This design comes from an exercise in tuning for small area on the open sky130 flow, not from production work.
RTL that was checked went through simulation tests only; none was proved equivalent to the original.
Some runs may be left out. An edit can pass the tests and still lose a function that they never use.
For runs 4 to 6, only the layout was checked, not whether the RTL still works.
No activity file was given, so power comes from the tool's default toggle rates.

Run 1, clock network drawn from the DEF:
The bar under the picture is 50 um long.
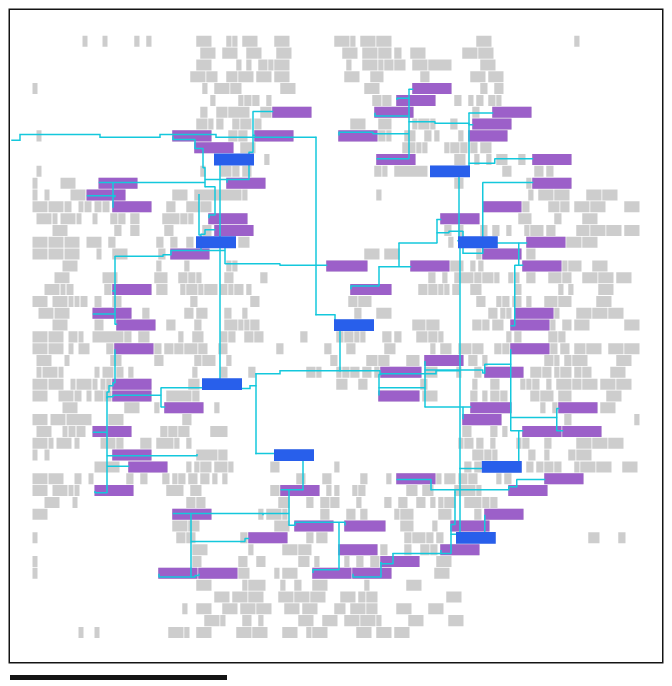
Run 1, clock tree branches:
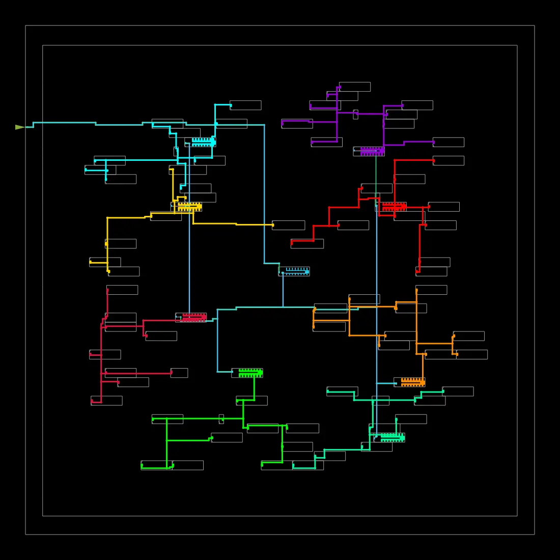
Run 1, local utilization:
The bar under the picture is 50 um long. 15 x 15 tiles, from black (low) to pale yellow (high), 0 to 100% covered.
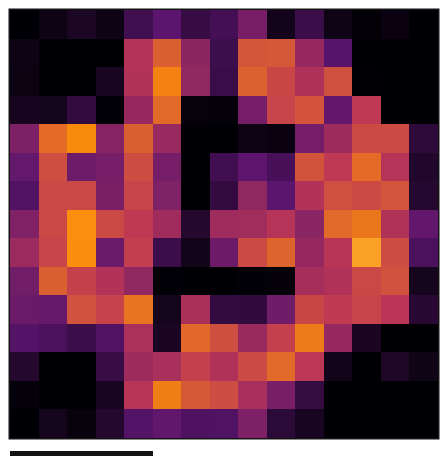
**design/flow/run.sh**
```bash
#!/bin/bash
# synth_recipe.tcl (not shown) runs the flow's synth.tcl, then flattens the netlist and writes it again
# the make line also repeats each setting of config.mk as NAME=value (left out here)
make -C /OpenROAD-flow-scripts/flow DESIGN_CONFIG=/design/flow/config.mk WORK_HOME=/design/flow/orfs CLKGATE_MAP_FILE= SYNTH_SCRIPT=/design/flow/synth_recipe.tcl finish
```
**design/flow/config.mk**
```make
export PLATFORM = sky130hd
export DESIGN_NAME = INTC
export DESIGN_NICKNAME = INTC
export VERILOG_FILES = /design/flow/design.v
export SDC_FILE = /design/flow/constraint.sdc
export NUM_CORES = 4
export LEC_CHECK = 0
export CAP_MARGIN = 20
export CORE_AREA = 5 5 145 145
export DIE_AREA = 0 0 150 150
export SLEW_MARGIN = 20
```
**design/flow/constraint.sdc**
```tcl
create_clock -name core_clock -period 6.5 [get_ports {clk}]
set_input_delay 1.3000 -clock core_clock [delete_from_list [all_inputs] [get_ports {clk}]]
set_output_delay 1.3000 -clock core_clock [all_outputs]
set_load 0.01 [all_outputs]
```
**design/flow/design.v**
```verilog
module INTC
(
    input   wire            clk,
    input   wire            rst_n,
    output  wire[31:0]      data_out,
    input   wire[62:0]      set_in,      
    input   wire[62:0]      en_in,       
    input   wire            reset_in,
    output  wire[30:0]      intc_int_en
);
    wire[63:0]  res_with_set, res_with_set_t, res, res_t;
    wire[63:0]  sr_o;
    wire[63:0]  reset_en;
    wire[5:0]   data_in;
    wire[5:0]   dec_o[63:0];
    assign intc_int_en = ~(res_with_set[62:32] | sr_o[62:32]); 
    reg[5:0]    data;
    assign data_out = {26'd0, data};
    always @(posedge clk, negedge rst_n) begin
        if (!rst_n) data <= 6'b111111;
        else begin
            data <= data_in;
        end
    end
    assign sr_o[63] = 1'b1;
    assign res_with_set_t[0] = set_in[0] | sr_o[0];
    assign res_with_set_t[1] = set_in[1] | sr_o[1] | res_with_set_t[0];
    assign res_with_set_t[2] = set_in[2] | sr_o[2];
    assign res_with_set_t[3] = set_in[3] | sr_o[3] | res_with_set_t[1] | res_with_set_t[2];
    assign res_with_set_t[4] = set_in[4] | sr_o[4];
    assign res_with_set_t[5] = set_in[5] | sr_o[5] | res_with_set_t[4];
    assign res_with_set_t[6] = set_in[6] | sr_o[6];
    assign res_with_set_t[7] = set_in[7] | sr_o[7] | res_with_set_t[3] | res_with_set_t[5] | res_with_set_t[6];
    assign res_with_set_t[8] = set_in[8] | sr_o[8];
    assign res_with_set_t[9] = set_in[9] | sr_o[9] | res_with_set_t[8];
    assign res_with_set_t[10] = set_in[10] | sr_o[10];
    assign res_with_set_t[11] = set_in[11] | sr_o[11] | res_with_set_t[9] | res_with_set_t[10];
    assign res_with_set_t[12] = set_in[12] | sr_o[12];
    assign res_with_set_t[13] = set_in[13] | sr_o[13] | res_with_set_t[12];
    assign res_with_set_t[14] = set_in[14] | sr_o[14];
    assign res_with_set_t[15] = set_in[15] | sr_o[15] | res_with_set_t[7] | res_with_set_t[11] | res_with_set_t[13] | res_with_set_t[14];
    assign res_with_set_t[16] = set_in[16] | sr_o[16];
    assign res_with_set_t[17] = set_in[17] | sr_o[17] | res_with_set_t[16];
    assign res_with_set_t[18] = set_in[18] | sr_o[18];
    assign res_with_set_t[19] = set_in[19] | sr_o[19] | res_with_set_t[17] | res_with_set_t[18];
    assign res_with_set_t[20] = set_in[20] | sr_o[20];
    assign res_with_set_t[21] = set_in[21] | sr_o[21] | res_with_set_t[20];
    assign res_with_set_t[22] = set_in[22] | sr_o[22];
    assign res_with_set_t[23] = set_in[23] | sr_o[23] | res_with_set_t[19] | res_with_set_t[21] | res_with_set_t[22];
    assign res_with_set_t[24] = set_in[24] | sr_o[24];
    assign res_with_set_t[25] = set_in[25] | sr_o[25] | res_with_set_t[24];
    assign res_with_set_t[26] = set_in[26] | sr_o[26];
    assign res_with_set_t[27] = set_in[27] | sr_o[27] | res_with_set_t[25] | res_with_set_t[26];
    assign res_with_set_t[28] = set_in[28] | sr_o[28];
    assign res_with_set_t[29] = set_in[29] | sr_o[29] | res_with_set_t[28];
    assign res_with_set_t[30] = set_in[30] | sr_o[30];
    assign res_with_set_t[31] = set_in[31] | sr_o[31] | res_with_set_t[15] | res_with_set_t[23] | res_with_set_t[27] | res_with_set_t[29] | res_with_set_t[30];
    assign res_with_set_t[32] = set_in[32] | sr_o[32];
    assign res_with_set_t[33] = set_in[33] | sr_o[33] | res_with_set_t[32];
    assign res_with_set_t[34] = set_in[34] | sr_o[34];
    assign res_with_set_t[35] = set_in[35] | sr_o[35] | res_with_set_t[33] | res_with_set_t[34];
    assign res_with_set_t[36] = set_in[36] | sr_o[36];
    assign res_with_set_t[37] = set_in[37] | sr_o[37] | res_with_set_t[36];
    assign res_with_set_t[38] = set_in[38] | sr_o[38];
    assign res_with_set_t[39] = set_in[39] | sr_o[39] | res_with_set_t[35] | res_with_set_t[37] | res_with_set_t[38];
    assign res_with_set_t[40] = set_in[40] | sr_o[40];
    assign res_with_set_t[41] = set_in[41] | sr_o[41] | res_with_set_t[40];
    assign res_with_set_t[42] = set_in[42] | sr_o[42];
    assign res_with_set_t[43] = set_in[43] | sr_o[43] | res_with_set_t[41] | res_with_set_t[42];
    assign res_with_set_t[44] = set_in[44] | sr_o[44];
    assign res_with_set_t[45] = set_in[45] | sr_o[45] | res_with_set_t[44];
    assign res_with_set_t[46] = set_in[46] | sr_o[46];
    assign res_with_set_t[47] = set_in[47] | sr_o[47] | res_with_set_t[39] | res_with_set_t[43] | res_with_set_t[45] | res_with_set_t[46];
    assign res_with_set_t[48] = set_in[48] | sr_o[48];
    assign res_with_set_t[49] = set_in[49] | sr_o[49] | res_with_set_t[48];
    assign res_with_set_t[50] = set_in[50] | sr_o[50];
    assign res_with_set_t[51] = set_in[51] | sr_o[51] | res_with_set_t[49] | res_with_set_t[50];
    assign res_with_set_t[52] = set_in[52] | sr_o[52];
    assign res_with_set_t[53] = set_in[53] | sr_o[53] | res_with_set_t[52];
    assign res_with_set_t[54] = set_in[54] | sr_o[54];
    assign res_with_set_t[55] = set_in[55] | sr_o[55] | res_with_set_t[51] | res_with_set_t[53] | res_with_set_t[54];
    assign res_with_set_t[56] = set_in[56] | sr_o[56];
    assign res_with_set_t[57] = set_in[57] | sr_o[57] | res_with_set_t[56];
    assign res_with_set_t[58] = set_in[58] | sr_o[58];
    assign res_with_set_t[59] = set_in[59] | sr_o[59] | res_with_set_t[57] | res_with_set_t[58];
    assign res_with_set_t[60] = set_in[60] | sr_o[60];
    assign res_with_set_t[61] = set_in[61] | sr_o[61] | res_with_set_t[60];
    assign res_with_set_t[62] = set_in[62] | sr_o[62];
    assign res_with_set_t[63] = 1'b1;
    assign res_with_set[0] = 1'b0;
    assign res_with_set[1] = res_with_set_t[0];
    assign res_with_set[2] = res_with_set_t[1];
    assign res_with_set[3] = res_with_set_t[2] | res_with_set_t[1];
    assign res_with_set[4] = res_with_set_t[3];
    assign res_with_set[5] = res_with_set_t[4] | res_with_set_t[3];
    assign res_with_set[6] = res_with_set_t[5] | res_with_set_t[3];
    assign res_with_set[7] = res_with_set_t[6] | res_with_set_t[5] | res_with_set_t[3];
    assign res_with_set[8] = res_with_set_t[7];
    assign res_with_set[9] = res_with_set_t[8] | res_with_set_t[7];
    assign res_with_set[10] = res_with_set_t[9] | res_with_set_t[7];
    assign res_with_set[11] = res_with_set_t[10] | res_with_set_t[9] | res_with_set_t[7];
    assign res_with_set[12] = res_with_set_t[11] | res_with_set_t[7];
    assign res_with_set[13] = res_with_set_t[12] | res_with_set_t[11] | res_with_set_t[7];
    assign res_with_set[14] = res_with_set_t[13] | res_with_set_t[11] | res_with_set_t[7];
    assign res_with_set[15] = res_with_set_t[14] | res_with_set_t[13] | res_with_set_t[11] | res_with_set_t[7];
    assign res_with_set[16] = res_with_set_t[15];
    assign res_with_set[17] = res_with_set_t[16] | res_with_set_t[15];
    assign res_with_set[18] = res_with_set_t[17] | res_with_set_t[15];
    assign res_with_set[19] = res_with_set_t[18] | res_with_set_t[17] | res_with_set_t[15];
    assign res_with_set[20] = res_with_set_t[19] | res_with_set_t[15];
    assign res_with_set[21] = res_with_set_t[20] | res_with_set_t[19] | res_with_set_t[15];
    assign res_with_set[22] = res_with_set_t[21] | res_with_set_t[19] | res_with_set_t[15];
    assign res_with_set[23] = res_with_set_t[22] | res_with_set_t[21] | res_with_set_t[19] | res_with_set_t[15];
    assign res_with_set[24] = res_with_set_t[23] | res_with_set_t[15];
    assign res_with_set[25] = res_with_set_t[24] | res_with_set_t[23] | res_with_set_t[15];
    assign res_with_set[26] = res_with_set_t[25] | res_with_set_t[23] | res_with_set_t[15];
    assign res_with_set[27] = res_with_set_t[26] | res_with_set_t[25] | res_with_set_t[23] | res_with_set_t[15];
    assign res_with_set[28] = res_with_set_t[27] | res_with_set_t[23] | res_with_set_t[15];
    assign res_with_set[29] = res_with_set_t[28] | res_with_set_t[27] | res_with_set_t[23] | res_with_set_t[15];
    assign res_with_set[30] = res_with_set_t[29] | res_with_set_t[27] | res_with_set_t[23] | res_with_set_t[15];
    assign res_with_set[31] = res_with_set_t[30] | res_with_set_t[29] | res_with_set_t[27] | res_with_set_t[23] | res_with_set_t[15];
    assign res_with_set[32] = res_with_set_t[31];
    assign res_with_set[33] = res_with_set_t[32] | res_with_set_t[31];
    assign res_with_set[34] = res_with_set_t[33] | res_with_set_t[31];
    assign res_with_set[35] = res_with_set_t[34] | res_with_set_t[33] | res_with_set_t[31];
    assign res_with_set[36] = res_with_set_t[35] | res_with_set_t[31];
    assign res_with_set[37] = res_with_set_t[36] | res_with_set_t[35] | res_with_set_t[31];
    assign res_with_set[38] = res_with_set_t[37] | res_with_set_t[35] | res_with_set_t[31];
    assign res_with_set[39] = res_with_set_t[38] | res_with_set_t[37] | res_with_set_t[35] | res_with_set_t[31];
    assign res_with_set[40] = res_with_set_t[39] | res_with_set_t[31];
    assign res_with_set[41] = res_with_set_t[40] | res_with_set_t[39] | res_with_set_t[31];
    assign res_with_set[42] = res_with_set_t[41] | res_with_set_t[39] | res_with_set_t[31];
    assign res_with_set[43] = res_with_set_t[42] | res_with_set_t[41] | res_with_set_t[39] | res_with_set_t[31];
    assign res_with_set[44] = res_with_set_t[43] | res_with_set_t[39] | res_with_set_t[31];
    assign res_with_set[45] = res_with_set_t[44] | res_with_set_t[43] | res_with_set_t[39] | res_with_set_t[31];
    assign res_with_set[46] = res_with_set_t[45] | res_with_set_t[43] | res_with_set_t[39] | res_with_set_t[31];
    assign res_with_set[47] = res_with_set_t[46] | res_with_set_t[45] | res_with_set_t[43] | res_with_set_t[39] | res_with_set_t[31];
    assign res_with_set[48] = res_with_set_t[47] | res_with_set_t[31];
    assign res_with_set[49] = res_with_set_t[48] | res_with_set_t[47] | res_with_set_t[31];
    assign res_with_set[50] = res_with_set_t[49] | res_with_set_t[47] | res_with_set_t[31];
    assign res_with_set[51] = res_with_set_t[50] | res_with_set_t[49] | res_with_set_t[47] | res_with_set_t[31];
    assign res_with_set[52] = res_with_set_t[51] | res_with_set_t[47] | res_with_set_t[31];
    assign res_with_set[53] = res_with_set_t[52] | res_with_set_t[51] | res_with_set_t[47] | res_with_set_t[31];
    assign res_with_set[54] = res_with_set_t[53] | res_with_set_t[51] | res_with_set_t[47] | res_with_set_t[31];
    assign res_with_set[55] = res_with_set_t[54] | res_with_set_t[53] | res_with_set_t[51] | res_with_set_t[47] | res_with_set_t[31];
    assign res_with_set[56] = res_with_set_t[55] | res_with_set_t[47] | res_with_set_t[31];
    assign res_with_set[57] = res_with_set_t[56] | res_with_set_t[55] | res_with_set_t[47] | res_with_set_t[31];
    assign res_with_set[58] = res_with_set_t[57] | res_with_set_t[55] | res_with_set_t[47] | res_with_set_t[31];
    assign res_with_set[59] = res_with_set_t[58] | res_with_set_t[57] | res_with_set_t[55] | res_with_set_t[47] | res_with_set_t[31];
    assign res_with_set[60] = res_with_set_t[59] | res_with_set_t[55] | res_with_set_t[47] | res_with_set_t[31];
    assign res_with_set[61] = res_with_set_t[60] | res_with_set_t[59] | res_with_set_t[55] | res_with_set_t[47] | res_with_set_t[31];
    assign res_with_set[62] = res_with_set_t[61] | res_with_set_t[59] | res_with_set_t[55] | res_with_set_t[47] | res_with_set_t[31];
    assign res_with_set[63] = res_with_set_t[62] | res_with_set_t[61] | res_with_set_t[59] | res_with_set_t[55] | res_with_set_t[47] | res_with_set_t[31];
    assign res_t[0] = sr_o[0];
    assign res_t[1] = sr_o[1] | res_t[0];
    assign res_t[2] = sr_o[2];
    assign res_t[3] = sr_o[3] | res_t[1] | res_t[2];
    assign res_t[4] = sr_o[4];
    assign res_t[5] = sr_o[5] | res_t[4];
    assign res_t[6] = sr_o[6];
    assign res_t[7] = sr_o[7] | res_t[3] | res_t[5] | res_t[6];
    assign res_t[8] = sr_o[8];
    assign res_t[9] = sr_o[9] | res_t[8];
    assign res_t[10] = sr_o[10];
    assign res_t[11] = sr_o[11] | res_t[9] | res_t[10];
    assign res_t[12] = sr_o[12];
    assign res_t[13] = sr_o[13] | res_t[12];
    assign res_t[14] = sr_o[14];
    assign res_t[15] = sr_o[15] | res_t[7] | res_t[11] | res_t[13] | res_t[14];
    assign res_t[16] = sr_o[16];
    assign res_t[17] = sr_o[17] | res_t[16];
    assign res_t[18] = sr_o[18];
    assign res_t[19] = sr_o[19] | res_t[17] | res_t[18];
    assign res_t[20] = sr_o[20];
    assign res_t[21] = sr_o[21] | res_t[20];
    assign res_t[22] = sr_o[22];
    assign res_t[23] = sr_o[23] | res_t[19] | res_t[21] | res_t[22];
    assign res_t[24] = sr_o[24];
    assign res_t[25] = sr_o[25] | res_t[24];
    assign res_t[26] = sr_o[26];
    assign res_t[27] = sr_o[27] | res_t[25] | res_t[26];
    assign res_t[28] = sr_o[28];
    assign res_t[29] = sr_o[29] | res_t[28];
    assign res_t[30] = sr_o[30];
    assign res_t[31] = sr_o[31] | res_t[15] | res_t[23] | res_t[27] | res_t[29] | res_t[30];
    assign res_t[32] = sr_o[32];
    assign res_t[33] = sr_o[33] | res_t[32];
    assign res_t[34] = sr_o[34];
    assign res_t[35] = sr_o[35] | res_t[33] | res_t[34];
    assign res_t[36] = sr_o[36];
    assign res_t[37] = sr_o[37] | res_t[36];
    assign res_t[38] = sr_o[38];
    assign res_t[39] = sr_o[39] | res_t[35] | res_t[37] | res_t[38];
    assign res_t[40] = sr_o[40];
    assign res_t[41] = sr_o[41] | res_t[40];
    assign res_t[42] = sr_o[42];
    assign res_t[43] = sr_o[43] | res_t[41] | res_t[42];
    assign res_t[44] = sr_o[44];
    assign res_t[45] = sr_o[45] | res_t[44];
    assign res_t[46] = sr_o[46];
    assign res_t[47] = sr_o[47] | res_t[39] | res_t[43] | res_t[45] | res_t[46];
    assign res_t[48] = sr_o[48];
    assign res_t[49] = sr_o[49] | res_t[48];
    assign res_t[50] = sr_o[50];
    assign res_t[51] = sr_o[51] | res_t[49] | res_t[50];
    assign res_t[52] = sr_o[52];
    assign res_t[53] = sr_o[53] | res_t[52];
    assign res_t[54] = sr_o[54];
    assign res_t[55] = sr_o[55] | res_t[51] | res_t[53] | res_t[54];
    assign res_t[56] = sr_o[56];
    assign res_t[57] = sr_o[57] | res_t[56];
    assign res_t[58] = sr_o[58];
    assign res_t[59] = sr_o[59] | res_t[57] | res_t[58];
    assign res_t[60] = sr_o[60];
    assign res_t[61] = sr_o[61] | res_t[60];
    assign res_t[62] = sr_o[62];
    assign res_t[63] = 1'b1;
    assign res[0] = 1'b0;
    assign res[1] = res_t[0];
    assign res[2] = res_t[1];
    assign res[3] = res_t[2] | res_t[1];
    assign res[4] = res_t[3];
    assign res[5] = res_t[4] | res_t[3];
    assign res[6] = res_t[5] | res_t[3];
    assign res[7] = res_t[6] | res_t[5] | res_t[3];
    assign res[8] = res_t[7];
    assign res[9] = res_t[8] | res_t[7];
    assign res[10] = res_t[9] | res_t[7];
    assign res[11] = res_t[10] | res_t[9] | res_t[7];
    assign res[12] = res_t[11] | res_t[7];
    assign res[13] = res_t[12] | res_t[11] | res_t[7];
    assign res[14] = res_t[13] | res_t[11] | res_t[7];
    assign res[15] = res_t[14] | res_t[13] | res_t[11] | res_t[7];
    assign res[16] = res_t[15];
    assign res[17] = res_t[16] | res_t[15];
    assign res[18] = res_t[17] | res_t[15];
    assign res[19] = res_t[18] | res_t[17] | res_t[15];
    assign res[20] = res_t[19] | res_t[15];
    assign res[21] = res_t[20] | res_t[19] | res_t[15];
    assign res[22] = res_t[21] | res_t[19] | res_t[15];
    assign res[23] = res_t[22] | res_t[21] | res_t[19] | res_t[15];
    assign res[24] = res_t[23] | res_t[15];
    assign res[25] = res_t[24] | res_t[23] | res_t[15];
    assign res[26] = res_t[25] | res_t[23] | res_t[15];
    assign res[27] = res_t[26] | res_t[25] | res_t[23] | res_t[15];
    assign res[28] = res_t[27] | res_t[23] | res_t[15];
    assign res[29] = res_t[28] | res_t[27] | res_t[23] | res_t[15];
    assign res[30] = res_t[29] | res_t[27] | res_t[23] | res_t[15];
    assign res[31] = res_t[30] | res_t[29] | res_t[27] | res_t[23] | res_t[15];
    assign res[32] = res_t[31];
    assign res[33] = res_t[32] | res_t[31];
    assign res[34] = res_t[33] | res_t[31];
    assign res[35] = res_t[34] | res_t[33] | res_t[31];
    assign res[36] = res_t[35] | res_t[31];
    assign res[37] = res_t[36] | res_t[35] | res_t[31];
    assign res[38] = res_t[37] | res_t[35] | res_t[31];
    assign res[39] = res_t[38] | res_t[37] | res_t[35] | res_t[31];
    assign res[40] = res_t[39] | res_t[31];
    assign res[41] = res_t[40] | res_t[39] | res_t[31];
    assign res[42] = res_t[41] | res_t[39] | res_t[31];
    assign res[43] = res_t[42] | res_t[41] | res_t[39] | res_t[31];
    assign res[44] = res_t[43] | res_t[39] | res_t[31];
    assign res[45] = res_t[44] | res_t[43] | res_t[39] | res_t[31];
    assign res[46] = res_t[45] | res_t[43] | res_t[39] | res_t[31];
    assign res[47] = res_t[46] | res_t[45] | res_t[43] | res_t[39] | res_t[31];
    assign res[48] = res_t[47] | res_t[31];
    assign res[49] = res_t[48] | res_t[47] | res_t[31];
    assign res[50] = res_t[49] | res_t[47] | res_t[31];
    assign res[51] = res_t[50] | res_t[49] | res_t[47] | res_t[31];
    assign res[52] = res_t[51] | res_t[47] | res_t[31];
    assign res[53] = res_t[52] | res_t[51] | res_t[47] | res_t[31];
    assign res[54] = res_t[53] | res_t[51] | res_t[47] | res_t[31];
    assign res[55] = res_t[54] | res_t[53] | res_t[51] | res_t[47] | res_t[31];
    assign res[56] = res_t[55] | res_t[47] | res_t[31];
    assign res[57] = res_t[56] | res_t[55] | res_t[47] | res_t[31];
    assign res[58] = res_t[57] | res_t[55] | res_t[47] | res_t[31];
    assign res[59] = res_t[58] | res_t[57] | res_t[55] | res_t[47] | res_t[31];
    assign res[60] = res_t[59] | res_t[55] | res_t[47] | res_t[31];
    assign res[61] = res_t[60] | res_t[59] | res_t[55] | res_t[47] | res_t[31];
    assign res[62] = res_t[61] | res_t[59] | res_t[55] | res_t[47] | res_t[31];
    assign res[63] = res_t[62] | res_t[61] | res_t[59] | res_t[55] | res_t[47] | res_t[31];
    genvar i;
    generate
        for (i = 0 ; i < 63; i = i + 1) begin : sr_gen
            SR sr_i(
                .clk(clk),
                .rst_n(rst_n),
                .set_in(set_in[i]),
                .en(en_in[i] & !res_with_set[i]),
                .reset_in(reset_in & reset_en[i]),
                .data(sr_o[i])
            );
        end
    endgenerate
    generate
        for (i = 0; i < 63; i = i + 1) begin : dec_gen
            INTController_Decoder_Unit
            #(
                .coef(i)
            )
            dec (
                .en_in(sr_o[i]),
                .prefix_or_in(res[i]),
                .reset_out(reset_en[i]),
                .data_out(dec_o[i])
            );
        end
    endgenerate
    INTController_Decoder_Unit
    #(
        .coef(63)
    )
    dec63 (
        .en_in(1'b1),
        .prefix_or_in(res[63]),
        .reset_out(reset_en[63]),
        .data_out(dec_o[63])
    );
    integer k;
    reg[5:0]    data_in_or;
    always @(*) begin
        data_in_or = 6'd0;
        for (k = 0; k < 64; k = k + 1) data_in_or = data_in_or | dec_o[k];
    end
    assign data_in = data_in_or;
endmodule
module INTController_Decoder_Unit
#(
    parameter coef = 0
)
(
    input   wire        en_in,
    input   wire        prefix_or_in,
    output  wire        reset_out,
    output  wire[5:0]   data_out
);
    assign data_out = (prefix_or_in ? 6'd0 : (en_in ? coef[5:0] : 6'd0));
    assign reset_out = (prefix_or_in ? 1'b0 : (en_in ? 1'b1 : 1'b0));
endmodule
module SR  
(
    input   wire    clk,
    input   wire    rst_n,
    input   wire    set_in,
    input   wire    en,
    input   wire    reset_in,
    output  reg     data
);
    always @(posedge clk, negedge rst_n) begin
        if (!rst_n) data <= 1'b0;
        else if (reset_in) data <= 1'b0;
        else if (en && set_in) data <= 1'b1;
        else data <= data;
    end
endmodule
```
==> results.py, run 1 <==
metrics = {
    "routing": {
        "met2_length_um": 7920,
        "route.detailed.drc": 0,
        "postRouteWirelength_um": 17600,
        "avgViaCountPerCell": 5.06,
        "drtPass1Iterations": 5,
    },
    "timing": {
        "layout_min_cycle_time_ps": 6180,
        "fin_crit_sh_pct": 95.1,
        "timing.final.setup_violations": 0,
        "setup_slack_ps": 316,
        "unrepaired_setup_endpoints_after_global_routing": "no",
        "timing_worst_slew_pin_value_ps": 945,
    },
    "logic_synthesis": {
        "syn_area_per_cell_sq_um": 8.04,
        "fraction_of_synthesis_flops_using_an_asynchronous_set_or_reset_pin_pct": 100,
        "synthesis_stage_register_bit_count": 69,
        "synthCells": 590,
        "post-synth-top-area-cell": "sky130_fd_sc_hd__dfrtp_1",
        "synth_top_cell_area_share_pct": 33.2,
    },
    "clock_tree": {
        "cts_buffer_depth": 2,
        "clk_pin_slew_ps": 60,
        "cts_tree": "done",
    },
    "critical_path": {
        "worst_reg_to_reg_path_cell_count": 6,
        "r2r_start": "sr_gen[10].sr_i.data",
        "crit_path_start_kind": "input port",
        "crit_required_ps": 5200,
    },
    "global_route": {
        "via_count_of_the_first_global_routing_pass": 5265,
        "aggregate_global_route_resource_usage_pct": 15.4,
        "grt_start_max_net_pins": 70,
        "grt-ovfl-total": 0,
        "initial_antenna_violation_count": 0,
    },
    "floorplan": {
        "die-area_sq_mm": 0.0225,
    },
    "placement": {
        "preCtsSetupSlack_ps": 217,
        "globalplace.congestion": 0.824,
        "numPlacedInstances": 1016,
        "port_buffers": 165,
    },
    "finish": {
        "most_common_cell_after_layout_fill_and_taps_aside": "sky130_fd_sc_hd__clkdlybuf4s50_1",
        "fin_cells": 1032,
        "multi_input_combinational_cell_area_sq_mm": 0.00275,
        "antenna_cells_inserted": 0,
        "layout.cells.most_common_list": "sky130_fd_sc_hd__clkdlybuf4s50_1, sky130_fd_sc_hd__nand2_1, sky130_fd_sc_hd__dfrtp_1",
        "filler_cell_count": 2069,
    },
    "hold_path": {
        "timing.hold.worst.start": "sr_gen[15].sr_i.data",
        "hold_path_end": "sr_gen[15].sr_i.data",
    },
    "outcome": {
        "run_status": "timing/DRC/antenna clean",
    },
    "run": {
        "cap_violations": 0,
    },
    "power_and_ir_drop": {
        "report.power.total_w": 0.00138,
        "power.density_mw_per_mm2": 198,
    },
}
Notes on 'clock network drawn from the DEF' above:
[blue] cells driving clock nets | count: 9
[purple] flip-flops | count: 69
[cyan] clock wires | length: 1220 um
flops lie	widely spread
clock power share: 37.0%
later-pin clock latency in the skew report: 340 ps
final setup skew: 4.46 ps
power attributed to the clock group: 0.000509 W

Notes on 'clock tree branches' above:
maximum level of the CTS H-tree: 3
sequential cell count: 69
root buffer cell: sky130_fd_sc_hd__clkbuf_16
number of clock sinks: 69
TritonCTS buffer count: 9

Notes on 'local utilization' above:
fullest tile	80%
tiles over 75% full	1.3%
mean over tiles	29%
nearly empty tiles	20%
area of the core: 0.0194 sq mm
initial cell density of the core: 24.4%
final core utilization: 35.8%

[run 1: synth_stat cells (3+ instances only)]
cell	count
sky130_fd_sc_hd__buf_2	3
sky130_fd_sc_hd__nand2_1	64
sky130_fd_sc_hd__nand3_1	27
sky130_fd_sc_hd__nor4_1	28
sky130_fd_sc_hd__dfrtp_1	63
sky130_fd_sc_hd__a41oi_1	7
sky130_fd_sc_hd__o21ai_0	55
sky130_fd_sc_hd__or4_1	9
sky130_fd_sc_hd__nor2b_1	4
sky130_fd_sc_hd__nor2_1	61
sky130_fd_sc_hd__inv_1	25
sky130_fd_sc_hd__o21ai_1	3
sky130_fd_sc_hd__buf_4	26
sky130_fd_sc_hd__o31ai_1	20
sky130_fd_sc_hd__a32oi_1	3
sky130_fd_sc_hd__a31oi_1	14
sky130_fd_sc_hd__o41ai_2	3
sky130_fd_sc_hd__or3_4	3
sky130_fd_sc_hd__a32o_1	4
sky130_fd_sc_hd__dfstp_2	6
sky130_fd_sc_hd__or3_1	16
sky130_fd_sc_hd__or2_2	7
sky130_fd_sc_hd__nor3_1	34
sky130_fd_sc_hd__a21oi_1	10
sky130_fd_sc_hd__nand4b_1	8
sky130_fd_sc_hd__nand3b_1	7
sky130_fd_sc_hd__nand4_1	18
sky130_fd_sc_hd__clkbuf_1	12
[run 1: cell families after synthesis]
| logic type | after synthesis | share of synthesized area, % |
|---|---|---|
| compound gates | 141 | 19.7 |
| flops | 69 | 36.6 |
| buf+inv | 67 | 7.60 |
| mux | 1 | 0.211 |
| simple gates | 311 | 35.8 |
| other cells | 1 | 0.0791 |
[run 1: through the flow]
stage / area (sq um) / hold slack, ps
after floorplan: 4840 / 488
after global routing: 6950 / 587
after global placement: 6650 / 521
after CTS: 6940 / 545
after detailed placement: 6650 / 530
final: 6950 / 545
[run 1: sequential cells by signal, summed over array words and instances, names as in the netlist]
register and cells:
data 6, sr_gen.sr_i.data 63
[run 1: final cells by class]
class | count | area share, %
repair buffers | 178 | 25.1
clock inverters | 1 | 0.432
well taps | 265 | 4.77
inverters | 25 | 1.35
clock buffers | 15 | 3.85
multi-input cells | 479 | 39.5
flip-flops and latches | 69 | 25.0
[run 1: critical path, cell delays in order]
cell and delay, ps:
sky130_fd_sc_hd__clkdlybuf4s50_1 450, sky130_fd_sc_hd__or3_4 410, sky130_fd_sc_hd__or4b_2 660, sky130_fd_sc_hd__or4_1 490, sky130_fd_sc_hd__or4_4 500, sky130_fd_sc_hd__or2_1 300
sky130_fd_sc_hd__nor3_1 180, sky130_fd_sc_hd__clkdlybuf4s50_1 590
[run 1: layer usage]
metal  up-vias  track usage [%]
met5         -                0
met4         0             5.44
met3        24             3.33
met2       185             24.4
met1      2484             20.8
li1       2531                -
[run 1: power by group]
group | leakage [nW] | total (W) | switching [W] | internal (W)
Clock | 0.144 | 0.000509 | 0.000191 | 0.000319
Combinational | 1.80 | 0.000373 | 0.000197 | 0.000176
Sequential | 0.939 | 0.000493 | 0.0000250 | 0.000468
Total | 2.89 | 0.00138 | 0.000413 | 0.000963
[run 1: worst max-delay path by stage]
stage                          start              end  slack (ps)  depth (start not counted)
after floorplan           set_in[37]  intc_int_en[30]        1340                          7
after global placement     set_in[1]  intc_int_en[24]         240                          9
after CTS                  set_in[1]  intc_int_en[24]         200                          9
after detailed placement   set_in[1]  intc_int_en[24]         220                          9
after global routing       set_in[1]  intc_int_en[10]         100                          9
final                     set_in[37]  intc_int_en[24]         320                          8
Run 1, metal 2:
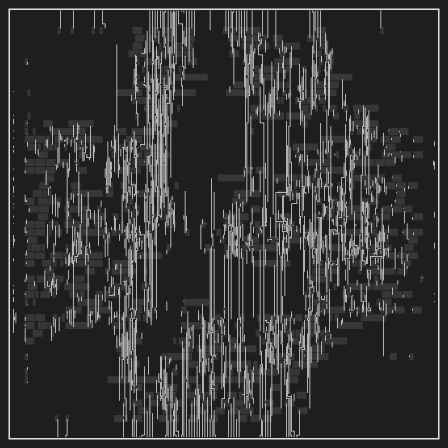

--- run 2 (changed files replaced; the others as in run 1) ---
==> design/flow/design.v <==
module INTC
(
    input   wire            clk,
    input   wire            rst_n,
    output  wire[31:0]      data_out,
    input   wire[62:0]      set_in,
    input   wire[62:0]      en_in,
    input   wire            reset_in,
    output  wire[30:0]      intc_int_en
);
    reg  [62:0] lat;
    reg  [5:0]  data;
    wire [62:0] p = set_in | lat;
    reg  [63:0] b, a;
    integer i;
    always @(*) begin
        b[0] = 1'b0;
        a[0] = 1'b0;
        for (i = 0; i < 63; i = i + 1) begin
            b[i+1] = b[i] | p[i];
            a[i+1] = a[i] | lat[i];
        end
    end
    reg  [5:0] cur;
    always @(*) begin
        cur = 6'd63;
        for (i = 62; i >= 0; i = i - 1)
            if (lat[i]) cur = i[5:0];
    end
    wire [62:0] clr = {63{reset_in}} & lat & ~a[62:0];
    wire [62:0] nxt = ~clr & (lat | (set_in & en_in & ~b[62:0]));
    always @(posedge clk, negedge rst_n) begin
        if (!rst_n) begin
            lat  <= 63'd0;
            data <= 6'b111111;
        end else begin
            lat  <= nxt;
            data <= cur;
        end
    end
    assign data_out = {26'd0, data};
    assign intc_int_en = ~(b[62:32] | lat[62:32]);
endmodule
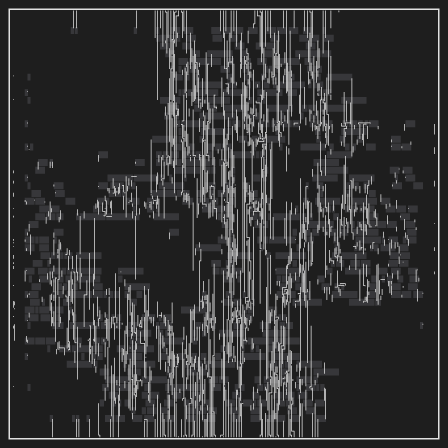
Run 2: metal 2
wire length on this layer	7390 um
main direction	vertical
longest straight run	66.6 um
via count: 5110
met2 capacity usage during global routing: 22.4%

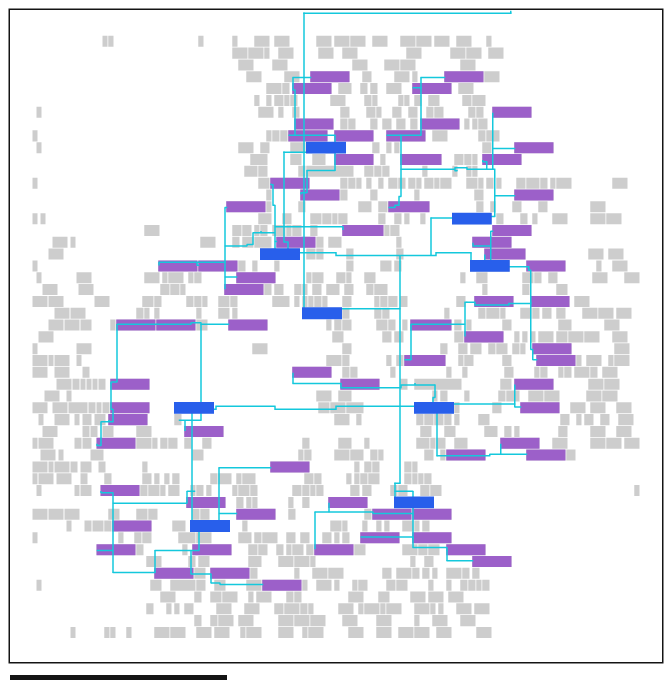
Run 2: clock network drawn from the DEF
The bar under the picture is 50 um long.
[blue] cells driving clock nets | count: 9
[cyan] clock wires | length: 1130 um
[purple] flip-flops | count: 69
flops lie	widely spread
routed clock nets	10
clock power share: 38.9%
final setup skew: 11.0 ps
power attributed to the clock group: 0.000521 W

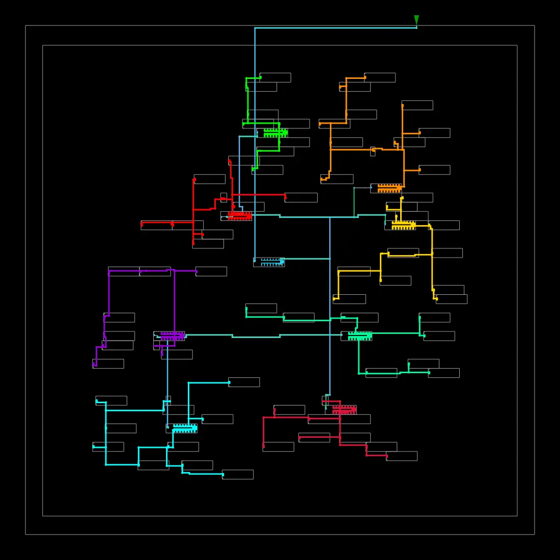
Run 2: clock tree branches

==> run 2 against run 1 <==
Net effect:
- sequential share of layout area increased by 0.58 points
- largest power group unchanged
- clock skew increased by 6.5 ps
- non-clock buffer count shrank 4
- design area decreased by 2.3%
- register-to-register slack worse by 300 ps
==> results.py, run 2 <==
metrics = {
    "critical_path": {
        "crit_path_start_kind": "input port",
        "crit_required_ps": 5200,
        "cpMostUsedCell": "sky130_fd_sc_hd__or4_4",
    },
    "clock_tree": {
        "cts_tree": "done",
        "cts_buffer_depth": 2,
        "clk_root_buffer_cell": "sky130_fd_sc_hd__clkbuf_16",
        "clk-insertion-delay-late_ps": 340,
        "clk_pin_slew_ps": 60,
        "clock_sink_count": 69,
    },
    "hold_path": {
        "timing.hold.worst.start": "lat[61]",
        "hold_path_end": "lat[61]",
    },
    "finish": {
        "reg.largest.list": "lat (63), data (6)",
        "final_core_utilization_pct": 35.0,
        "layout.cells.most_common_list": "sky130_fd_sc_hd__clkdlybuf4s50_1, sky130_fd_sc_hd__nor2_1, sky130_fd_sc_hd__nand2_1",
        "most_common_cell_after_layout_fill_and_taps_aside": "sky130_fd_sc_hd__clkdlybuf4s50_1",
    },
    "timing": {
        "setup_slack_ps": 100,
        "layout_min_cycle_time_ps": 6400,
    },
    "floorplan": {
        "coreArea_sq_mm": 0.0194,
        "floorplan.initialDensity_pct": 23.8,
    },
    "power_and_ir_drop": {
        "switching_power_as_a_share_of_total_power_pct": 28.6,
        "share_comb_of_total_power_pct": 24.1,
        "power.share.sequential_pct": 37.0,
    },
    "routing": {
        "avgViaCountPerCell": 4.99,
        "met2_length_um": 7390,
        "drtPass1Iterations": 5,
    },
    "outcome": {
        "run_status": "timing/DRC/antenna clean",
    },
    "logic_synthesis": {
        "synth_most_common_cell": "sky130_fd_sc_hd__nor2_1",
        "synth_top_cell_area_share_pct": 34.1,
        "post-synth-top-area-cell": "sky130_fd_sc_hd__dfrtp_1",
    },
    "global_route": {
        "via_count_of_the_first_global_routing_pass": 5096,
    },
    "placement": {
        "preCtsSetupSlack_ps": 62.5,
    },
}
## run 2: cell types whose count changed after synthesis, moves of 4 or more
cell / previous run / this run
sky130_fd_sc_hd__nor2_1: 61 / 68
sky130_fd_sc_hd__inv_1: 25 / 19
sky130_fd_sc_hd__or4_4: 0 / 5
sky130_fd_sc_hd__a31oi_1: 14 / 8
sky130_fd_sc_hd__a32o_1: 4 / 9
sky130_fd_sc_hd__o31ai_1: 20 / 25
sky130_fd_sc_hd__nand3b_1: 7 / 3
sky130_fd_sc_hd__a41oi_1: 7 / 3
sky130_fd_sc_hd__o21ai_0: 55 / 64
## run 2: final cells by class
| cell class | instances | area [sq um] |
|---|---|---|
| fill | 2054 | 12600 |
| multi-input combinational | 481 | 2630 |
| sequential | 69 | 1730 |
| timing repair buffer | 174 | 1720 |
| tap | 265 | 332 |
| clock buffer | 11 | 233 |
| clock inverter | 5 | 75.1 |
| inverter | 19 | 71.3 |
## run 2: timing repair
action	in CTS	in global routing
setup endpoints to repair	0	3
gates resized for setup	0	1
setup buffers	0	1
## run 2: power groups by stage
stage	Combinational [W]	Sequential, W	Clock [W]
6_report	0.000324	0.000495	0.000521
5_1_grt	0.000358	0.000500	0.000552
4_1_cts	0.000325	0.000496	0.000535
3_5_place_dp	0.000324	0.000503	0
2_1_floorplan	0.000148	0.000499	0
3_3_place_gp	0.000323	0.000504	0
## run 2: how the worst max path moves through the flow
stage | from | to | slack, ps | cells past startpoint
floorplan | set_in[15] | intc_int_en[20] | 950 | 8
global placement | set_in[15] | intc_int_en[22] | 110 | 8
detailed placement | set_in[15] | intc_int_en[23] | 60 | 8
CTS | set_in[15] | intc_int_en[23] | 50 | 8
global route | set_in[15] | intc_int_en[22] | 4 | 8
finish | set_in[15] | intc_int_en[22] | 100 | 8
## run 2: routing by layer
layer | up-vias | track usage, %
met5 | - | 0
met4 | 2 | 5.81
met3 | 37 | 4.48
met1 | 2383 | 20.4
met2 | 190 | 22.4
li1 | 2498 | -
## run 2: stage by stage
| stage | area (sq um) | std cells | hold slack (ps) | total power (W) |
|---|---|---|---|---|
| 2_1_floorplan | 4720 | 611 | 485 | 0.000648 |
| 3_3_place_gp | 6470 | 1007 | 517 | 0.000826 |
| 3_5_place_dp | 6470 | 1007 | 523 | 0.000827 |
| 4_1_cts | 6780 | 1023 | 537 | 0.00136 |
| 5_1_grt | 6790 | 1024 | 556 | 0.00141 |
| 6_report | 6790 | 1024 | 537 | 0.00134 |
## run 2: cells by family (layout without fill, tap and decap cells)
group	count (synthesis)	in the layout	share of synthesized area (%)
DFF	69	69	37.5
AOI/OAI and AO/OA	143	143	20.0
buffers and inverters	61	209	7.69
other	1	26	0.0811
and+or+nand+nor	312	312	34.7
## run 2: worst max-delay path: cells and delay by family
kind | cells | cell delay [ps]
buffers and inverters | 2 | 990
AND/OR/NAND/NOR | 6 | 2800
Run 2, where the registers sit:
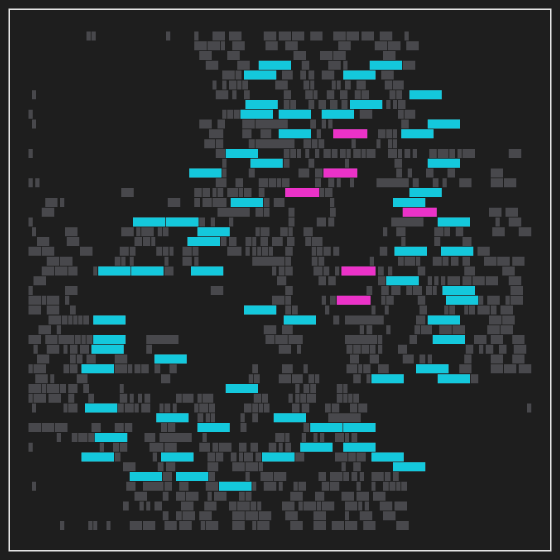

==> inputs of run 3 (changes only) <==
==> design/flow/flow/run.sh (new file) <==
#!/bin/bash
# Standard layout with smaller port buffers and a lighter clock tree.
set -euo pipefail
export BUFFER_PORTS_ARGS="-buffer_cell sky130_fd_sc_hd__buf_1"
export CTS_ARGS="-sink_clustering_enable -repair_clock_nets -buf_list sky130_fd_sc_hd__clkbuf_4 -dont_use_dummy_load"
bash standard.sh > standard.log 2>&1
==> design/flow/standard.sh (new file) <==
#!/bin/bash
# synth_recipe.tcl (not shown) runs the flow's synth.tcl, then flattens the netlist and writes it again
# the make line also repeats each setting of config.mk as NAME=value (left out here)
make -C /OpenROAD-flow-scripts/flow DESIGN_CONFIG=/design/flow/config.mk WORK_HOME=/design/flow/orfs CLKGATE_MAP_FILE= SYNTH_SCRIPT=/design/flow/synth_recipe.tcl "${@:-finish}"
--- a/design/flow/config.mk
+++ b/design/flow/config.mk
@@ -6,6 +6,7 @@
 export NUM_CORES = 4
 export LEC_CHECK = 0
 export CAP_MARGIN = 20
-export CORE_AREA = 5 5 145 145
-export DIE_AREA = 0 0 150 150
+export CORE_AREA = 3 3 87 87
+export DIE_AREA = 0 0 90 90
+export PLACE_DENSITY = 0.8
 export SLEW_MARGIN = 20
removed: design/flow/run.sh
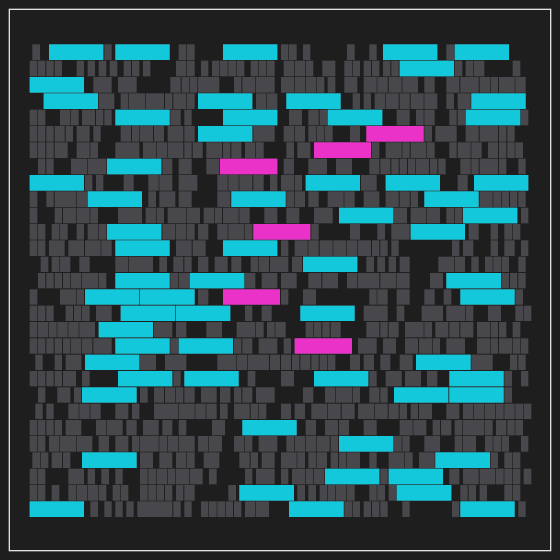
Run 3: where the registers sit
color	name in the netlist	flops
cyan	lat	63
magenta	data	6
sequential power: 0.000493 W
final core utilization: 79.5%

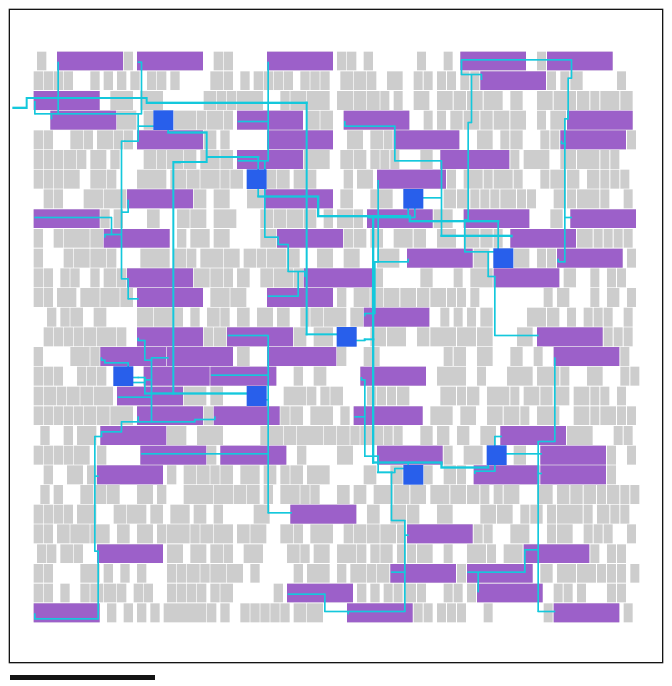
Run 3: clock network drawn from the DEF
The bar under the picture is 20 um long.
[blue] cells driving clock nets | count: 9
[cyan] clock wires | length: 859 um
[purple] flip-flops | count: 69
flops lie	widely spread
routed clock nets	10
clock power share: 21.2%
power attributed to the clock group: 0.000200 W

==> run 3 against run 2 <==
Net effect:
- cell count shrank 18%
- largest cell class unchanged
- combinational power shrank 23%
- sequential cell count is the same
- design area shrank 23%
- global-route usage grew 18 points
- first-iteration DRC count grew 61%
- die area shrank 64%
- routed wire length shrank 19%
- sequential share of layout area grew 7.5 points
- via count grew 1.9%
- core utilization grew 45 points
- register-to-register slack lost 50 ps
==> results.py, run 3 <==
metrics = {
    "logic_synthesis": {
        "netlist-cell-type-count": 49,
        "synth-main-ff-cell": "sky130_fd_sc_hd__dfrtp_1",
        "synth_enable_flop_cells": 0,
        "synth.cells.most_frequent": "sky130_fd_sc_hd__nor2_1, sky130_fd_sc_hd__nand2_1, sky130_fd_sc_hd__o21ai_0, sky130_fd_sc_hd__dfrtp_1, sky130_fd_sc_hd__nor3_1",
        "synth_most_common_cell": "sky130_fd_sc_hd__nor2_1",
        "synthCells": 586,
        "post-synth-top-area-cell": "sky130_fd_sc_hd__dfrtp_1",
        "synth_top_cell_area_share_pct": 34.1,
    },
    "timing": {
        "finalHoldViolations": 0,
        "setup_slack_ps": 632,
        "drv_slew": 0,
        "unrepaired_setup_endpoints_after_global_routing": "no",
        "final_setup_skew_ps": 34.6,
        "layout_min_cycle_time_ps": 5870,
    },
    "critical_path": {
        "cpMostUsedCell": "sky130_fd_sc_hd__or4_4",
        "worst_path_max_delay_cell": "sky130_fd_sc_hd__or4_4",
        "timing.critical_path.arrival_ps": 4570,
        "crit_required_ps": 5200,
        "crit_path_start_kind": "input port",
    },
    "placement": {
        "postPlaceCellArea_sq_mm": 0.00518,
        "hpwl_um": 10700,
        "preCtsSetupSlack_ps": 737,
        "globalplace.congestion": 0.987,
        "port_buffers": 165,
        "numPlacedInstances": 829,
    },
    "floorplan": {
        "boundaryPins": 192,
        "placementRows": 29,
        "coreArea_sq_mm": 0.00660,
        "floorplan.initialDensity_pct": 70.0,
        "die-width_um": 90,
    },
    "finish": {
        "postLayoutCellArea_sq_mm": 0.00525,
        "drive_gt1_share_pct": 4.83,
        "antenna_cells_inserted": 0,
        "reg.largest.list": "lat (63), data (6)",
        "areaGrowthSynthToFinish_pct": 13.6,
        "most_common_cell_after_layout_fill_and_taps_aside": "sky130_fd_sc_hd__buf_1",
        "layout.cells.most_common_list": "sky130_fd_sc_hd__buf_1, sky130_fd_sc_hd__nor2_1, sky130_fd_sc_hd__nand2_1",
        "fin_cells": 838,
        "largest_register_ff_count": 63,
    },
    "clock_tree": {
        "cts_post_setup_buffers_inserted": 0,
        "cts_tree": "done",
        "cts_buffers": 9,
        "clk_pin_slew_ps": 110,
        "cts_buffer_depth": 2,
        "clock_sink_count": 69,
        "clk_root_buffer_cell": "sky130_fd_sc_hd__clkbuf_4",
        "cts_repair_resized_insts": 0,
        "clk-insertion-delay-late_ps": 430,
    },
    "global_route": {
        "via_count_of_the_first_global_routing_pass": 4707,
    },
    "routing": {
        "drtPass1Iterations": 6,
        "avgViaCountPerCell": 6.21,
        "wl_per_cell_um": 16.5,
    },
    "power_and_ir_drop": {
        "report.power.total_w": 0.000943,
        "power.ir.vdd_worst_v": 0.000149,
    },
    "outcome": {
        "run_status": "timing/DRC/antenna clean",
    },
    "hold_path": {
        "worst_hold_path_type": "reg2reg",
    },
}
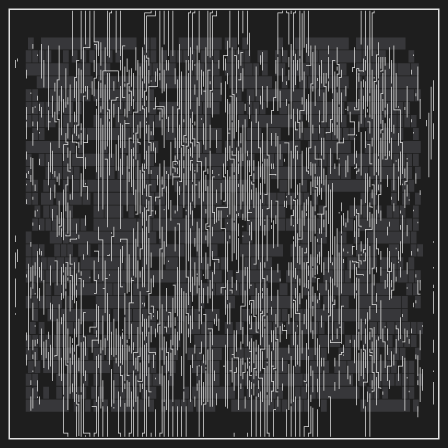
Run 3: metal 2
main direction	vertical
nets with wire on the layer	747
longest straight run	27.2 um
share of all routed wire	46%
WL final: 13800 um
via count: 5208
met2 capacity usage during global routing: 51.1%

[run 3: cell types whose count changed in the layout (fill, tap and decap cells not counted), sizes merged]
cell,delta
buf,+157
dlymetal6s2s,-1
clkinv,-3
bufinv,-2
clkdlybuf4s50,-163
clkbuf,-2
[run 3: per-stage QoR]
step           hold WS [ps]  utilization [%]
2_1_floorplan           485                -
3_3_place_gp            521             78.5
3_5_place_dp            528             78.5
4_1_cts                 552             79.5
5_1_grt                 593             79.5
6_report                558             79.5
[run 3: layout make-up]
class | count | area (sq um)
Clock buffer | 9 | 67.6
Fill cell | 529 | 1350
Inverter | 19 | 71.3
Multi-Input combinational cell | 481 | 2630
Sequential cell | 69 | 1730
Tap cell | 93 | 116
Timing Repair Buffer | 167 | 636
[run 3: per-layer routing]
layer | global-route usage (%) | part of all wire, %
met1 | 46.3 | 40
met2 | 51.1 | 46
met3 | 8.43 | 12
met4 | 9.44 | 2.6
met5 | 0 | 0
[run 3: cell families after synthesis]
family                 share of synthesized area, %
and+or+nand+nor                                34.7
AOI/OAI and AO/OA                              20.0
DFF                                            37.5
buffers and inverters                          7.69
other                                        0.0811
[run 3: path summary, 6_finish.rpt]
kind	start	endpoint
max	set_in[15]	intc_int_en[23]
min	lat[61]	lat[61]
max reg2reg	lat[14]	lat[52]
min reg2reg	lat[61]	lat[61]
max in group asynchronous	rst_n	lat[53]
min in group asynchronous	rst_n	lat[4]
[run 3: critical path, delay by kind of cell]
family,cells,cell delay [ps]
and+or+nand+nor,6,2930
buffers and inverters,2,330
[run 3: where the power goes]
| group | switching (W) | total, W | internal [W] |
|---|---|---|---|
| Combinational | 0.000167 | 0.000250 | 0.0000834 |
| Clock | 0.000136 | 0.000200 | 0.0000643 |
| Sequential | 0.0000263 | 0.000493 | 0.000466 |
| Total | 0.000329 | 0.000943 | 0.000614 |
## Run 4: files that changed since run 3, shown whole
==> design/flow/design.v <==
module INTC
(
    input   wire            clk,
    input   wire            rst_n,
    output  wire[31:0]      data_out,
    input   wire[62:0]      set_in,
    input   wire[62:0]      en_in,
    input   wire            reset_in,
    output  wire[30:0]      intc_int_en
);
    reg  [62:0] lat;
    reg  [5:0]  data;
    wire [62:0] nxt;
    wire [5:0]  cur;
    wire [63:0] a, na, sp, nsp;
    wire [62:0] q;
    wire        rn;
    INTC_inv u_rn (.a(reset_in), .y(rn));
    INTC_inv u_a1 (.a(lat[0]), .y(na[1]));
    INTC_ornb u_a2 (.a(lat[1]), .bn(na[1]), .y(a[2]));
    INTC_nor2 u_a3 (.a(a[2]), .b(lat[2]), .y(na[3]));
    INTC_ornb u_a4 (.a(lat[3]), .bn(na[3]), .y(a[4]));
    INTC_nor2 u_a5 (.a(a[4]), .b(lat[4]), .y(na[5]));
    INTC_ornb u_a6 (.a(lat[5]), .bn(na[5]), .y(a[6]));
    INTC_nor2 u_a7 (.a(a[6]), .b(lat[6]), .y(na[7]));
    INTC_ornb u_a8 (.a(lat[7]), .bn(na[7]), .y(a[8]));
    INTC_nor2 u_a9 (.a(a[8]), .b(lat[8]), .y(na[9]));
    INTC_ornb u_a10 (.a(lat[9]), .bn(na[9]), .y(a[10]));
    INTC_nor2 u_a11 (.a(a[10]), .b(lat[10]), .y(na[11]));
    INTC_ornb u_a12 (.a(lat[11]), .bn(na[11]), .y(a[12]));
    INTC_nor2 u_a13 (.a(a[12]), .b(lat[12]), .y(na[13]));
    INTC_ornb u_a14 (.a(lat[13]), .bn(na[13]), .y(a[14]));
    INTC_nor2 u_a15 (.a(a[14]), .b(lat[14]), .y(na[15]));
    INTC_ornb u_a16 (.a(lat[15]), .bn(na[15]), .y(a[16]));
    INTC_nor2 u_a17 (.a(a[16]), .b(lat[16]), .y(na[17]));
    INTC_ornb u_a18 (.a(lat[17]), .bn(na[17]), .y(a[18]));
    INTC_nor2 u_a19 (.a(a[18]), .b(lat[18]), .y(na[19]));
    INTC_ornb u_a20 (.a(lat[19]), .bn(na[19]), .y(a[20]));
    INTC_nor2 u_a21 (.a(a[20]), .b(lat[20]), .y(na[21]));
    INTC_ornb u_a22 (.a(lat[21]), .bn(na[21]), .y(a[22]));
    INTC_nor2 u_a23 (.a(a[22]), .b(lat[22]), .y(na[23]));
    INTC_ornb u_a24 (.a(lat[23]), .bn(na[23]), .y(a[24]));
    INTC_nor2 u_a25 (.a(a[24]), .b(lat[24]), .y(na[25]));
    INTC_ornb u_a26 (.a(lat[25]), .bn(na[25]), .y(a[26]));
    INTC_nor2 u_a27 (.a(a[26]), .b(lat[26]), .y(na[27]));
    INTC_ornb u_a28 (.a(lat[27]), .bn(na[27]), .y(a[28]));
    INTC_nor2 u_a29 (.a(a[28]), .b(lat[28]), .y(na[29]));
    INTC_ornb u_a30 (.a(lat[29]), .bn(na[29]), .y(a[30]));
    INTC_nor2 u_a31 (.a(a[30]), .b(lat[30]), .y(na[31]));
    INTC_or32 u_a32 (.a(lat[31:0]), .y(a[32]));
    INTC_nor2 u_a33 (.a(a[32]), .b(lat[32]), .y(na[33]));
    INTC_ornb u_a34 (.a(lat[33]), .bn(na[33]), .y(a[34]));
    INTC_nor2 u_a35 (.a(a[34]), .b(lat[34]), .y(na[35]));
    INTC_ornb u_a36 (.a(lat[35]), .bn(na[35]), .y(a[36]));
    INTC_nor2 u_a37 (.a(a[36]), .b(lat[36]), .y(na[37]));
    INTC_ornb u_a38 (.a(lat[37]), .bn(na[37]), .y(a[38]));
    INTC_nor2 u_a39 (.a(a[38]), .b(lat[38]), .y(na[39]));
    INTC_ornb u_a40 (.a(lat[39]), .bn(na[39]), .y(a[40]));
    INTC_nor2 u_a41 (.a(a[40]), .b(lat[40]), .y(na[41]));
    INTC_ornb u_a42 (.a(lat[41]), .bn(na[41]), .y(a[42]));
    INTC_nor2 u_a43 (.a(a[42]), .b(lat[42]), .y(na[43]));
    INTC_ornb u_a44 (.a(lat[43]), .bn(na[43]), .y(a[44]));
    INTC_nor2 u_a45 (.a(a[44]), .b(lat[44]), .y(na[45]));
    INTC_ornb u_a46 (.a(lat[45]), .bn(na[45]), .y(a[46]));
    INTC_nor2 u_a47 (.a(a[46]), .b(lat[46]), .y(na[47]));
    INTC_ornb u_a48 (.a(lat[47]), .bn(na[47]), .y(a[48]));
    INTC_nor2 u_a49 (.a(a[48]), .b(lat[48]), .y(na[49]));
    INTC_ornb u_a50 (.a(lat[49]), .bn(na[49]), .y(a[50]));
    INTC_nor2 u_a51 (.a(a[50]), .b(lat[50]), .y(na[51]));
    INTC_ornb u_a52 (.a(lat[51]), .bn(na[51]), .y(a[52]));
    INTC_nor2 u_a53 (.a(a[52]), .b(lat[52]), .y(na[53]));
    INTC_ornb u_a54 (.a(lat[53]), .bn(na[53]), .y(a[54]));
    INTC_nor2 u_a55 (.a(a[54]), .b(lat[54]), .y(na[55]));
    INTC_ornb u_a56 (.a(lat[55]), .bn(na[55]), .y(a[56]));
    INTC_nor2 u_a57 (.a(a[56]), .b(lat[56]), .y(na[57]));
    INTC_ornb u_a58 (.a(lat[57]), .bn(na[57]), .y(a[58]));
    INTC_nor2 u_a59 (.a(a[58]), .b(lat[58]), .y(na[59]));
    INTC_ornb u_a60 (.a(lat[59]), .bn(na[59]), .y(a[60]));
    INTC_nor2 u_a61 (.a(a[60]), .b(lat[60]), .y(na[61]));
    INTC_ornb u_a62 (.a(lat[61]), .bn(na[61]), .y(a[62]));
    INTC_nor2 u_a63 (.a(a[62]), .b(lat[62]), .y(na[63]));
    INTC_buf u_s1 (.a(set_in[0]), .y(sp[1]));
    INTC_nor2 u_s2 (.a(sp[1]), .b(set_in[1]), .y(nsp[2]));
    INTC_ornb u_s3 (.a(set_in[2]), .bn(nsp[2]), .y(sp[3]));
    INTC_nor2 u_s4 (.a(sp[3]), .b(set_in[3]), .y(nsp[4]));
    INTC_ornb u_s5 (.a(set_in[4]), .bn(nsp[4]), .y(sp[5]));
    INTC_nor2 u_s6 (.a(sp[5]), .b(set_in[5]), .y(nsp[6]));
    INTC_ornb u_s7 (.a(set_in[6]), .bn(nsp[6]), .y(sp[7]));
    INTC_nor2 u_s8 (.a(sp[7]), .b(set_in[7]), .y(nsp[8]));
    INTC_ornb u_s9 (.a(set_in[8]), .bn(nsp[8]), .y(sp[9]));
    INTC_nor2 u_s10 (.a(sp[9]), .b(set_in[9]), .y(nsp[10]));
    INTC_ornb u_s11 (.a(set_in[10]), .bn(nsp[10]), .y(sp[11]));
    INTC_nor2 u_s12 (.a(sp[11]), .b(set_in[11]), .y(nsp[12]));
    INTC_ornb u_s13 (.a(set_in[12]), .bn(nsp[12]), .y(sp[13]));
    INTC_nor2 u_s14 (.a(sp[13]), .b(set_in[13]), .y(nsp[14]));
    INTC_ornb u_s15 (.a(set_in[14]), .bn(nsp[14]), .y(sp[15]));
    INTC_nor2 u_s16 (.a(sp[15]), .b(set_in[15]), .y(nsp[16]));
    INTC_ornb u_s17 (.a(set_in[16]), .bn(nsp[16]), .y(sp[17]));
    INTC_nor2 u_s18 (.a(sp[17]), .b(set_in[17]), .y(nsp[18]));
    INTC_ornb u_s19 (.a(set_in[18]), .bn(nsp[18]), .y(sp[19]));
    INTC_nor2 u_s20 (.a(sp[19]), .b(set_in[19]), .y(nsp[20]));
    INTC_ornb u_s21 (.a(set_in[20]), .bn(nsp[20]), .y(sp[21]));
    INTC_nor2 u_s22 (.a(sp[21]), .b(set_in[21]), .y(nsp[22]));
    INTC_ornb u_s23 (.a(set_in[22]), .bn(nsp[22]), .y(sp[23]));
    INTC_nor2 u_s24 (.a(sp[23]), .b(set_in[23]), .y(nsp[24]));
    INTC_ornb u_s25 (.a(set_in[24]), .bn(nsp[24]), .y(sp[25]));
    INTC_nor2 u_s26 (.a(sp[25]), .b(set_in[25]), .y(nsp[26]));
    INTC_ornb u_s27 (.a(set_in[26]), .bn(nsp[26]), .y(sp[27]));
    INTC_nor2 u_s28 (.a(sp[27]), .b(set_in[27]), .y(nsp[28]));
    INTC_ornb u_s29 (.a(set_in[28]), .bn(nsp[28]), .y(sp[29]));
    INTC_nor2 u_s30 (.a(sp[29]), .b(set_in[29]), .y(nsp[30]));
    INTC_ornb u_s31 (.a(set_in[30]), .bn(nsp[30]), .y(sp[31]));
    INTC_nor32 u_s32 (.a(set_in[31:0]), .y(nsp[32]));
    INTC_ornb u_s33 (.a(set_in[32]), .bn(nsp[32]), .y(sp[33]));
    INTC_nor2 u_s34 (.a(sp[33]), .b(set_in[33]), .y(nsp[34]));
    INTC_ornb u_s35 (.a(set_in[34]), .bn(nsp[34]), .y(sp[35]));
    INTC_nor2 u_s36 (.a(sp[35]), .b(set_in[35]), .y(nsp[36]));
    INTC_ornb u_s37 (.a(set_in[36]), .bn(nsp[36]), .y(sp[37]));
    INTC_nor2 u_s38 (.a(sp[37]), .b(set_in[37]), .y(nsp[38]));
    INTC_ornb u_s39 (.a(set_in[38]), .bn(nsp[38]), .y(sp[39]));
    INTC_nor2 u_s40 (.a(sp[39]), .b(set_in[39]), .y(nsp[40]));
    INTC_ornb u_s41 (.a(set_in[40]), .bn(nsp[40]), .y(sp[41]));
    INTC_nor2 u_s42 (.a(sp[41]), .b(set_in[41]), .y(nsp[42]));
    INTC_ornb u_s43 (.a(set_in[42]), .bn(nsp[42]), .y(sp[43]));
    INTC_nor2 u_s44 (.a(sp[43]), .b(set_in[43]), .y(nsp[44]));
    INTC_ornb u_s45 (.a(set_in[44]), .bn(nsp[44]), .y(sp[45]));
    INTC_nor2 u_s46 (.a(sp[45]), .b(set_in[45]), .y(nsp[46]));
    INTC_ornb u_s47 (.a(set_in[46]), .bn(nsp[46]), .y(sp[47]));
    INTC_nor2 u_s48 (.a(sp[47]), .b(set_in[47]), .y(nsp[48]));
    INTC_ornb u_s49 (.a(set_in[48]), .bn(nsp[48]), .y(sp[49]));
    INTC_nor2 u_s50 (.a(sp[49]), .b(set_in[49]), .y(nsp[50]));
    INTC_ornb u_s51 (.a(set_in[50]), .bn(nsp[50]), .y(sp[51]));
    INTC_nor2 u_s52 (.a(sp[51]), .b(set_in[51]), .y(nsp[52]));
    INTC_ornb u_s53 (.a(set_in[52]), .bn(nsp[52]), .y(sp[53]));
    INTC_nor2 u_s54 (.a(sp[53]), .b(set_in[53]), .y(nsp[54]));
    INTC_ornb u_s55 (.a(set_in[54]), .bn(nsp[54]), .y(sp[55]));
    INTC_nor2 u_s56 (.a(sp[55]), .b(set_in[55]), .y(nsp[56]));
    INTC_ornb u_s57 (.a(set_in[56]), .bn(nsp[56]), .y(sp[57]));
    INTC_nor2 u_s58 (.a(sp[57]), .b(set_in[57]), .y(nsp[58]));
    INTC_ornb u_s59 (.a(set_in[58]), .bn(nsp[58]), .y(sp[59]));
    INTC_nor2 u_s60 (.a(sp[59]), .b(set_in[59]), .y(nsp[60]));
    INTC_ornb u_s61 (.a(set_in[60]), .bn(nsp[60]), .y(sp[61]));
    INTC_nor2 u_s62 (.a(sp[61]), .b(set_in[61]), .y(nsp[62]));
    INTC_bit_en u_b0 (.s(set_in[0]), .e(en_in[0]), .l(lat[0]), .rn(rn), .a_i(1'b0), .na_o(na[1]), .nsp_i(1'b1), .nxt(nxt[0]));
    INTC_bit_o u_b1 (.s(set_in[1]), .e(en_in[1]), .l(lat[1]), .r(reset_in), .na_i(na[1]), .a_o(a[2]), .sp_i(sp[1]), .nxt(nxt[1]), .q(q[1]));
    INTC_bit_en u_b2 (.s(set_in[2]), .e(en_in[2]), .l(lat[2]), .rn(rn), .a_i(a[2]), .na_o(na[3]), .nsp_i(nsp[2]), .nxt(nxt[2]));
    INTC_bit_o u_b3 (.s(set_in[3]), .e(en_in[3]), .l(lat[3]), .r(reset_in), .na_i(na[3]), .a_o(a[4]), .sp_i(sp[3]), .nxt(nxt[3]), .q(q[3]));
    INTC_bit_en u_b4 (.s(set_in[4]), .e(en_in[4]), .l(lat[4]), .rn(rn), .a_i(a[4]), .na_o(na[5]), .nsp_i(nsp[4]), .nxt(nxt[4]));
    INTC_bit_o u_b5 (.s(set_in[5]), .e(en_in[5]), .l(lat[5]), .r(reset_in), .na_i(na[5]), .a_o(a[6]), .sp_i(sp[5]), .nxt(nxt[5]), .q(q[5]));
    INTC_bit_en u_b6 (.s(set_in[6]), .e(en_in[6]), .l(lat[6]), .rn(rn), .a_i(a[6]), .na_o(na[7]), .nsp_i(nsp[6]), .nxt(nxt[6]));
    INTC_bit_o u_b7 (.s(set_in[7]), .e(en_in[7]), .l(lat[7]), .r(reset_in), .na_i(na[7]), .a_o(a[8]), .sp_i(sp[7]), .nxt(nxt[7]), .q(q[7]));
    INTC_bit_en u_b8 (.s(set_in[8]), .e(en_in[8]), .l(lat[8]), .rn(rn), .a_i(a[8]), .na_o(na[9]), .nsp_i(nsp[8]), .nxt(nxt[8]));
    INTC_bit_o u_b9 (.s(set_in[9]), .e(en_in[9]), .l(lat[9]), .r(reset_in), .na_i(na[9]), .a_o(a[10]), .sp_i(sp[9]), .nxt(nxt[9]), .q(q[9]));
    INTC_bit_en u_b10 (.s(set_in[10]), .e(en_in[10]), .l(lat[10]), .rn(rn), .a_i(a[10]), .na_o(na[11]), .nsp_i(nsp[10]), .nxt(nxt[10]));
    INTC_bit_o u_b11 (.s(set_in[11]), .e(en_in[11]), .l(lat[11]), .r(reset_in), .na_i(na[11]), .a_o(a[12]), .sp_i(sp[11]), .nxt(nxt[11]), .q(q[11]));
    INTC_bit_en u_b12 (.s(set_in[12]), .e(en_in[12]), .l(lat[12]), .rn(rn), .a_i(a[12]), .na_o(na[13]), .nsp_i(nsp[12]), .nxt(nxt[12]));
    INTC_bit_o u_b13 (.s(set_in[13]), .e(en_in[13]), .l(lat[13]), .r(reset_in), .na_i(na[13]), .a_o(a[14]), .sp_i(sp[13]), .nxt(nxt[13]), .q(q[13]));
    INTC_bit_en u_b14 (.s(set_in[14]), .e(en_in[14]), .l(lat[14]), .rn(rn), .a_i(a[14]), .na_o(na[15]), .nsp_i(nsp[14]), .nxt(nxt[14]));
    INTC_bit_o u_b15 (.s(set_in[15]), .e(en_in[15]), .l(lat[15]), .r(reset_in), .na_i(na[15]), .a_o(a[16]), .sp_i(sp[15]), .nxt(nxt[15]), .q(q[15]));
    INTC_bit_en u_b16 (.s(set_in[16]), .e(en_in[16]), .l(lat[16]), .rn(rn), .a_i(a[16]), .na_o(na[17]), .nsp_i(nsp[16]), .nxt(nxt[16]));
    INTC_bit_o u_b17 (.s(set_in[17]), .e(en_in[17]), .l(lat[17]), .r(reset_in), .na_i(na[17]), .a_o(a[18]), .sp_i(sp[17]), .nxt(nxt[17]), .q(q[17]));
    INTC_bit_en u_b18 (.s(set_in[18]), .e(en_in[18]), .l(lat[18]), .rn(rn), .a_i(a[18]), .na_o(na[19]), .nsp_i(nsp[18]), .nxt(nxt[18]));
    INTC_bit_o u_b19 (.s(set_in[19]), .e(en_in[19]), .l(lat[19]), .r(reset_in), .na_i(na[19]), .a_o(a[20]), .sp_i(sp[19]), .nxt(nxt[19]), .q(q[19]));
    INTC_bit_en u_b20 (.s(set_in[20]), .e(en_in[20]), .l(lat[20]), .rn(rn), .a_i(a[20]), .na_o(na[21]), .nsp_i(nsp[20]), .nxt(nxt[20]));
    INTC_bit_o u_b21 (.s(set_in[21]), .e(en_in[21]), .l(lat[21]), .r(reset_in), .na_i(na[21]), .a_o(a[22]), .sp_i(sp[21]), .nxt(nxt[21]), .q(q[21]));
    INTC_bit_en u_b22 (.s(set_in[22]), .e(en_in[22]), .l(lat[22]), .rn(rn), .a_i(a[22]), .na_o(na[23]), .nsp_i(nsp[22]), .nxt(nxt[22]));
    INTC_bit_o u_b23 (.s(set_in[23]), .e(en_in[23]), .l(lat[23]), .r(reset_in), .na_i(na[23]), .a_o(a[24]), .sp_i(sp[23]), .nxt(nxt[23]), .q(q[23]));
    INTC_bit_en u_b24 (.s(set_in[24]), .e(en_in[24]), .l(lat[24]), .rn(rn), .a_i(a[24]), .na_o(na[25]), .nsp_i(nsp[24]), .nxt(nxt[24]));
    INTC_bit_o u_b25 (.s(set_in[25]), .e(en_in[25]), .l(lat[25]), .r(reset_in), .na_i(na[25]), .a_o(a[26]), .sp_i(sp[25]), .nxt(nxt[25]), .q(q[25]));
    INTC_bit_en u_b26 (.s(set_in[26]), .e(en_in[26]), .l(lat[26]), .rn(rn), .a_i(a[26]), .na_o(na[27]), .nsp_i(nsp[26]), .nxt(nxt[26]));
    INTC_bit_o u_b27 (.s(set_in[27]), .e(en_in[27]), .l(lat[27]), .r(reset_in), .na_i(na[27]), .a_o(a[28]), .sp_i(sp[27]), .nxt(nxt[27]), .q(q[27]));
    INTC_bit_en u_b28 (.s(set_in[28]), .e(en_in[28]), .l(lat[28]), .rn(rn), .a_i(a[28]), .na_o(na[29]), .nsp_i(nsp[28]), .nxt(nxt[28]));
    INTC_bit_o u_b29 (.s(set_in[29]), .e(en_in[29]), .l(lat[29]), .r(reset_in), .na_i(na[29]), .a_o(a[30]), .sp_i(sp[29]), .nxt(nxt[29]), .q(q[29]));
    INTC_bit_en u_b30 (.s(set_in[30]), .e(en_in[30]), .l(lat[30]), .rn(rn), .a_i(a[30]), .na_o(na[31]), .nsp_i(nsp[30]), .nxt(nxt[30]));
    INTC_bit_o u_b31 (.s(set_in[31]), .e(en_in[31]), .l(lat[31]), .r(reset_in), .na_i(na[31]), .a_o(a[32]), .sp_i(sp[31]), .nxt(nxt[31]), .q(q[31]));
    INTC_bit_e u_b32 (.s(set_in[32]), .e(en_in[32]), .l(lat[32]), .rn(rn), .a_i(a[32]), .na_o(na[33]), .nsp_i(nsp[32]), .nxt(nxt[32]), .q(q[32]));
    INTC_bit_o u_b33 (.s(set_in[33]), .e(en_in[33]), .l(lat[33]), .r(reset_in), .na_i(na[33]), .a_o(a[34]), .sp_i(sp[33]), .nxt(nxt[33]), .q(q[33]));
    INTC_bit_e u_b34 (.s(set_in[34]), .e(en_in[34]), .l(lat[34]), .rn(rn), .a_i(a[34]), .na_o(na[35]), .nsp_i(nsp[34]), .nxt(nxt[34]), .q(q[34]));
    INTC_bit_o u_b35 (.s(set_in[35]), .e(en_in[35]), .l(lat[35]), .r(reset_in), .na_i(na[35]), .a_o(a[36]), .sp_i(sp[35]), .nxt(nxt[35]), .q(q[35]));
    INTC_bit_e u_b36 (.s(set_in[36]), .e(en_in[36]), .l(lat[36]), .rn(rn), .a_i(a[36]), .na_o(na[37]), .nsp_i(nsp[36]), .nxt(nxt[36]), .q(q[36]));
    INTC_bit_o u_b37 (.s(set_in[37]), .e(en_in[37]), .l(lat[37]), .r(reset_in), .na_i(na[37]), .a_o(a[38]), .sp_i(sp[37]), .nxt(nxt[37]), .q(q[37]));
    INTC_bit_e u_b38 (.s(set_in[38]), .e(en_in[38]), .l(lat[38]), .rn(rn), .a_i(a[38]), .na_o(na[39]), .nsp_i(nsp[38]), .nxt(nxt[38]), .q(q[38]));
    INTC_bit_o u_b39 (.s(set_in[39]), .e(en_in[39]), .l(lat[39]), .r(reset_in), .na_i(na[39]), .a_o(a[40]), .sp_i(sp[39]), .nxt(nxt[39]), .q(q[39]));
    INTC_bit_e u_b40 (.s(set_in[40]), .e(en_in[40]), .l(lat[40]), .rn(rn), .a_i(a[40]), .na_o(na[41]), .nsp_i(nsp[40]), .nxt(nxt[40]), .q(q[40]));
    INTC_bit_o u_b41 (.s(set_in[41]), .e(en_in[41]), .l(lat[41]), .r(reset_in), .na_i(na[41]), .a_o(a[42]), .sp_i(sp[41]), .nxt(nxt[41]), .q(q[41]));
    INTC_bit_e u_b42 (.s(set_in[42]), .e(en_in[42]), .l(lat[42]), .rn(rn), .a_i(a[42]), .na_o(na[43]), .nsp_i(nsp[42]), .nxt(nxt[42]), .q(q[42]));
    INTC_bit_o u_b43 (.s(set_in[43]), .e(en_in[43]), .l(lat[43]), .r(reset_in), .na_i(na[43]), .a_o(a[44]), .sp_i(sp[43]), .nxt(nxt[43]), .q(q[43]));
    INTC_bit_e u_b44 (.s(set_in[44]), .e(en_in[44]), .l(lat[44]), .rn(rn), .a_i(a[44]), .na_o(na[45]), .nsp_i(nsp[44]), .nxt(nxt[44]), .q(q[44]));
    INTC_bit_o u_b45 (.s(set_in[45]), .e(en_in[45]), .l(lat[45]), .r(reset_in), .na_i(na[45]), .a_o(a[46]), .sp_i(sp[45]), .nxt(nxt[45]), .q(q[45]));
    INTC_bit_e u_b46 (.s(set_in[46]), .e(en_in[46]), .l(lat[46]), .rn(rn), .a_i(a[46]), .na_o(na[47]), .nsp_i(nsp[46]), .nxt(nxt[46]), .q(q[46]));
    INTC_bit_o u_b47 (.s(set_in[47]), .e(en_in[47]), .l(lat[47]), .r(reset_in), .na_i(na[47]), .a_o(a[48]), .sp_i(sp[47]), .nxt(nxt[47]), .q(q[47]));
    INTC_bit_e u_b48 (.s(set_in[48]), .e(en_in[48]), .l(lat[48]), .rn(rn), .a_i(a[48]), .na_o(na[49]), .nsp_i(nsp[48]), .nxt(nxt[48]), .q(q[48]));
    INTC_bit_o u_b49 (.s(set_in[49]), .e(en_in[49]), .l(lat[49]), .r(reset_in), .na_i(na[49]), .a_o(a[50]), .sp_i(sp[49]), .nxt(nxt[49]), .q(q[49]));
    INTC_bit_e u_b50 (.s(set_in[50]), .e(en_in[50]), .l(lat[50]), .rn(rn), .a_i(a[50]), .na_o(na[51]), .nsp_i(nsp[50]), .nxt(nxt[50]), .q(q[50]));
    INTC_bit_o u_b51 (.s(set_in[51]), .e(en_in[51]), .l(lat[51]), .r(reset_in), .na_i(na[51]), .a_o(a[52]), .sp_i(sp[51]), .nxt(nxt[51]), .q(q[51]));
    INTC_bit_e u_b52 (.s(set_in[52]), .e(en_in[52]), .l(lat[52]), .rn(rn), .a_i(a[52]), .na_o(na[53]), .nsp_i(nsp[52]), .nxt(nxt[52]), .q(q[52]));
    INTC_bit_o u_b53 (.s(set_in[53]), .e(en_in[53]), .l(lat[53]), .r(reset_in), .na_i(na[53]), .a_o(a[54]), .sp_i(sp[53]), .nxt(nxt[53]), .q(q[53]));
    INTC_bit_e u_b54 (.s(set_in[54]), .e(en_in[54]), .l(lat[54]), .rn(rn), .a_i(a[54]), .na_o(na[55]), .nsp_i(nsp[54]), .nxt(nxt[54]), .q(q[54]));
    INTC_bit_o u_b55 (.s(set_in[55]), .e(en_in[55]), .l(lat[55]), .r(reset_in), .na_i(na[55]), .a_o(a[56]), .sp_i(sp[55]), .nxt(nxt[55]), .q(q[55]));
    INTC_bit_e u_b56 (.s(set_in[56]), .e(en_in[56]), .l(lat[56]), .rn(rn), .a_i(a[56]), .na_o(na[57]), .nsp_i(nsp[56]), .nxt(nxt[56]), .q(q[56]));
    INTC_bit_o u_b57 (.s(set_in[57]), .e(en_in[57]), .l(lat[57]), .r(reset_in), .na_i(na[57]), .a_o(a[58]), .sp_i(sp[57]), .nxt(nxt[57]), .q(q[57]));
    INTC_bit_e u_b58 (.s(set_in[58]), .e(en_in[58]), .l(lat[58]), .rn(rn), .a_i(a[58]), .na_o(na[59]), .nsp_i(nsp[58]), .nxt(nxt[58]), .q(q[58]));
    INTC_bit_o u_b59 (.s(set_in[59]), .e(en_in[59]), .l(lat[59]), .r(reset_in), .na_i(na[59]), .a_o(a[60]), .sp_i(sp[59]), .nxt(nxt[59]), .q(q[59]));
    INTC_bit_e u_b60 (.s(set_in[60]), .e(en_in[60]), .l(lat[60]), .rn(rn), .a_i(a[60]), .na_o(na[61]), .nsp_i(nsp[60]), .nxt(nxt[60]), .q(q[60]));
    INTC_bit_o u_b61 (.s(set_in[61]), .e(en_in[61]), .l(lat[61]), .r(reset_in), .na_i(na[61]), .a_o(a[62]), .sp_i(sp[61]), .nxt(nxt[61]), .q(q[61]));
    INTC_bit_e u_b62 (.s(set_in[62]), .e(en_in[62]), .l(lat[62]), .rn(rn), .a_i(a[62]), .na_o(na[63]), .nsp_i(nsp[62]), .nxt(nxt[62]), .q(q[62]));
    INTC_enc u_enc (
        .na1(na[1]),
        .a2(a[2]),
        .na3(na[3]),
        .a4(a[4]),
        .na5(na[5]),
        .a6(a[6]),
        .na7(na[7]),
        .a8(a[8]),
        .na9(na[9]),
        .a10(a[10]),
        .na11(na[11]),
        .a12(a[12]),
        .na13(na[13]),
        .a14(a[14]),
        .na15(na[15]),
        .a16(a[16]),
        .na17(na[17]),
        .a18(a[18]),
        .na19(na[19]),
        .a20(a[20]),
        .na21(na[21]),
        .a22(a[22]),
        .na23(na[23]),
        .a24(a[24]),
        .na25(na[25]),
        .a26(a[26]),
        .na27(na[27]),
        .a28(a[28]),
        .na29(na[29]),
        .a30(a[30]),
        .na31(na[31]),
        .a32(a[32]),
        .na33(na[33]),
        .a34(a[34]),
        .na35(na[35]),
        .a36(a[36]),
        .na37(na[37]),
        .a38(a[38]),
        .na39(na[39]),
        .a40(a[40]),
        .na41(na[41]),
        .a42(a[42]),
        .na43(na[43]),
        .a44(a[44]),
        .na45(na[45]),
        .a46(a[46]),
        .na47(na[47]),
        .a48(a[48]),
        .na49(na[49]),
        .a50(a[50]),
        .na51(na[51]),
        .a52(a[52]),
        .na53(na[53]),
        .a54(a[54]),
        .na55(na[55]),
        .a56(a[56]),
        .na57(na[57]),
        .a58(a[58]),
        .na59(na[59]),
        .a60(a[60]),
        .na61(na[61]),
        .a62(a[62]),
        .na63(na[63]),
        .cur(cur)
    );
    always @(posedge clk, negedge rst_n) begin
        if (!rst_n) begin
            lat  <= 63'd0;
            data <= 6'b111111;
        end else begin
            lat  <= nxt;
            data <= cur;
        end
    end
    assign data_out = {26'd0, data};
    assign intc_int_en = q[62:32];
endmodule
module INTC_inv (input wire a, output wire y);
    assign y = ~a;
endmodule
module INTC_buf (input wire a, output wire y);
    assign y = a;
endmodule
module INTC_nor2 (input wire a, input wire b, output wire y);
    assign y = ~(a | b);
endmodule
module INTC_ornb (input wire a, input wire bn, output wire y);
    assign y = a | ~bn;
endmodule
module INTC_or32 (input wire[31:0] a, output wire y);
    assign y = |a;
endmodule
module INTC_nor32 (input wire[31:0] a, output wire y);
    assign y = ~(|a);
endmodule
module INTC_bit_en (input wire s, input wire e, input wire l, input wire rn,
                    input wire a_i, input wire na_o, input wire nsp_i, output wire nxt);
    assign nxt = (l & (a_i | rn)) | (s & e & na_o & nsp_i);
endmodule
module INTC_bit_e (input wire s, input wire e, input wire l, input wire rn,
                   input wire a_i, input wire na_o, input wire nsp_i, output wire nxt, output wire q);
    assign q = na_o & nsp_i;
    assign nxt = (l & (a_i | rn)) | (s & e & q);
endmodule
module INTC_bit_o (input wire s, input wire e, input wire l, input wire r,
                   input wire na_i, input wire a_o, input wire sp_i, output wire nxt, output wire q);
    assign q = ~(a_o | sp_i);
    assign nxt = (l & ~(na_i & r)) | (s & e & q);
endmodule
module INTC_enc (input wire na1, input wire a2, input wire na3, input wire a4, input wire na5, input wire a6, input wire na7, input wire a8, input wire na9, input wire a10, input wire na11, input wire a12, input wire na13, input wire a14, input wire na15, input wire a16, input wire na17, input wire a18, input wire na19, input wire a20, input wire na21, input wire a22, input wire na23, input wire a24, input wire na25, input wire a26, input wire na27, input wire a28, input wire na29, input wire a30, input wire na31, input wire a32, input wire na33, input wire a34, input wire na35, input wire a36, input wire na37, input wire a38, input wire na39, input wire a40, input wire na41, input wire a42, input wire na43, input wire a44, input wire na45, input wire a46, input wire na47, input wire a48, input wire na49, input wire a50, input wire na51, input wire a52, input wire na53, input wire a54, input wire na55, input wire a56, input wire na57, input wire a58, input wire na59, input wire a60, input wire na61, input wire a62, input wire na63, output wire[5:0] cur);
    wire [64:0] t;
    assign t[0] = 1'b0;
    assign t[64] = 1'b1;
    assign t[1] = ~na1;
    assign t[2] = a2;
    assign t[3] = ~na3;
    assign t[4] = a4;
    assign t[5] = ~na5;
    assign t[6] = a6;
    assign t[7] = ~na7;
    assign t[8] = a8;
    assign t[9] = ~na9;
    assign t[10] = a10;
    assign t[11] = ~na11;
    assign t[12] = a12;
    assign t[13] = ~na13;
    assign t[14] = a14;
    assign t[15] = ~na15;
    assign t[16] = a16;
    assign t[17] = ~na17;
    assign t[18] = a18;
    assign t[19] = ~na19;
    assign t[20] = a20;
    assign t[21] = ~na21;
    assign t[22] = a22;
    assign t[23] = ~na23;
    assign t[24] = a24;
    assign t[25] = ~na25;
    assign t[26] = a26;
    assign t[27] = ~na27;
    assign t[28] = a28;
    assign t[29] = ~na29;
    assign t[30] = a30;
    assign t[31] = ~na31;
    assign t[32] = a32;
    assign t[33] = ~na33;
    assign t[34] = a34;
    assign t[35] = ~na35;
    assign t[36] = a36;
    assign t[37] = ~na37;
    assign t[38] = a38;
    assign t[39] = ~na39;
    assign t[40] = a40;
    assign t[41] = ~na41;
    assign t[42] = a42;
    assign t[43] = ~na43;
    assign t[44] = a44;
    assign t[45] = ~na45;
    assign t[46] = a46;
    assign t[47] = ~na47;
    assign t[48] = a48;
    assign t[49] = ~na49;
    assign t[50] = a50;
    assign t[51] = ~na51;
    assign t[52] = a52;
    assign t[53] = ~na53;
    assign t[54] = a54;
    assign t[55] = ~na55;
    assign t[56] = a56;
    assign t[57] = ~na57;
    assign t[58] = a58;
    assign t[59] = ~na59;
    assign t[60] = a60;
    assign t[61] = ~na61;
    assign t[62] = a62;
    assign t[63] = ~na63;
    assign cur[0] = (~t[1] & t[2]) | (~t[3] & t[4]) | (~t[5] & t[6]) | (~t[7] & t[8]) | (~t[9] & t[10]) | (~t[11] & t[12]) | (~t[13] & t[14]) | (~t[15] & t[16]) | (~t[17] & t[18]) | (~t[19] & t[20]) | (~t[21] & t[22]) | (~t[23] & t[24]) | (~t[25] & t[26]) | (~t[27] & t[28]) | (~t[29] & t[30]) | (~t[31] & t[32]) | (~t[33] & t[34]) | (~t[35] & t[36]) | (~t[37] & t[38]) | (~t[39] & t[40]) | (~t[41] & t[42]) | (~t[43] & t[44]) | (~t[45] & t[46]) | (~t[47] & t[48]) | (~t[49] & t[50]) | (~t[51] & t[52]) | (~t[53] & t[54]) | (~t[55] & t[56]) | (~t[57] & t[58]) | (~t[59] & t[60]) | (~t[61] & t[62]) | (~t[63] & t[64]);
    assign cur[1] = (~t[2] & t[4]) | (~t[6] & t[8]) | (~t[10] & t[12]) | (~t[14] & t[16]) | (~t[18] & t[20]) | (~t[22] & t[24]) | (~t[26] & t[28]) | (~t[30] & t[32]) | (~t[34] & t[36]) | (~t[38] & t[40]) | (~t[42] & t[44]) | (~t[46] & t[48]) | (~t[50] & t[52]) | (~t[54] & t[56]) | (~t[58] & t[60]) | (~t[62] & t[64]);
    assign cur[2] = (~t[4] & t[8]) | (~t[12] & t[16]) | (~t[20] & t[24]) | (~t[28] & t[32]) | (~t[36] & t[40]) | (~t[44] & t[48]) | (~t[52] & t[56]) | (~t[60] & t[64]);
    assign cur[3] = (~t[8] & t[16]) | (~t[24] & t[32]) | (~t[40] & t[48]) | (~t[56] & t[64]);
    assign cur[4] = (~t[16] & t[32]) | (~t[48] & t[64]);
    assign cur[5] = (~t[32] & t[64]);
endmodule
==> design/flow/config.mk <==
export PLATFORM = sky130hd
export DESIGN_NAME = INTC
export DESIGN_NICKNAME = INTC
export VERILOG_FILES = /design/flow/design.v
export SDC_FILE = /design/flow/constraint.sdc
export NUM_CORES = 4
export LEC_CHECK = 0
export CAP_MARGIN = 20
export CORE_AREA = 3 3 87 87
export DIE_AREA = 0 0 90 90
export PLACE_DENSITY = 0.8
export SLEW_MARGIN = 20
export SYNTH_HIERARCHICAL = 1
==> run 4 against run 3 <==
Net effect:
- the flow now stops in 4_1_cts
- synthesized cell count decreased by 8.9%
- synthesized area is 3.2% lower
==> results.py, run 4 <==
metrics = {
    "outcome": {
        "run_status": "aborted with a tool error",
        "outcome.stop_stage": "4_1_cts",
        "run.stop_error": "[ERROR DPL-0038] Utilization greater than 100%, impossible to legalize",
    },
    "logic_synthesis": {
        "mappedNetlistArea_sq_mm": 0.00448,
        "synthXorXnorAreaFrac_pct": 0,
        "synthesis_stage_register_bit_count": 69,
        "combinational_family_with_the_most_area_after_synthesis": "simple AND/OR/NAND/NOR gates",
        "syn_area_per_cell_sq_um": 8.38,
        "synthTopCellsByArea": "sky130_fd_sc_hd__dfrtp_1, sky130_fd_sc_hd__buf_4, sky130_fd_sc_hd__nand2b_1",
        "fraction_of_synthesis_flops_using_an_asynchronous_set_or_reset_pin_pct": 100,
        "post_synthesis_adder_cell_area_fraction_pct": 0,
        "synthCells": 534,
        "synth-compound-area-share_pct": 15.6,
        "yosys-mux-area-fraction_pct": 0,
        "synth-main-ff-cell": "sky130_fd_sc_hd__dfrtp_1",
        "synth_enable_flop_cells": 0,
        "fraction_of_the_yosys_area_taken_by_sequential_cells_pct": 38.7,
        "post-synth-top-area-cell": "sky130_fd_sc_hd__dfrtp_1",
        "synth_top_cell_area_share_pct": 35.2,
        "synth.cells.most_frequent": "sky130_fd_sc_hd__dfrtp_1, sky130_fd_sc_hd__nand2_1, sky130_fd_sc_hd__nor2_1, sky130_fd_sc_hd__nand2b_1, sky130_fd_sc_hd__buf_4",
        "synth.yosys.warnings": 7,
        "synth_simple_gate_area_share_pct": 34.3,
        "netlist-cell-type-count": 27,
    },
    "floorplan": {
        "placementRows": 29,
        "boundaryPins": 192,
        "die-width_um": 90,
        "floorplan.die.height_um": 90,
        "floorplan.initialDensity_pct": 67.8,
    },
    "placement": {
        "postPlaceCellArea_sq_mm": 0.00576,
        "port_buffers": 165,
        "globalplace.congestion": 0.918,
        "hpwl_um": 11900,
    },
    "clock_tree": {
        "cts_post_setup_buffers_inserted": 136,
        "cts_buffer_depth": 2,
        "clk_root_buffer_cell": "sky130_fd_sc_hd__clkbuf_4",
        "cts-htree-levels": 3,
        "cts_repair_resized_insts": 72,
        "cts_buffers": 9,
        "cts_hold_fix_bufs": 0,
        "clock_sink_count": 69,
    },
}
## run 4: cells by family after synthesis
logic type             after synthesis
AO/OA/AOI/OAI                       94
buffers and inverters               75
flip-flops                          69
other                                2
AND/OR/NAND/NOR                    294
## run 4: how the worst max path moves through the flow
stage	from	to	slack, ps	depth (start not counted)
after detailed placement	set_in[1]	intc_int_en[30]	-1330	36
after global placement	set_in[1]	intc_int_en[30]	-880	36
after floorplan	lat[26]	intc_int_en[30]	-210	36
## run 4: power groups by stage
stage	registers, W	logic [W]	clock network, W
global placement	0.000467	0.000690	0
detailed placement	0.000466	0.000714	0
floorplan	0.000469	0.000385	0
## run 4: Yosys stat by module, one instance, submodules excluded, excerpt
module,copies in the design,cells
INTC_bit_o,31,3
INTC_enc,1,55
INTC_inv,2,1
INTC_nor2,61,1
INTC_or32,1,11
INTC_ornb,60,1
## run 4: per-stage QoR
stage	hold WS (ps)	power [W]	util, %	cells	worst slack [ps]
after global placement	465	0.00116	87.3	850	-880
after detailed placement	483	0.00118	87.3	850	-1330
after floorplan	452	0.000854	-	560	-211
==> inputs of run 5 (changes only) <==
--- a/design/flow/design.v
+++ b/design/flow/design.v
@@ -9,7 +9,7 @@
     output  wire[30:0]      intc_int_en
 );
     reg  [62:0] lat;
-    reg  [5:0]  data;
+    reg  [5:0]  dreg;
     wire [62:0] nxt;
     wire [5:0]  cur;
     wire [63:0] a, na, sp, nsp;
@@ -47,7 +47,7 @@
     INTC_nor2 u_a29 (.a(a[28]), .b(lat[28]), .y(na[29]));
     INTC_ornb u_a30 (.a(lat[29]), .bn(na[29]), .y(a[30]));
     INTC_nor2 u_a31 (.a(a[30]), .b(lat[30]), .y(na[31]));
-    INTC_or32 u_a32 (.a(lat[31:0]), .y(a[32]));
+    INTC_or32 u_a32 (.v(lat[31:0]), .y(a[32]));
     INTC_nor2 u_a33 (.a(a[32]), .b(lat[32]), .y(na[33]));
     INTC_ornb u_a34 (.a(lat[33]), .bn(na[33]), .y(a[34]));
     INTC_nor2 u_a35 (.a(a[34]), .b(lat[34]), .y(na[35]));
@@ -63,7 +63,7 @@
     INTC_nor2 u_a45 (.a(a[44]), .b(lat[44]), .y(na[45]));
     INTC_ornb u_a46 (.a(lat[45]), .bn(na[45]), .y(a[46]));
     INTC_nor2 u_a47 (.a(a[46]), .b(lat[46]), .y(na[47]));
-    INTC_ornb u_a48 (.a(lat[47]), .bn(na[47]), .y(a[48]));
+    INTC_orc16 u_a48 (.c(a[32]), .v(lat[47:32]), .y(a[48]));
     INTC_nor2 u_a49 (.a(a[48]), .b(lat[48]), .y(na[49]));
     INTC_ornb u_a50 (.a(lat[49]), .bn(na[49]), .y(a[50]));
     INTC_nor2 u_a51 (.a(a[50]), .b(lat[50]), .y(na[51]));
@@ -94,7 +94,7 @@
     INTC_ornb u_s13 (.a(set_in[12]), .bn(nsp[12]), .y(sp[13]));
     INTC_nor2 u_s14 (.a(sp[13]), .b(set_in[13]), .y(nsp[14]));
     INTC_ornb u_s15 (.a(set_in[14]), .bn(nsp[14]), .y(sp[15]));
-    INTC_nor2 u_s16 (.a(sp[15]), .b(set_in[15]), .y(nsp[16]));
+    INTC_nor16 u_s16 (.v(set_in[15:0]), .y(nsp[16]));
     INTC_ornb u_s17 (.a(set_in[16]), .bn(nsp[16]), .y(sp[17]));
     INTC_nor2 u_s18 (.a(sp[17]), .b(set_in[17]), .y(nsp[18]));
     INTC_ornb u_s19 (.a(set_in[18]), .bn(nsp[18]), .y(sp[19]));
@@ -110,7 +110,7 @@
     INTC_ornb u_s29 (.a(set_in[28]), .bn(nsp[28]), .y(sp[29]));
     INTC_nor2 u_s30 (.a(sp[29]), .b(set_in[29]), .y(nsp[30]));
     INTC_ornb u_s31 (.a(set_in[30]), .bn(nsp[30]), .y(sp[31]));
-    INTC_nor32 u_s32 (.a(set_in[31:0]), .y(nsp[32]));
+    INTC_norc16 u_s32 (.cn(nsp[16]), .v(set_in[31:16]), .y(nsp[32]));
     INTC_ornb u_s33 (.a(set_in[32]), .bn(nsp[32]), .y(sp[33]));
     INTC_nor2 u_s34 (.a(sp[33]), .b(set_in[33]), .y(nsp[34]));
     INTC_ornb u_s35 (.a(set_in[34]), .bn(nsp[34]), .y(sp[35]));
@@ -126,7 +126,7 @@
     INTC_ornb u_s45 (.a(set_in[44]), .bn(nsp[44]), .y(sp[45]));
     INTC_nor2 u_s46 (.a(sp[45]), .b(set_in[45]), .y(nsp[46]));
     INTC_ornb u_s47 (.a(set_in[46]), .bn(nsp[46]), .y(sp[47]));
-    INTC_nor2 u_s48 (.a(sp[47]), .b(set_in[47]), .y(nsp[48]));
+    INTC_norc16 u_s48 (.cn(nsp[32]), .v(set_in[47:32]), .y(nsp[48]));
     INTC_ornb u_s49 (.a(set_in[48]), .bn(nsp[48]), .y(sp[49]));
     INTC_nor2 u_s50 (.a(sp[49]), .b(set_in[49]), .y(nsp[50]));
     INTC_ornb u_s51 (.a(set_in[50]), .bn(nsp[50]), .y(sp[51]));
@@ -273,13 +273,20 @@
     always @(posedge clk, negedge rst_n) begin
         if (!rst_n) begin
             lat  <= 63'd0;
-            data <= 6'b111111;
+            dreg <= 6'b111100;
         end else begin
             lat  <= nxt;
-            data <= cur;
+            dreg <= cur;
         end
     end
-    assign data_out = {26'd0, data};
+    wire [5:0] d;
+    assign d[5] = dreg[5];
+    assign d[4] = dreg[4];
+    assign d[3] = dreg[3];
+    assign d[2] = dreg[2];
+    assign d[1] = d[2] ^ dreg[1];
+    assign d[0] = d[1] ^ dreg[0];
+    assign data_out = {26'd0, d};
     assign intc_int_en = q[62:32];
 endmodule
 module INTC_inv (input wire a, output wire y);
@@ -294,11 +301,17 @@
 module INTC_ornb (input wire a, input wire bn, output wire y);
     assign y = a | ~bn;
 endmodule
-module INTC_or32 (input wire[31:0] a, output wire y);
-    assign y = |a;
+module INTC_or32 (input wire[31:0] v, output wire y);
+    assign y = |v;
 endmodule
-module INTC_nor32 (input wire[31:0] a, output wire y);
-    assign y = ~(|a);
+module INTC_orc16 (input wire c, input wire[15:0] v, output wire y);
+    assign y = c | (|v);
+endmodule
+module INTC_nor16 (input wire[15:0] v, output wire y);
+    assign y = ~(|v);
+endmodule
+module INTC_norc16 (input wire cn, input wire[15:0] v, output wire y);
+    assign y = cn & ~(|v);
 endmodule
 module INTC_bit_en (input wire s, input wire e, input wire l, input wire rn,
                     input wire a_i, input wire na_o, input wire nsp_i, output wire nxt);
@@ -381,8 +394,8 @@
     assign t[61] = ~na61;
     assign t[62] = a62;
     assign t[63] = ~na63;
-    assign cur[0] = (~t[1] & t[2]) | (~t[3] & t[4]) | (~t[5] & t[6]) | (~t[7] & t[8]) | (~t[9] & t[10]) | (~t[11] & t[12]) | (~t[13] & t[14]) | (~t[15] & t[16]) | (~t[17] & t[18]) | (~t[19] & t[20]) | (~t[21] & t[22]) | (~t[23] & t[24]) | (~t[25] & t[26]) | (~t[27] & t[28]) | (~t[29] & t[30]) | (~t[31] & t[32]) | (~t[33] & t[34]) | (~t[35] & t[36]) | (~t[37] & t[38]) | (~t[39] & t[40]) | (~t[41] & t[42]) | (~t[43] & t[44]) | (~t[45] & t[46]) | (~t[47] & t[48]) | (~t[49] & t[50]) | (~t[51] & t[52]) | (~t[53] & t[54]) | (~t[55] & t[56]) | (~t[57] & t[58]) | (~t[59] & t[60]) | (~t[61] & t[62]) | (~t[63] & t[64]);
-    assign cur[1] = (~t[2] & t[4]) | (~t[6] & t[8]) | (~t[10] & t[12]) | (~t[14] & t[16]) | (~t[18] & t[20]) | (~t[22] & t[24]) | (~t[26] & t[28]) | (~t[30] & t[32]) | (~t[34] & t[36]) | (~t[38] & t[40]) | (~t[42] & t[44]) | (~t[46] & t[48]) | (~t[50] & t[52]) | (~t[54] & t[56]) | (~t[58] & t[60]) | (~t[62] & t[64]);
+    assign cur[0] = (~t[1] & t[3]) | (~t[5] & t[7]) | (~t[9] & t[11]) | (~t[13] & t[15]) | (~t[17] & t[19]) | (~t[21] & t[23]) | (~t[25] & t[27]) | (~t[29] & t[31]) | (~t[33] & t[35]) | (~t[37] & t[39]) | (~t[41] & t[43]) | (~t[45] & t[47]) | (~t[49] & t[51]) | (~t[53] & t[55]) | (~t[57] & t[59]) | (~t[61] & t[63]);
+    assign cur[1] = (~t[2] & t[6]) | (~t[10] & t[14]) | (~t[18] & t[22]) | (~t[26] & t[30]) | (~t[34] & t[38]) | (~t[42] & t[46]) | (~t[50] & t[54]) | (~t[58] & t[62]);
     assign cur[2] = (~t[4] & t[8]) | (~t[12] & t[16]) | (~t[20] & t[24]) | (~t[28] & t[32]) | (~t[36] & t[40]) | (~t[44] & t[48]) | (~t[52] & t[56]) | (~t[60] & t[64]);
     assign cur[3] = (~t[8] & t[16]) | (~t[24] & t[32]) | (~t[40] & t[48]) | (~t[56] & t[64]);
     assign cur[4] = (~t[16] & t[32]) | (~t[48] & t[64]);
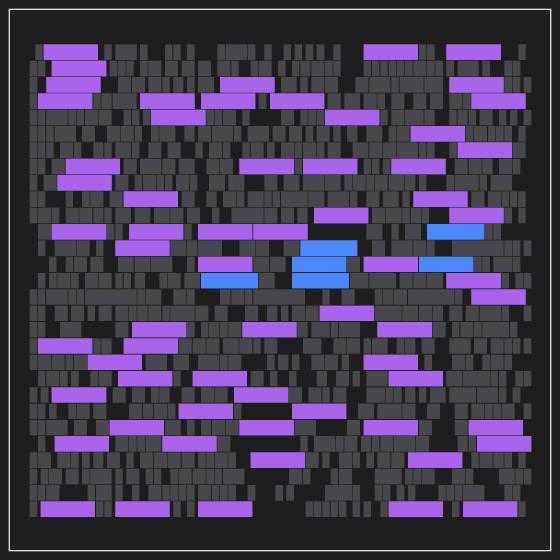
Run 5: where the registers sit
color	name in the netlist	flops
blue	dreg	6
purple	lat	63
sequential power: 0.000465 W
final core utilization: 81.5%
Seq. cell area: 0.00173 sq mm
share of cell area taken by flip-flops and latches: 32.2%

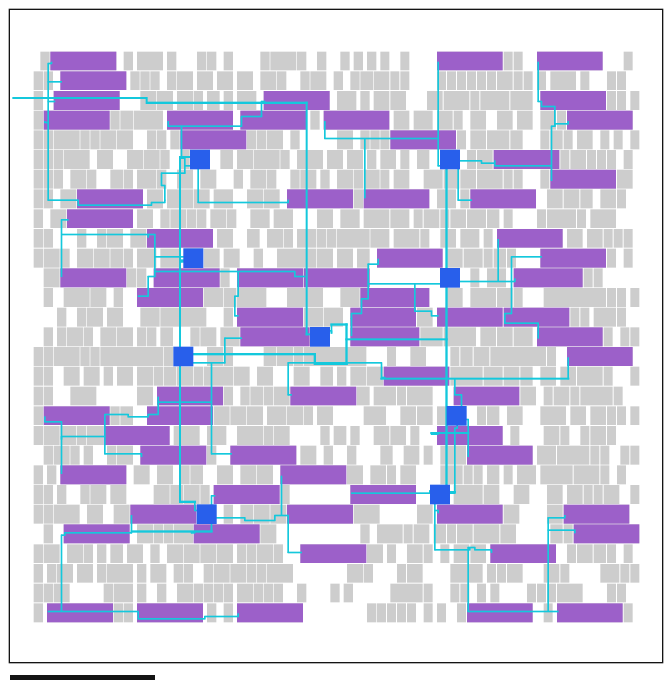
Run 5: clock network drawn from the DEF
The bar under the picture is 20 um long.
[blue] cells driving clock nets | count: 9
[purple] flip-flops | count: 69
[cyan] clock wires | length: 858 um
flops lie	widely spread
final setup skew: 21.8 ps
clock power share: 16.5%

==> run 5 against run 4 <==
Net effect:
- the run now finishes clean
- synthesized area grew 1.6%
- synthesized cell count grew 1.5%
==> results.py, run 5 <==
metrics = {
    "logic_synthesis": {
        "synthTopCellsByArea": "sky130_fd_sc_hd__dfrtp_1, sky130_fd_sc_hd__buf_4, sky130_fd_sc_hd__nand2b_1",
        "fraction_of_the_yosys_area_taken_by_sequential_cells_pct": 38.1,
        "mappedNetlistArea_sq_mm": 0.00455,
        "syn_area_per_cell_sq_um": 8.39,
        "synthesis_stage_register_bit_count": 69,
        "synth_enable_flop_cells": 0,
        "synth.cells.most_frequent": "sky130_fd_sc_hd__dfrtp_1, sky130_fd_sc_hd__nand2_1, sky130_fd_sc_hd__buf_4, sky130_fd_sc_hd__nand2b_1, sky130_fd_sc_hd__nor2_1",
        "synth-main-ff-cell": "sky130_fd_sc_hd__dfrtp_1",
        "synth_top_cell_area_share_pct": 35.8,
        "synthCells": 542,
        "post-synth-top-area-cell": "sky130_fd_sc_hd__dfrtp_1",
        "synth.yosys.warnings": 7,
        "fraction_of_synthesis_flops_using_an_asynchronous_set_or_reset_pin_pct": 100,
        "netlist-cell-type-count": 30,
    },
    "placement": {
        "globalplace.congestion": 0.904,
        "hpwl_um": 10600,
        "port_buffers": 165,
        "preCtsSetupSlack_ps": 24.4,
    },
    "critical_path": {
        "crit_path_start_kind": "input port",
        "worst-path-buf-inv": 3,
        "biggest_cell_delay_along_the_critical_path_ps": 340,
    },
    "timing": {
        "finalSetupTns_ps": 0,
    },
    "floorplan": {
        "floorplan.initialDensity_pct": 68.9,
        "coreArea_sq_mm": 0.00660,
        "boundaryPins": 192,
        "die-width_um": 90,
        "floorplan.die.height_um": 90,
        "placementRows": 29,
    },
    "finish": {
        "filler_cell_count": 485,
        "largest-register": "lat",
        "areaGrowthSynthToFinish_pct": 18.3,
    },
    "power_and_ir_drop": {
        "power.density_mw_per_mm2": 231,
        "power.leakage_nw": 2.42,
    },
    "clock_tree": {
        "cts_tree": "done",
        "cts_hold_fix_bufs": 0,
        "clk_root_buffer_cell": "sky130_fd_sc_hd__clkbuf_4",
        "cts_buffer_depth": 2,
        "clock_sink_count": 69,
        "cts-htree-levels": 3,
        "cts_buffers": 9,
    },
    "outcome": {
        "run_status": "timing/DRC/antenna clean",
    },
}
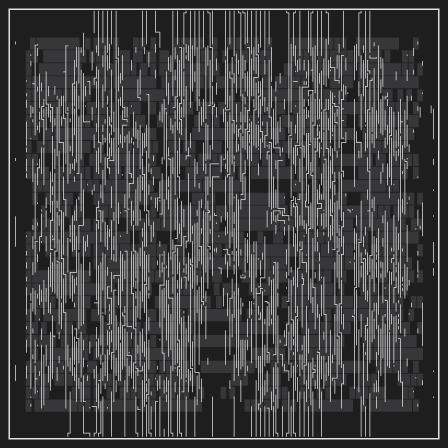
Run 5: metal 2
wire length on this layer	6620 um
share of all routed wire	49%
longest straight run	42.3 um
WL final: 13600 um
via count: 4755
met2 capacity usage during global routing: 54.4%

==> run 5: worst reg2reg max path: cells and delay by family, from the launching register on <==
kind | cells | cell delay (ps)
AND/OR/NAND/NOR | 32 | 4650
flip-flops | 1 | 410
buffers and inverters | 2 | 300
AO/OA/AOI/OAI | 1 | 230
==> run 5: worst paths after layout <==
path                                 start         endpoint  cells after the start
worst max-delay path            set_in[12]  intc_int_en[15]                     22
worst min-delay path               lat[54]          lat[54]                      2
worst min register to register     lat[54]          lat[54]                      2
max in group asynchronous            rst_n           lat[2]                      2
min in group asynchronous            rst_n           lat[5]                      2
worst max register to register      lat[0]          dreg[0]                     35
==> run 5: what timing repair did <==
item                                    in CTS  in global routing
setup buffers                                0                  1
gates resized for setup                      4                 31
endpoints found under the setup margin       1                 11
==> run 5: cell type report <==
| class | instances | area [sq um] | share of cell area, % |
|---|---|---|---|
| inverters | 18 | 67.6 | 1.26 |
| clock buffers | 9 | 67.6 | 1.26 |
| flip-flops and latches | 69 | 1730 | 32.2 |
| repair buffers | 198 | 868 | 16.1 |
| multi-input cells | 419 | 2530 | 47.0 |
| well taps | 93 | 116 | 2.16 |
==> run 5: logic make-up after synthesis <==
logic type / synth area share [%]
compound gates: 12.7
xor+xnor: 0.715
simple gates: 36.7
flops: 38.1
buf+inv: 11.7
other cells: 0.165
==> run 5: power by group <==
part           total [W]  internal (W)  switching [W]
registers       0.000465      0.000452      0.0000129
clock network   0.000204     0.0000644       0.000140
logic           0.000573      0.000216       0.000357
==> run 5: layer usage <==
layer / track usage, % / vias to the layer above / routed length, um
li1: - / 2183 / -
met1: 41.6 / 2225 / 5160
met2: 54.4 / 310 / 6620
met3: 6.59 / 37 / 1510
met4: 12.8 / 0 / 326
met5: 0 / - / 0
==> run 5: Yosys stat by module (local to each module, per instance) <==
module       cells inside  area, sq um  copies in the design  flops+latches
INTC                  134         2230                     1             69
INTC_bit_e              4         21.3                    16              0
INTC_bit_en             3         15.0                    16              0
INTC_bit_o              3         20.0                    31              0
INTC_buf                1         7.51                     1              0
INTC_enc               48          280                     1              0
INTC_inv                1         3.75                     2              0
INTC_nor16              5         33.8                     1              0
INTC_nor2               1         3.75                    59              0
INTC_norc16             6         43.8                     2              0
INTC_or32              11         75.1                     1              0
INTC_orc16              6         36.3                     1              0
INTC_ornb               1         6.26                    59              0
==> run 5: per-stage QoR <==
step	util [%]	total power, W	hold slack (ps)	area [sq um]	cells
floorplan	-	0.000766	451	4650	568
global placement	78.1	0.000992	459	5160	796
detailed placement	78.1	0.00100	470	5160	796
CTS	79.4	0.00120	495	5250	805
global route	81.5	0.00131	527	5380	806
finish	81.5	0.00124	495	5380	806
Run 5, local utilization:
The bar under the picture is 20 um long. 9 x 9 tiles, from black (low) to pale yellow (high), 0 to 100% covered.
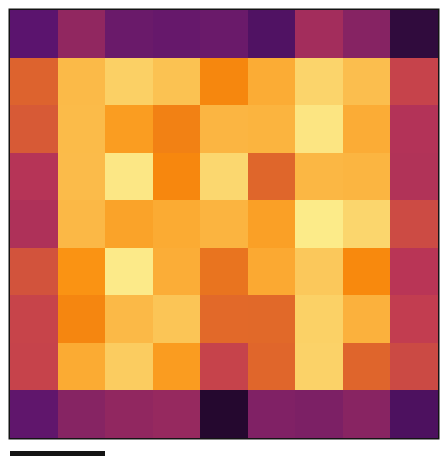

==> run 6: too many edits to list; what changed since run 5 <==
design/flow/design.v: 403 -> 433 lines; modules unchanged: 7
  INTC: edited, 291 -> 314 lines
  INTC_or: new, 3 lines
  INTC_skip_a: new, 7 lines
  INTC_skip_s: new, 7 lines
  INTC_bit_0: new, 3 lines
  INTC_bit_o: edited, 5 -> 4 lines
  removed: INTC_or32, INTC_orc16, INTC_nor16, INTC_norc16
==> module INTC_bit_0 as of run 6 <==
module INTC_bit_0 (input wire s, input wire e, input wire l, input wire rn, output wire nxt);
    assign nxt = (l & rn) | (s & e & ~l);
endmodule
==> module INTC_skip_a as of run 6 <==
module INTC_skip_a (input wire[55:0] v, output wire a16, output wire a32, output wire a40, output wire a48, output wire a56);
    assign a16 = |v[15:0];
    assign a32 = |v[31:0];
    assign a40 = |v[39:0];
    assign a48 = |v[47:0];
    assign a56 = |v[55:0];
endmodule
==> module INTC_bit_o as of run 6 <==
module INTC_bit_o (input wire s, input wire e, input wire l, input wire r,
                   input wire na_i, input wire q, output wire nxt);
    assign nxt = (l & ~(na_i & r)) | (s & e & q);
endmodule
==> module INTC_skip_s as of run 6 <==
module INTC_skip_s (input wire[55:0] v, output wire nsp16, output wire nsp32, output wire nsp40, output wire nsp48, output wire nsp56);
    assign nsp16 = ~(|v[15:0]);
    assign nsp32 = ~(|v[31:0]);
    assign nsp40 = ~(|v[39:0]);
    assign nsp48 = ~(|v[47:0]);
    assign nsp56 = ~(|v[55:0]);
endmodule
==> module INTC_or as of run 6 <==
module INTC_or #(parameter W = 2) (input wire[W-1:0] v, output wire y);
    assign y = |v;
endmodule
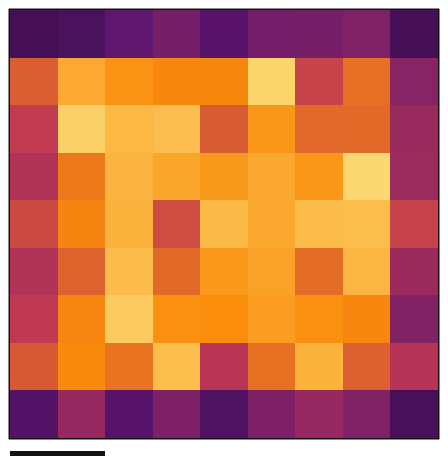
Run 6: local utilization
The bar under the picture is 20 um long. 9 x 9 tiles, from black (low) to pale yellow (high), 0 to 100% covered.
mean over tiles	60%
tiles over 75% full	36%
emptiest ninth of the die	upper right
initial cell density of the core: 68.9%
final core utilization: 75.7%
area of the core: 0.00660 sq mm

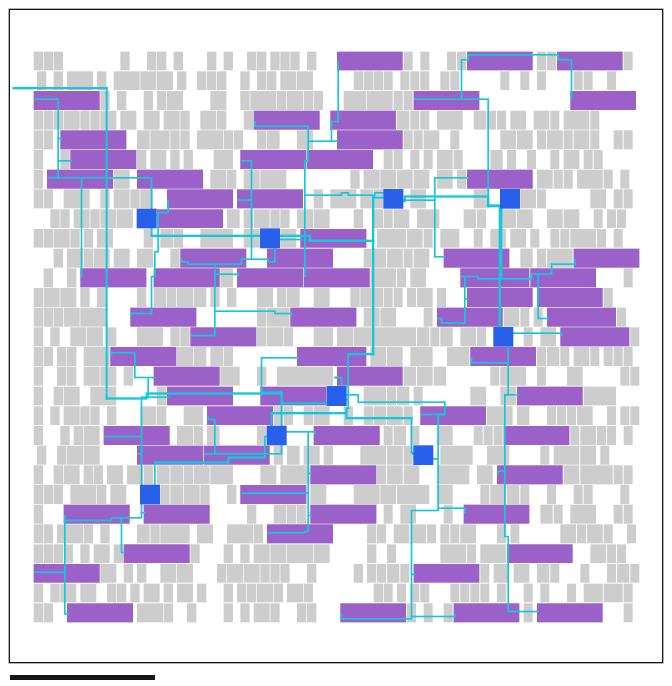
Run 6: clock network drawn from the DEF
The bar under the picture is 20 um long.
[cyan] clock wires | length: 866 um
[purple] flip-flops | count: 69
[blue] cells driving clock nets | count: 9
flops lie	widely spread
routed clock nets	10
final setup skew: 31.3 ps
power attributed to the clock group: 0.000201 W

==> run 6 against run 5 <==
Net effect:
- still clean
- register-to-register slack gained 610 ps
- clock power is essentially flat
- power down 17%
- setup slack gained 770 ps
- critical endpoint is now intc_int_en[22]
- largest cell class unchanged
- highest routed layer unchanged
==> results.py, run 6 <==
metrics = {
    "critical_path": {
        "worst-path-buf-inv": 1,
        "startpoint": "lat[37]",
        "critPathCapture": "intc_int_en[22]",
        "worst_reg_to_reg_path_cell_count": 21,
        "biggest_cell_delay_along_the_critical_path_ps": 580,
        "r2r_start": "lat[4]",
        "timing.rr.end": "dreg[0]",
        "worst-path-stages": 12,
    },
    "logic_synthesis": {
        "synth.cells.most_frequent": "sky130_fd_sc_hd__nor2_1, sky130_fd_sc_hd__nand2_1, sky130_fd_sc_hd__dfrtp_1, sky130_fd_sc_hd__buf_4, sky130_fd_sc_hd__nand2b_1",
        "synthTopCellsByArea": "sky130_fd_sc_hd__dfrtp_1, sky130_fd_sc_hd__buf_4, sky130_fd_sc_hd__nand2b_1",
        "syn_area_per_cell_sq_um": 8.28,
        "synth-main-ff-cell": "sky130_fd_sc_hd__dfrtp_1",
        "synthCells": 549,
        "mappedNetlistArea_sq_mm": 0.00455,
        "netlist-cell-type-count": 32,
        "fraction_of_synthesis_flops_using_an_asynchronous_set_or_reset_pin_pct": 100,
        "synthesis_stage_register_bit_count": 69,
        "synth_enable_flop_cells": 0,
        "post-synth-top-area-cell": "sky130_fd_sc_hd__dfrtp_1",
        "synth_top_cell_area_share_pct": 35.8,
        "synth.yosys.warnings": 7,
    },
    "floorplan": {
        "placementRows": 29,
        "die-width_um": 90,
        "boundaryPins": 192,
    },
    "clock_tree": {
        "clk_root_buffer_cell": "sky130_fd_sc_hd__clkbuf_4",
        "cts_hold_fix_bufs": 0,
        "clk-insertion-delay-late_ps": 420,
        "cts-htree-levels": 3,
        "cts_post_setup_buffers_inserted": 0,
        "cts_buffer_depth": 2,
        "cts_repair_resized_insts": 0,
        "cts_tree": "done",
    },
    "placement": {
        "globalplace.congestion": 1.01,
        "port_buffers": 165,
        "hpwl_um": 10400,
        "numPlacedInstances": 773,
    },
    "outcome": {
        "run_status": "timing/DRC/antenna clean",
    },
    "routing": {
        "wl_per_cell_um": 16.8,
    },
    "finish": {
        "fin_cells": 782,
        "areaGrowthSynthToFinish_pct": 10.0,
        "largest-register": "lat",
    },
    "power_and_ir_drop": {
        "internal_power_w": 0.000618,
        "report.power.total_w": 0.00103,
        "clock_power_share_pct": 19.6,
        "switching_power_as_a_share_of_total_power_pct": 39.9,
        "power_switching_w": 0.000410,
        "power.share.sequential_pct": 44.4,
        "power.leakage_nw": 2.29,
        "share_comb_of_total_power_pct": 36.1,
    },
    "global_route": {
        "initial_antenna_violation_count": 0,
    },
    "timing": {
        "finalSetupTns_ps": 0,
    },
}
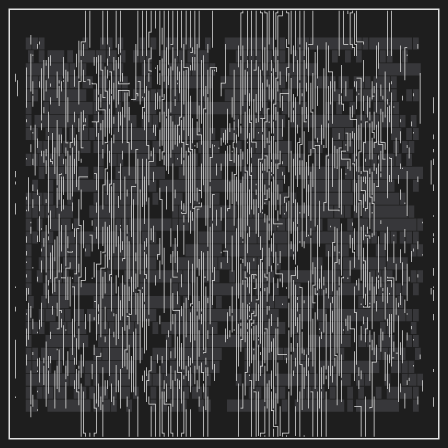
Run 6: metal 2
longest straight run	32.0 um
share of all routed wire	48%
main direction	vertical
met2 capacity usage during global routing: 54.3%
via count: 4656
WL final: 13200 um

==> run 6: cell count changes in the layout (fill, tap and decap cells not counted), moves of 4 or more <==
| cell | change |
|---|---|
| sky130_fd_sc_hd__buf_4 | -31 |
| sky130_fd_sc_hd__nand2_1 | +4 |
| sky130_fd_sc_hd__nor2_1 | +44 |
| sky130_fd_sc_hd__nor2_2 | -42 |
| sky130_fd_sc_hd__nor2_4 | -4 |
| sky130_fd_sc_hd__nor4_1 | +6 |
| sky130_fd_sc_hd__or4_1 | +4 |
==> run 6: cells by family after synthesis <==
group / Yosys count / synth area share [%]
buffers and inverters: 81 / 11.7
AO/OA/AOI/OAI: 77 / 12.7
XOR/XNOR: 2 / 0.715
AND/OR/NAND/NOR: 319 / 36.7
flip-flops: 69 / 38.1
other: 1 / 0.0825
==> run 6: how the worst min path moves through the flow <==
stage / slack [ps] / end / cells past startpoint / startpoint
after global placement: 460 / lat[62] / 2 / lat[62]
after detailed placement: 470 / lat[62] / 2 / lat[62]
after CTS: 490 / lat[62] / 2 / lat[62]
after global routing: 520 / lat[57] / 1 / lat[57]
after floorplan: 450 / lat[62] / 2 / lat[62]
final: 490 / lat[59] / 1 / lat[59]
==> run 6: cell type report <==
class | instances | area [sq um]
clock buffers | 9 | 67.6
fillers | 545 | 1600
inverters | 20 | 75.1
multi-input cells | 424 | 2380
flip-flops and latches | 69 | 1730
well taps | 93 | 116
repair buffers | 167 | 636
==> run 6: per-module statistics from Yosys, one instance, submodules excluded <==
module / flops+latches / copies in the design / area (sq um)
INTC_bit_en: 0 / 15 / 15.0
INTC_enc: 0 / 1 / 280
INTC_inv: 0 / 2 / 3.75
INTC: 69 / 1 / 2230
INTC_bit_e: 0 / 16 / 21.3
INTC_skip_s: 0 / 1 / 175
INTC_bit_0: 0 / 1 / 12.5
INTC_ornb: 0 / 56 / 6.26
INTC_skip_a: 0 / 1 / 173
INTC_bit_o: 0 / 31 / 13.8
INTC_nor2: 0 / 88 / 3.75
==> run 6: metrics by stage <==
stage                     util, %  cell area, sq um  hold slack, ps  worst slack (ps)
after floorplan                 -              4640             450              2190
after CTS                    75.7              5000             493              1140
after detailed placement     74.7              4930             470              1460
final                        75.7              5000             492              1060
after global placement       74.7              4930             462              1420
after global routing         75.7              5000             520               707
==> run 6: power groups by stage <==
stage               registers [W]  clock network, W  logic, W
global route             0.000458          0.000224  0.000404
global placement         0.000464                 0  0.000354
floorplan                0.000462                 0  0.000240
CTS                      0.000456          0.000203  0.000362
finish                   0.000456          0.000201  0.000371
detailed placement       0.000465                 0  0.000360
==> run 6: metal layers <==
layer	part of all wire, %	GRT usage (%)	vias up
met3	10	8.10	34
li1	-	-	2148
met4	2.1	11.1	0
met1	40	41.1	2162
met2	48	54.3	312
met5	0	0	-
Run 6, where the registers sit:
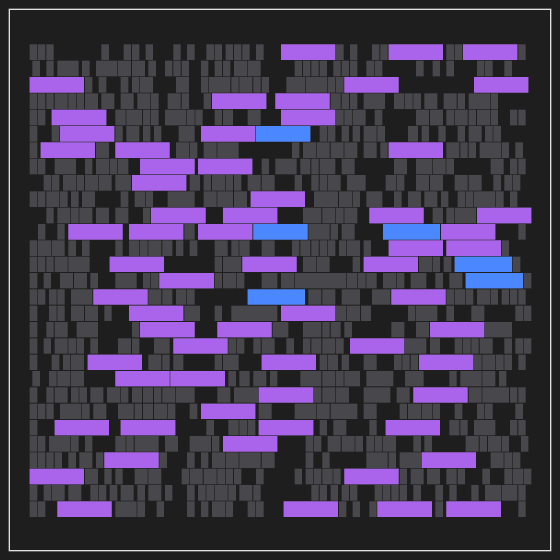

==> inputs of run 7 (changes only) <==
--- a/design/flow/design.v
+++ b/design/flow/design.v
@@ -53,6 +53,7 @@
     INTC_nor2 u_a37 (.a(a[36]), .b(lat[36]), .y(na[37]));
     INTC_ornb u_a38 (.a(lat[37]), .bn(na[37]), .y(a[38]));
     INTC_nor2 u_a39 (.a(a[38]), .b(lat[38]), .y(na[39]));
+    INTC_ornb u_a40 (.a(lat[39]), .bn(na[39]), .y(a[40]));
     INTC_nor2 u_a41 (.a(a[40]), .b(lat[40]), .y(na[41]));
     INTC_ornb u_a42 (.a(lat[41]), .bn(na[41]), .y(a[42]));
     INTC_nor2 u_a43 (.a(a[42]), .b(lat[42]), .y(na[43]));
@@ -67,6 +68,7 @@
     INTC_nor2 u_a53 (.a(a[52]), .b(lat[52]), .y(na[53]));
     INTC_ornb u_a54 (.a(lat[53]), .bn(na[53]), .y(a[54]));
     INTC_nor2 u_a55 (.a(a[54]), .b(lat[54]), .y(na[55]));
+    INTC_ornb u_a56 (.a(lat[55]), .bn(na[55]), .y(a[56]));
     INTC_nor2 u_a57 (.a(a[56]), .b(lat[56]), .y(na[57]));
     INTC_ornb u_a58 (.a(lat[57]), .bn(na[57]), .y(a[58]));
     INTC_nor2 u_a59 (.a(a[58]), .b(lat[58]), .y(na[59]));
@@ -111,6 +113,7 @@
     INTC_ornb u_s37 (.a(set_in[36]), .bn(nsp[36]), .y(sp[37]));
     INTC_nor2 u_s38 (.a(sp[37]), .b(set_in[37]), .y(nsp[38]));
     INTC_ornb u_s39 (.a(set_in[38]), .bn(nsp[38]), .y(sp[39]));
+    INTC_nor2 u_s40 (.a(sp[39]), .b(set_in[39]), .y(nsp[40]));
     INTC_ornb u_s41 (.a(set_in[40]), .bn(nsp[40]), .y(sp[41]));
     INTC_nor2 u_s42 (.a(sp[41]), .b(set_in[41]), .y(nsp[42]));
     INTC_ornb u_s43 (.a(set_in[42]), .bn(nsp[42]), .y(sp[43]));
@@ -125,14 +128,15 @@
     INTC_ornb u_s53 (.a(set_in[52]), .bn(nsp[52]), .y(sp[53]));
     INTC_nor2 u_s54 (.a(sp[53]), .b(set_in[53]), .y(nsp[54]));
     INTC_ornb u_s55 (.a(set_in[54]), .bn(nsp[54]), .y(sp[55]));
+    INTC_nor2 u_s56 (.a(sp[55]), .b(set_in[55]), .y(nsp[56]));
     INTC_ornb u_s57 (.a(set_in[56]), .bn(nsp[56]), .y(sp[57]));
     INTC_nor2 u_s58 (.a(sp[57]), .b(set_in[57]), .y(nsp[58]));
     INTC_ornb u_s59 (.a(set_in[58]), .bn(nsp[58]), .y(sp[59]));
     INTC_nor2 u_s60 (.a(sp[59]), .b(set_in[59]), .y(nsp[60]));
     INTC_ornb u_s61 (.a(set_in[60]), .bn(nsp[60]), .y(sp[61]));
     INTC_nor2 u_s62 (.a(sp[61]), .b(set_in[61]), .y(nsp[62]));
-    INTC_skip_a u_skip_a (.v(lat[55:0]), .a16(a[16]), .a32(a[32]), .a40(a[40]), .a48(a[48]), .a56(a[56]));
-    INTC_skip_s u_skip_s (.v(set_in[55:0]), .nsp16(nsp[16]), .nsp32(nsp[32]), .nsp40(nsp[40]), .nsp48(nsp[48]), .nsp56(nsp[56]));
+    INTC_skip_a u_skip_a (.v(lat[47:0]), .a16(a[16]), .a32(a[32]), .a48(a[48]));
+    INTC_skip_s u_skip_s (.v(set_in[47:0]), .nsp16(nsp[16]), .nsp32(nsp[32]), .nsp48(nsp[48]));
     INTC_bit_0 u_b0 (.s(set_in[0]), .e(en_in[0]), .l(lat[0]), .rn(rn), .nxt(nxt[0]));
     INTC_nor2 u_q1 (.a(a[2]), .b(sp[1]), .y(q[1]));
     INTC_bit_o u_b1 (.s(set_in[1]), .e(en_in[1]), .l(lat[1]), .r(reset_in), .na_i(na[1]), .q(q[1]), .nxt(nxt[1]));
@@ -327,19 +331,15 @@
 module INTC_or #(parameter W = 2) (input wire[W-1:0] v, output wire y);
     assign y = |v;
 endmodule
-module INTC_skip_a (input wire[55:0] v, output wire a16, output wire a32, output wire a40, output wire a48, output wire a56);
+module INTC_skip_a (input wire[47:0] v, output wire a16, output wire a32, output wire a48);
     assign a16 = |v[15:0];
     assign a32 = |v[31:0];
-    assign a40 = |v[39:0];
     assign a48 = |v[47:0];
-    assign a56 = |v[55:0];
 endmodule
-module INTC_skip_s (input wire[55:0] v, output wire nsp16, output wire nsp32, output wire nsp40, output wire nsp48, output wire nsp56);
+module INTC_skip_s (input wire[47:0] v, output wire nsp16, output wire nsp32, output wire nsp48);
     assign nsp16 = ~(|v[15:0]);
     assign nsp32 = ~(|v[31:0]);
-    assign nsp40 = ~(|v[39:0]);
     assign nsp48 = ~(|v[47:0]);
-    assign nsp56 = ~(|v[55:0]);
 endmodule
 module INTC_bit_0 (input wire s, input wire e, input wire l, input wire rn, output wire nxt);
     assign nxt = (l & rn) | (s & e & ~l);
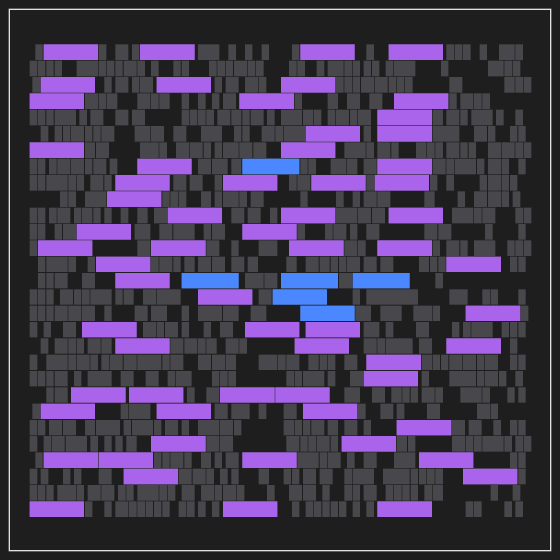
Run 7: where the registers sit
color	name in the netlist	flops	where
blue	dreg	6	center
purple	lat	63	widely spread
share of cell area taken by flip-flops and latches: 34.7%
final core utilization: 75.6%
sequential power: 0.000459 W

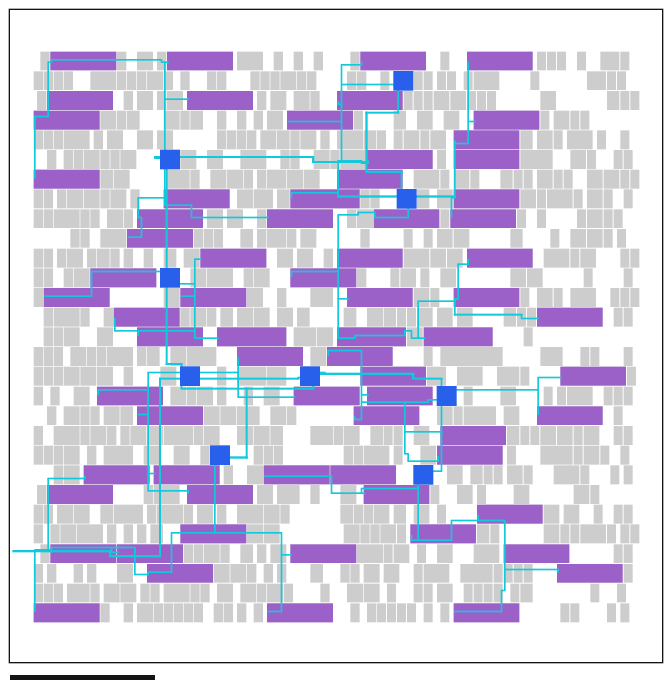
Run 7: clock network drawn from the DEF
The bar under the picture is 20 um long.
[purple] flip-flops | count: 69
[blue] cells driving clock nets | count: 9
[cyan] clock wires | length: 842 um
flops lie	widely spread
final setup skew: 34.7 ps
clock power share: 19.2%

==> run 7 against run 6 <==
Net effect:
- critical endpoint is now intc_int_en[14]
- still clean on timing, DRC and antenna
- register-to-register slack lost 200 ps
- clock power is essentially flat
- setup slack lost 740 ps
- worst hold slack lost 4.8 ps
- power grew 2.1%
- die area is the same
- synthesized cell count shrank 1.6%
- routed wire length shrank 1.9%
- synthesized area shrank 2.1%
- maximum frequency shrank 12%
==> results.py, run 7 <==
metrics = {
    "outcome": {
        "run_status": "timing/DRC/antenna clean",
    },
    "clock_tree": {
        "cts_tree": "done",
        "cts_buffer_depth": 2,
        "cts-htree-levels": 3,
        "cts_post_setup_buffers_inserted": 0,
        "clock_sink_count": 69,
        "clk-insertion-delay-late_ps": 420,
        "cts_hold_fix_bufs": 0,
    },
    "finish": {
        "multi_input_combinational_cell_area_sq_mm": 0.00235,
        "reg.largest.list": "lat (63), dreg (6)",
        "seq_area_sq_mm": 0.00173,
        "antenna_cells_inserted": 0,
        "filler_cell_count": 530,
        "largest_register_ff_count": 63,
        "areaGrowthSynthToFinish_pct": 12.3,
        "drive_gt1_share_pct": 5.56,
        "largest-register": "lat",
    },
    "logic_synthesis": {
        "yosys-mux-area-fraction_pct": 0,
        "synthesis_stage_register_bit_count": 69,
        "fraction_of_synthesis_flops_using_an_asynchronous_set_or_reset_pin_pct": 100,
        "synth.cells.most_frequent": "sky130_fd_sc_hd__nor2_1, sky130_fd_sc_hd__dfrtp_1, sky130_fd_sc_hd__nand2_1, sky130_fd_sc_hd__buf_4, sky130_fd_sc_hd__nand2b_1",
        "syn_area_per_cell_sq_um": 8.24,
        "netlist-cell-type-count": 29,
        "synth_top_cell_area_share_pct": 36.6,
        "synthCells": 540,
        "synth-compound-area-share_pct": 13.0,
        "synthTopCellsByArea": "sky130_fd_sc_hd__dfrtp_1, sky130_fd_sc_hd__buf_4, sky130_fd_sc_hd__nand2b_1",
        "post-synth-top-area-cell": "sky130_fd_sc_hd__dfrtp_1",
        "mappedNetlistArea_sq_mm": 0.00445,
        "synth_simple_gate_area_share_pct": 35.4,
        "synth-main-ff-cell": "sky130_fd_sc_hd__dfrtp_1",
        "combinational_family_with_the_most_area_after_synthesis": "simple AND/OR/NAND/NOR gates",
    },
    "power_and_ir_drop": {
        "power_switching_w": 0.000418,
        "share_comb_of_total_power_pct": 37.1,
        "internal_power_w": 0.000631,
        "power.share.sequential_pct": 43.7,
        "report.power.total_w": 0.00105,
        "switching_power_as_a_share_of_total_power_pct": 39.8,
    },
    "routing": {
        "wl_per_cell_um": 16.7,
        "vias": 4506,
        "postRouteWirelength_um": 12900,
        "dr.first_iter.drc_count": 377,
    },
    "placement": {
        "preCtsSetupSlack_ps": -23.5,
        "port_buffers": 165,
    },
    "timing": {
        "finalHoldWorstSlack_ps": 488,
        "setup_slack_ps": 321,
    },
    "floorplan": {
        "placementRows": 29,
        "coreArea_sq_mm": 0.00660,
        "die-width_um": 90,
        "boundaryPins": 192,
        "floorplan.initialDensity_pct": 67.4,
    },
    "critical_path": {
        "biggest_cell_delay_along_the_critical_path_ps": 410,
        "critical_path_class": "reg2out",
        "worst_path_max_delay_cell": "sky130_fd_sc_hd__dfrtp_1",
    },
    "global_route": {
        "initial_antenna_violation_count": 0,
        "via_count_of_the_first_global_routing_pass": 4337,
    },
}
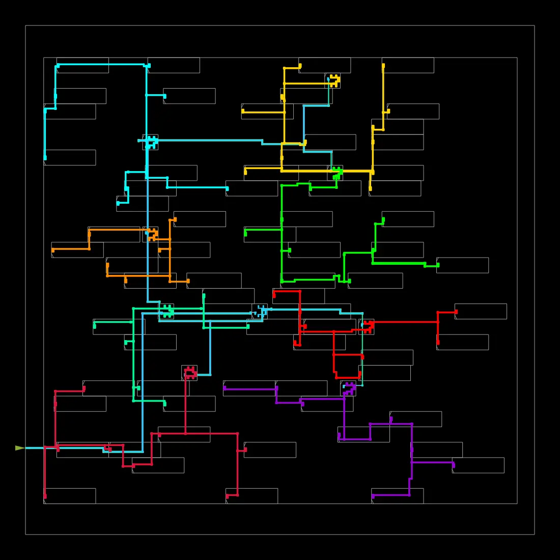
Run 7: clock tree branches
root buffer cell: sky130_fd_sc_hd__clkbuf_4

run 7: cell types whose count changed after synthesis, sizes merged, moves of 2 or more:
cell and change:
nand2b +2, and4 -2, nand3 -2, nand4 +2, nand2 -3, or4 -6
run 7: area by class of cell:
| type | count | share of cell area (%) |
|---|---|---|
| flip-flops and latches | 69 | 34.7 |
| clock buffers | 9 | 1.35 |
| inverters | 19 | 1.43 |
| repair buffers | 170 | 13.2 |
| multi-input cells | 416 | 47.0 |
| well taps | 93 | 2.33 |
run 7: cell families after synthesis:
group                  after synthesis
flip-flops                          69
XOR/XNOR                             2
buffers and inverters               80
other                                1
AND/OR/NAND/NOR                    311
AO/OA/AOI/OAI                       77
run 7: modules after synthesis (local to each module, per instance), a selection:
module | cell area [sq um] | times used | flops+latches
INTC_bit_o | 13.8 | 31 | 0
INTC_bit_0 | 12.5 | 1 | 0
INTC_enc | 280 | 1 | 0
INTC_ornb | 6.26 | 58 | 0
INTC_nor2 | 3.75 | 90 | 0
INTC_inv | 3.75 | 2 | 0
INTC_bit_en | 15.0 | 15 | 0
INTC | 2230 | 1 | 69
run 7: worst max-delay path: cells and delay by family (launching register included):
family                 cells  cell delay (ps)
AND/OR/NAND/NOR           19             3700
flip-flops                 1              410
buffers and inverters      2              350
run 7: worst paths after layout:
check	startpoint	endpoint	slack, ps	cells after the start
worst min register to register	lat[50]	lat[50]	490	2
min in group asynchronous	rst_n	lat[23]	1060	2
worst min-delay path	lat[50]	lat[50]	490	2
worst max-delay path	lat[7]	intc_int_en[14]	320	21
max in group asynchronous	rst_n	lat[45]	4800	2
worst max register to register	lat[7]	dreg[0]	1190	21
run 7: metrics by stage:
| step | cell area, sq um | std cells |
|---|---|---|
| after global placement | 4860 | 767 |
| final | 4990 | 776 |
| after detailed placement | 4860 | 767 |
| after CTS | 4940 | 776 |
| after global routing | 4990 | 776 |
| after floorplan | 4540 | 565 |
run 7: layer usage:
| layer | GRT usage (%) | vias up | part of all wire, % |
|---|---|---|---|
| met5 | 0 | - | 0 |
| met4 | 9.69 | 0 | 2.2 |
| met3 | 7.18 | 31 | 10 |
| met2 | 48.5 | 272 | 45 |
| met1 | 42.6 | 2090 | 42 |
| li1 | - | 2113 | - |
run 7: power by group through the flow:
stage,sequential (W),combinational [W],clock (W)
2_1_floorplan,0.000463,0.000239,0
3_3_place_gp,0.000467,0.000359,0
3_5_place_dp,0.000467,0.000365,0
4_1_cts,0.000458,0.000370,0.000202
5_1_grt,0.000460,0.000425,0.000222
6_report,0.000459,0.000389,0.000201
run 7: what timing repair did:
item,CTS,global route
setup endpoints to repair,3,6
gates cloned,0,0
resized for setup,6,14
hold endpoints to repair,0,0
pin swaps,0,0

port drivers added, routing unchanged:
No port has a modelled driver above. Below, the same layouts with a new extraction and two added sets of constraints.
Step 1, drivers: a clkbuf_16 drives clk and a buf_2 each remaining input, both assumed.
Step 2, shift: input delay + t, output delay - t, t = (earliest + latest rising clock arrival at the registers) / 2. This alone moves slack from input paths to output paths.
Slacks: ideal ports / drivers / drivers and shift; pairs: ideal ports / drivers.
run	t (ns)	setup slack, ns	worst setup path at the end	clock arrival spread, ns	worst slew at a driven data input, ns
run 1	0.382	0.316 / 0.288 / 0.288	input to output	0.004 / 0.005	0.06
run 2	0.378	0.100 / 0.068 / 0.068	input to output	0.011 / 0.011	0.07
run 3	0.443	0.632 / 0.609 / 0.609	input to output	0.035 / 0.035	0.05
run 5	0.433	0.293 / 0.265 / 0.265	input to output	0.021 / 0.021	0.04
run 6	0.441	1.060 / 1.028 / 1.348	input to output	0.031 / 0.031	0.04
run 7	0.430	0.321 / 0.293 / 0.429	input to output	0.035 / 0.035	0.04
After both steps every run listed still meets setup and hold. The setup slack of run 2, which loses most, moves by -0.032 ns with the drivers and by -0.032 ns with both steps.
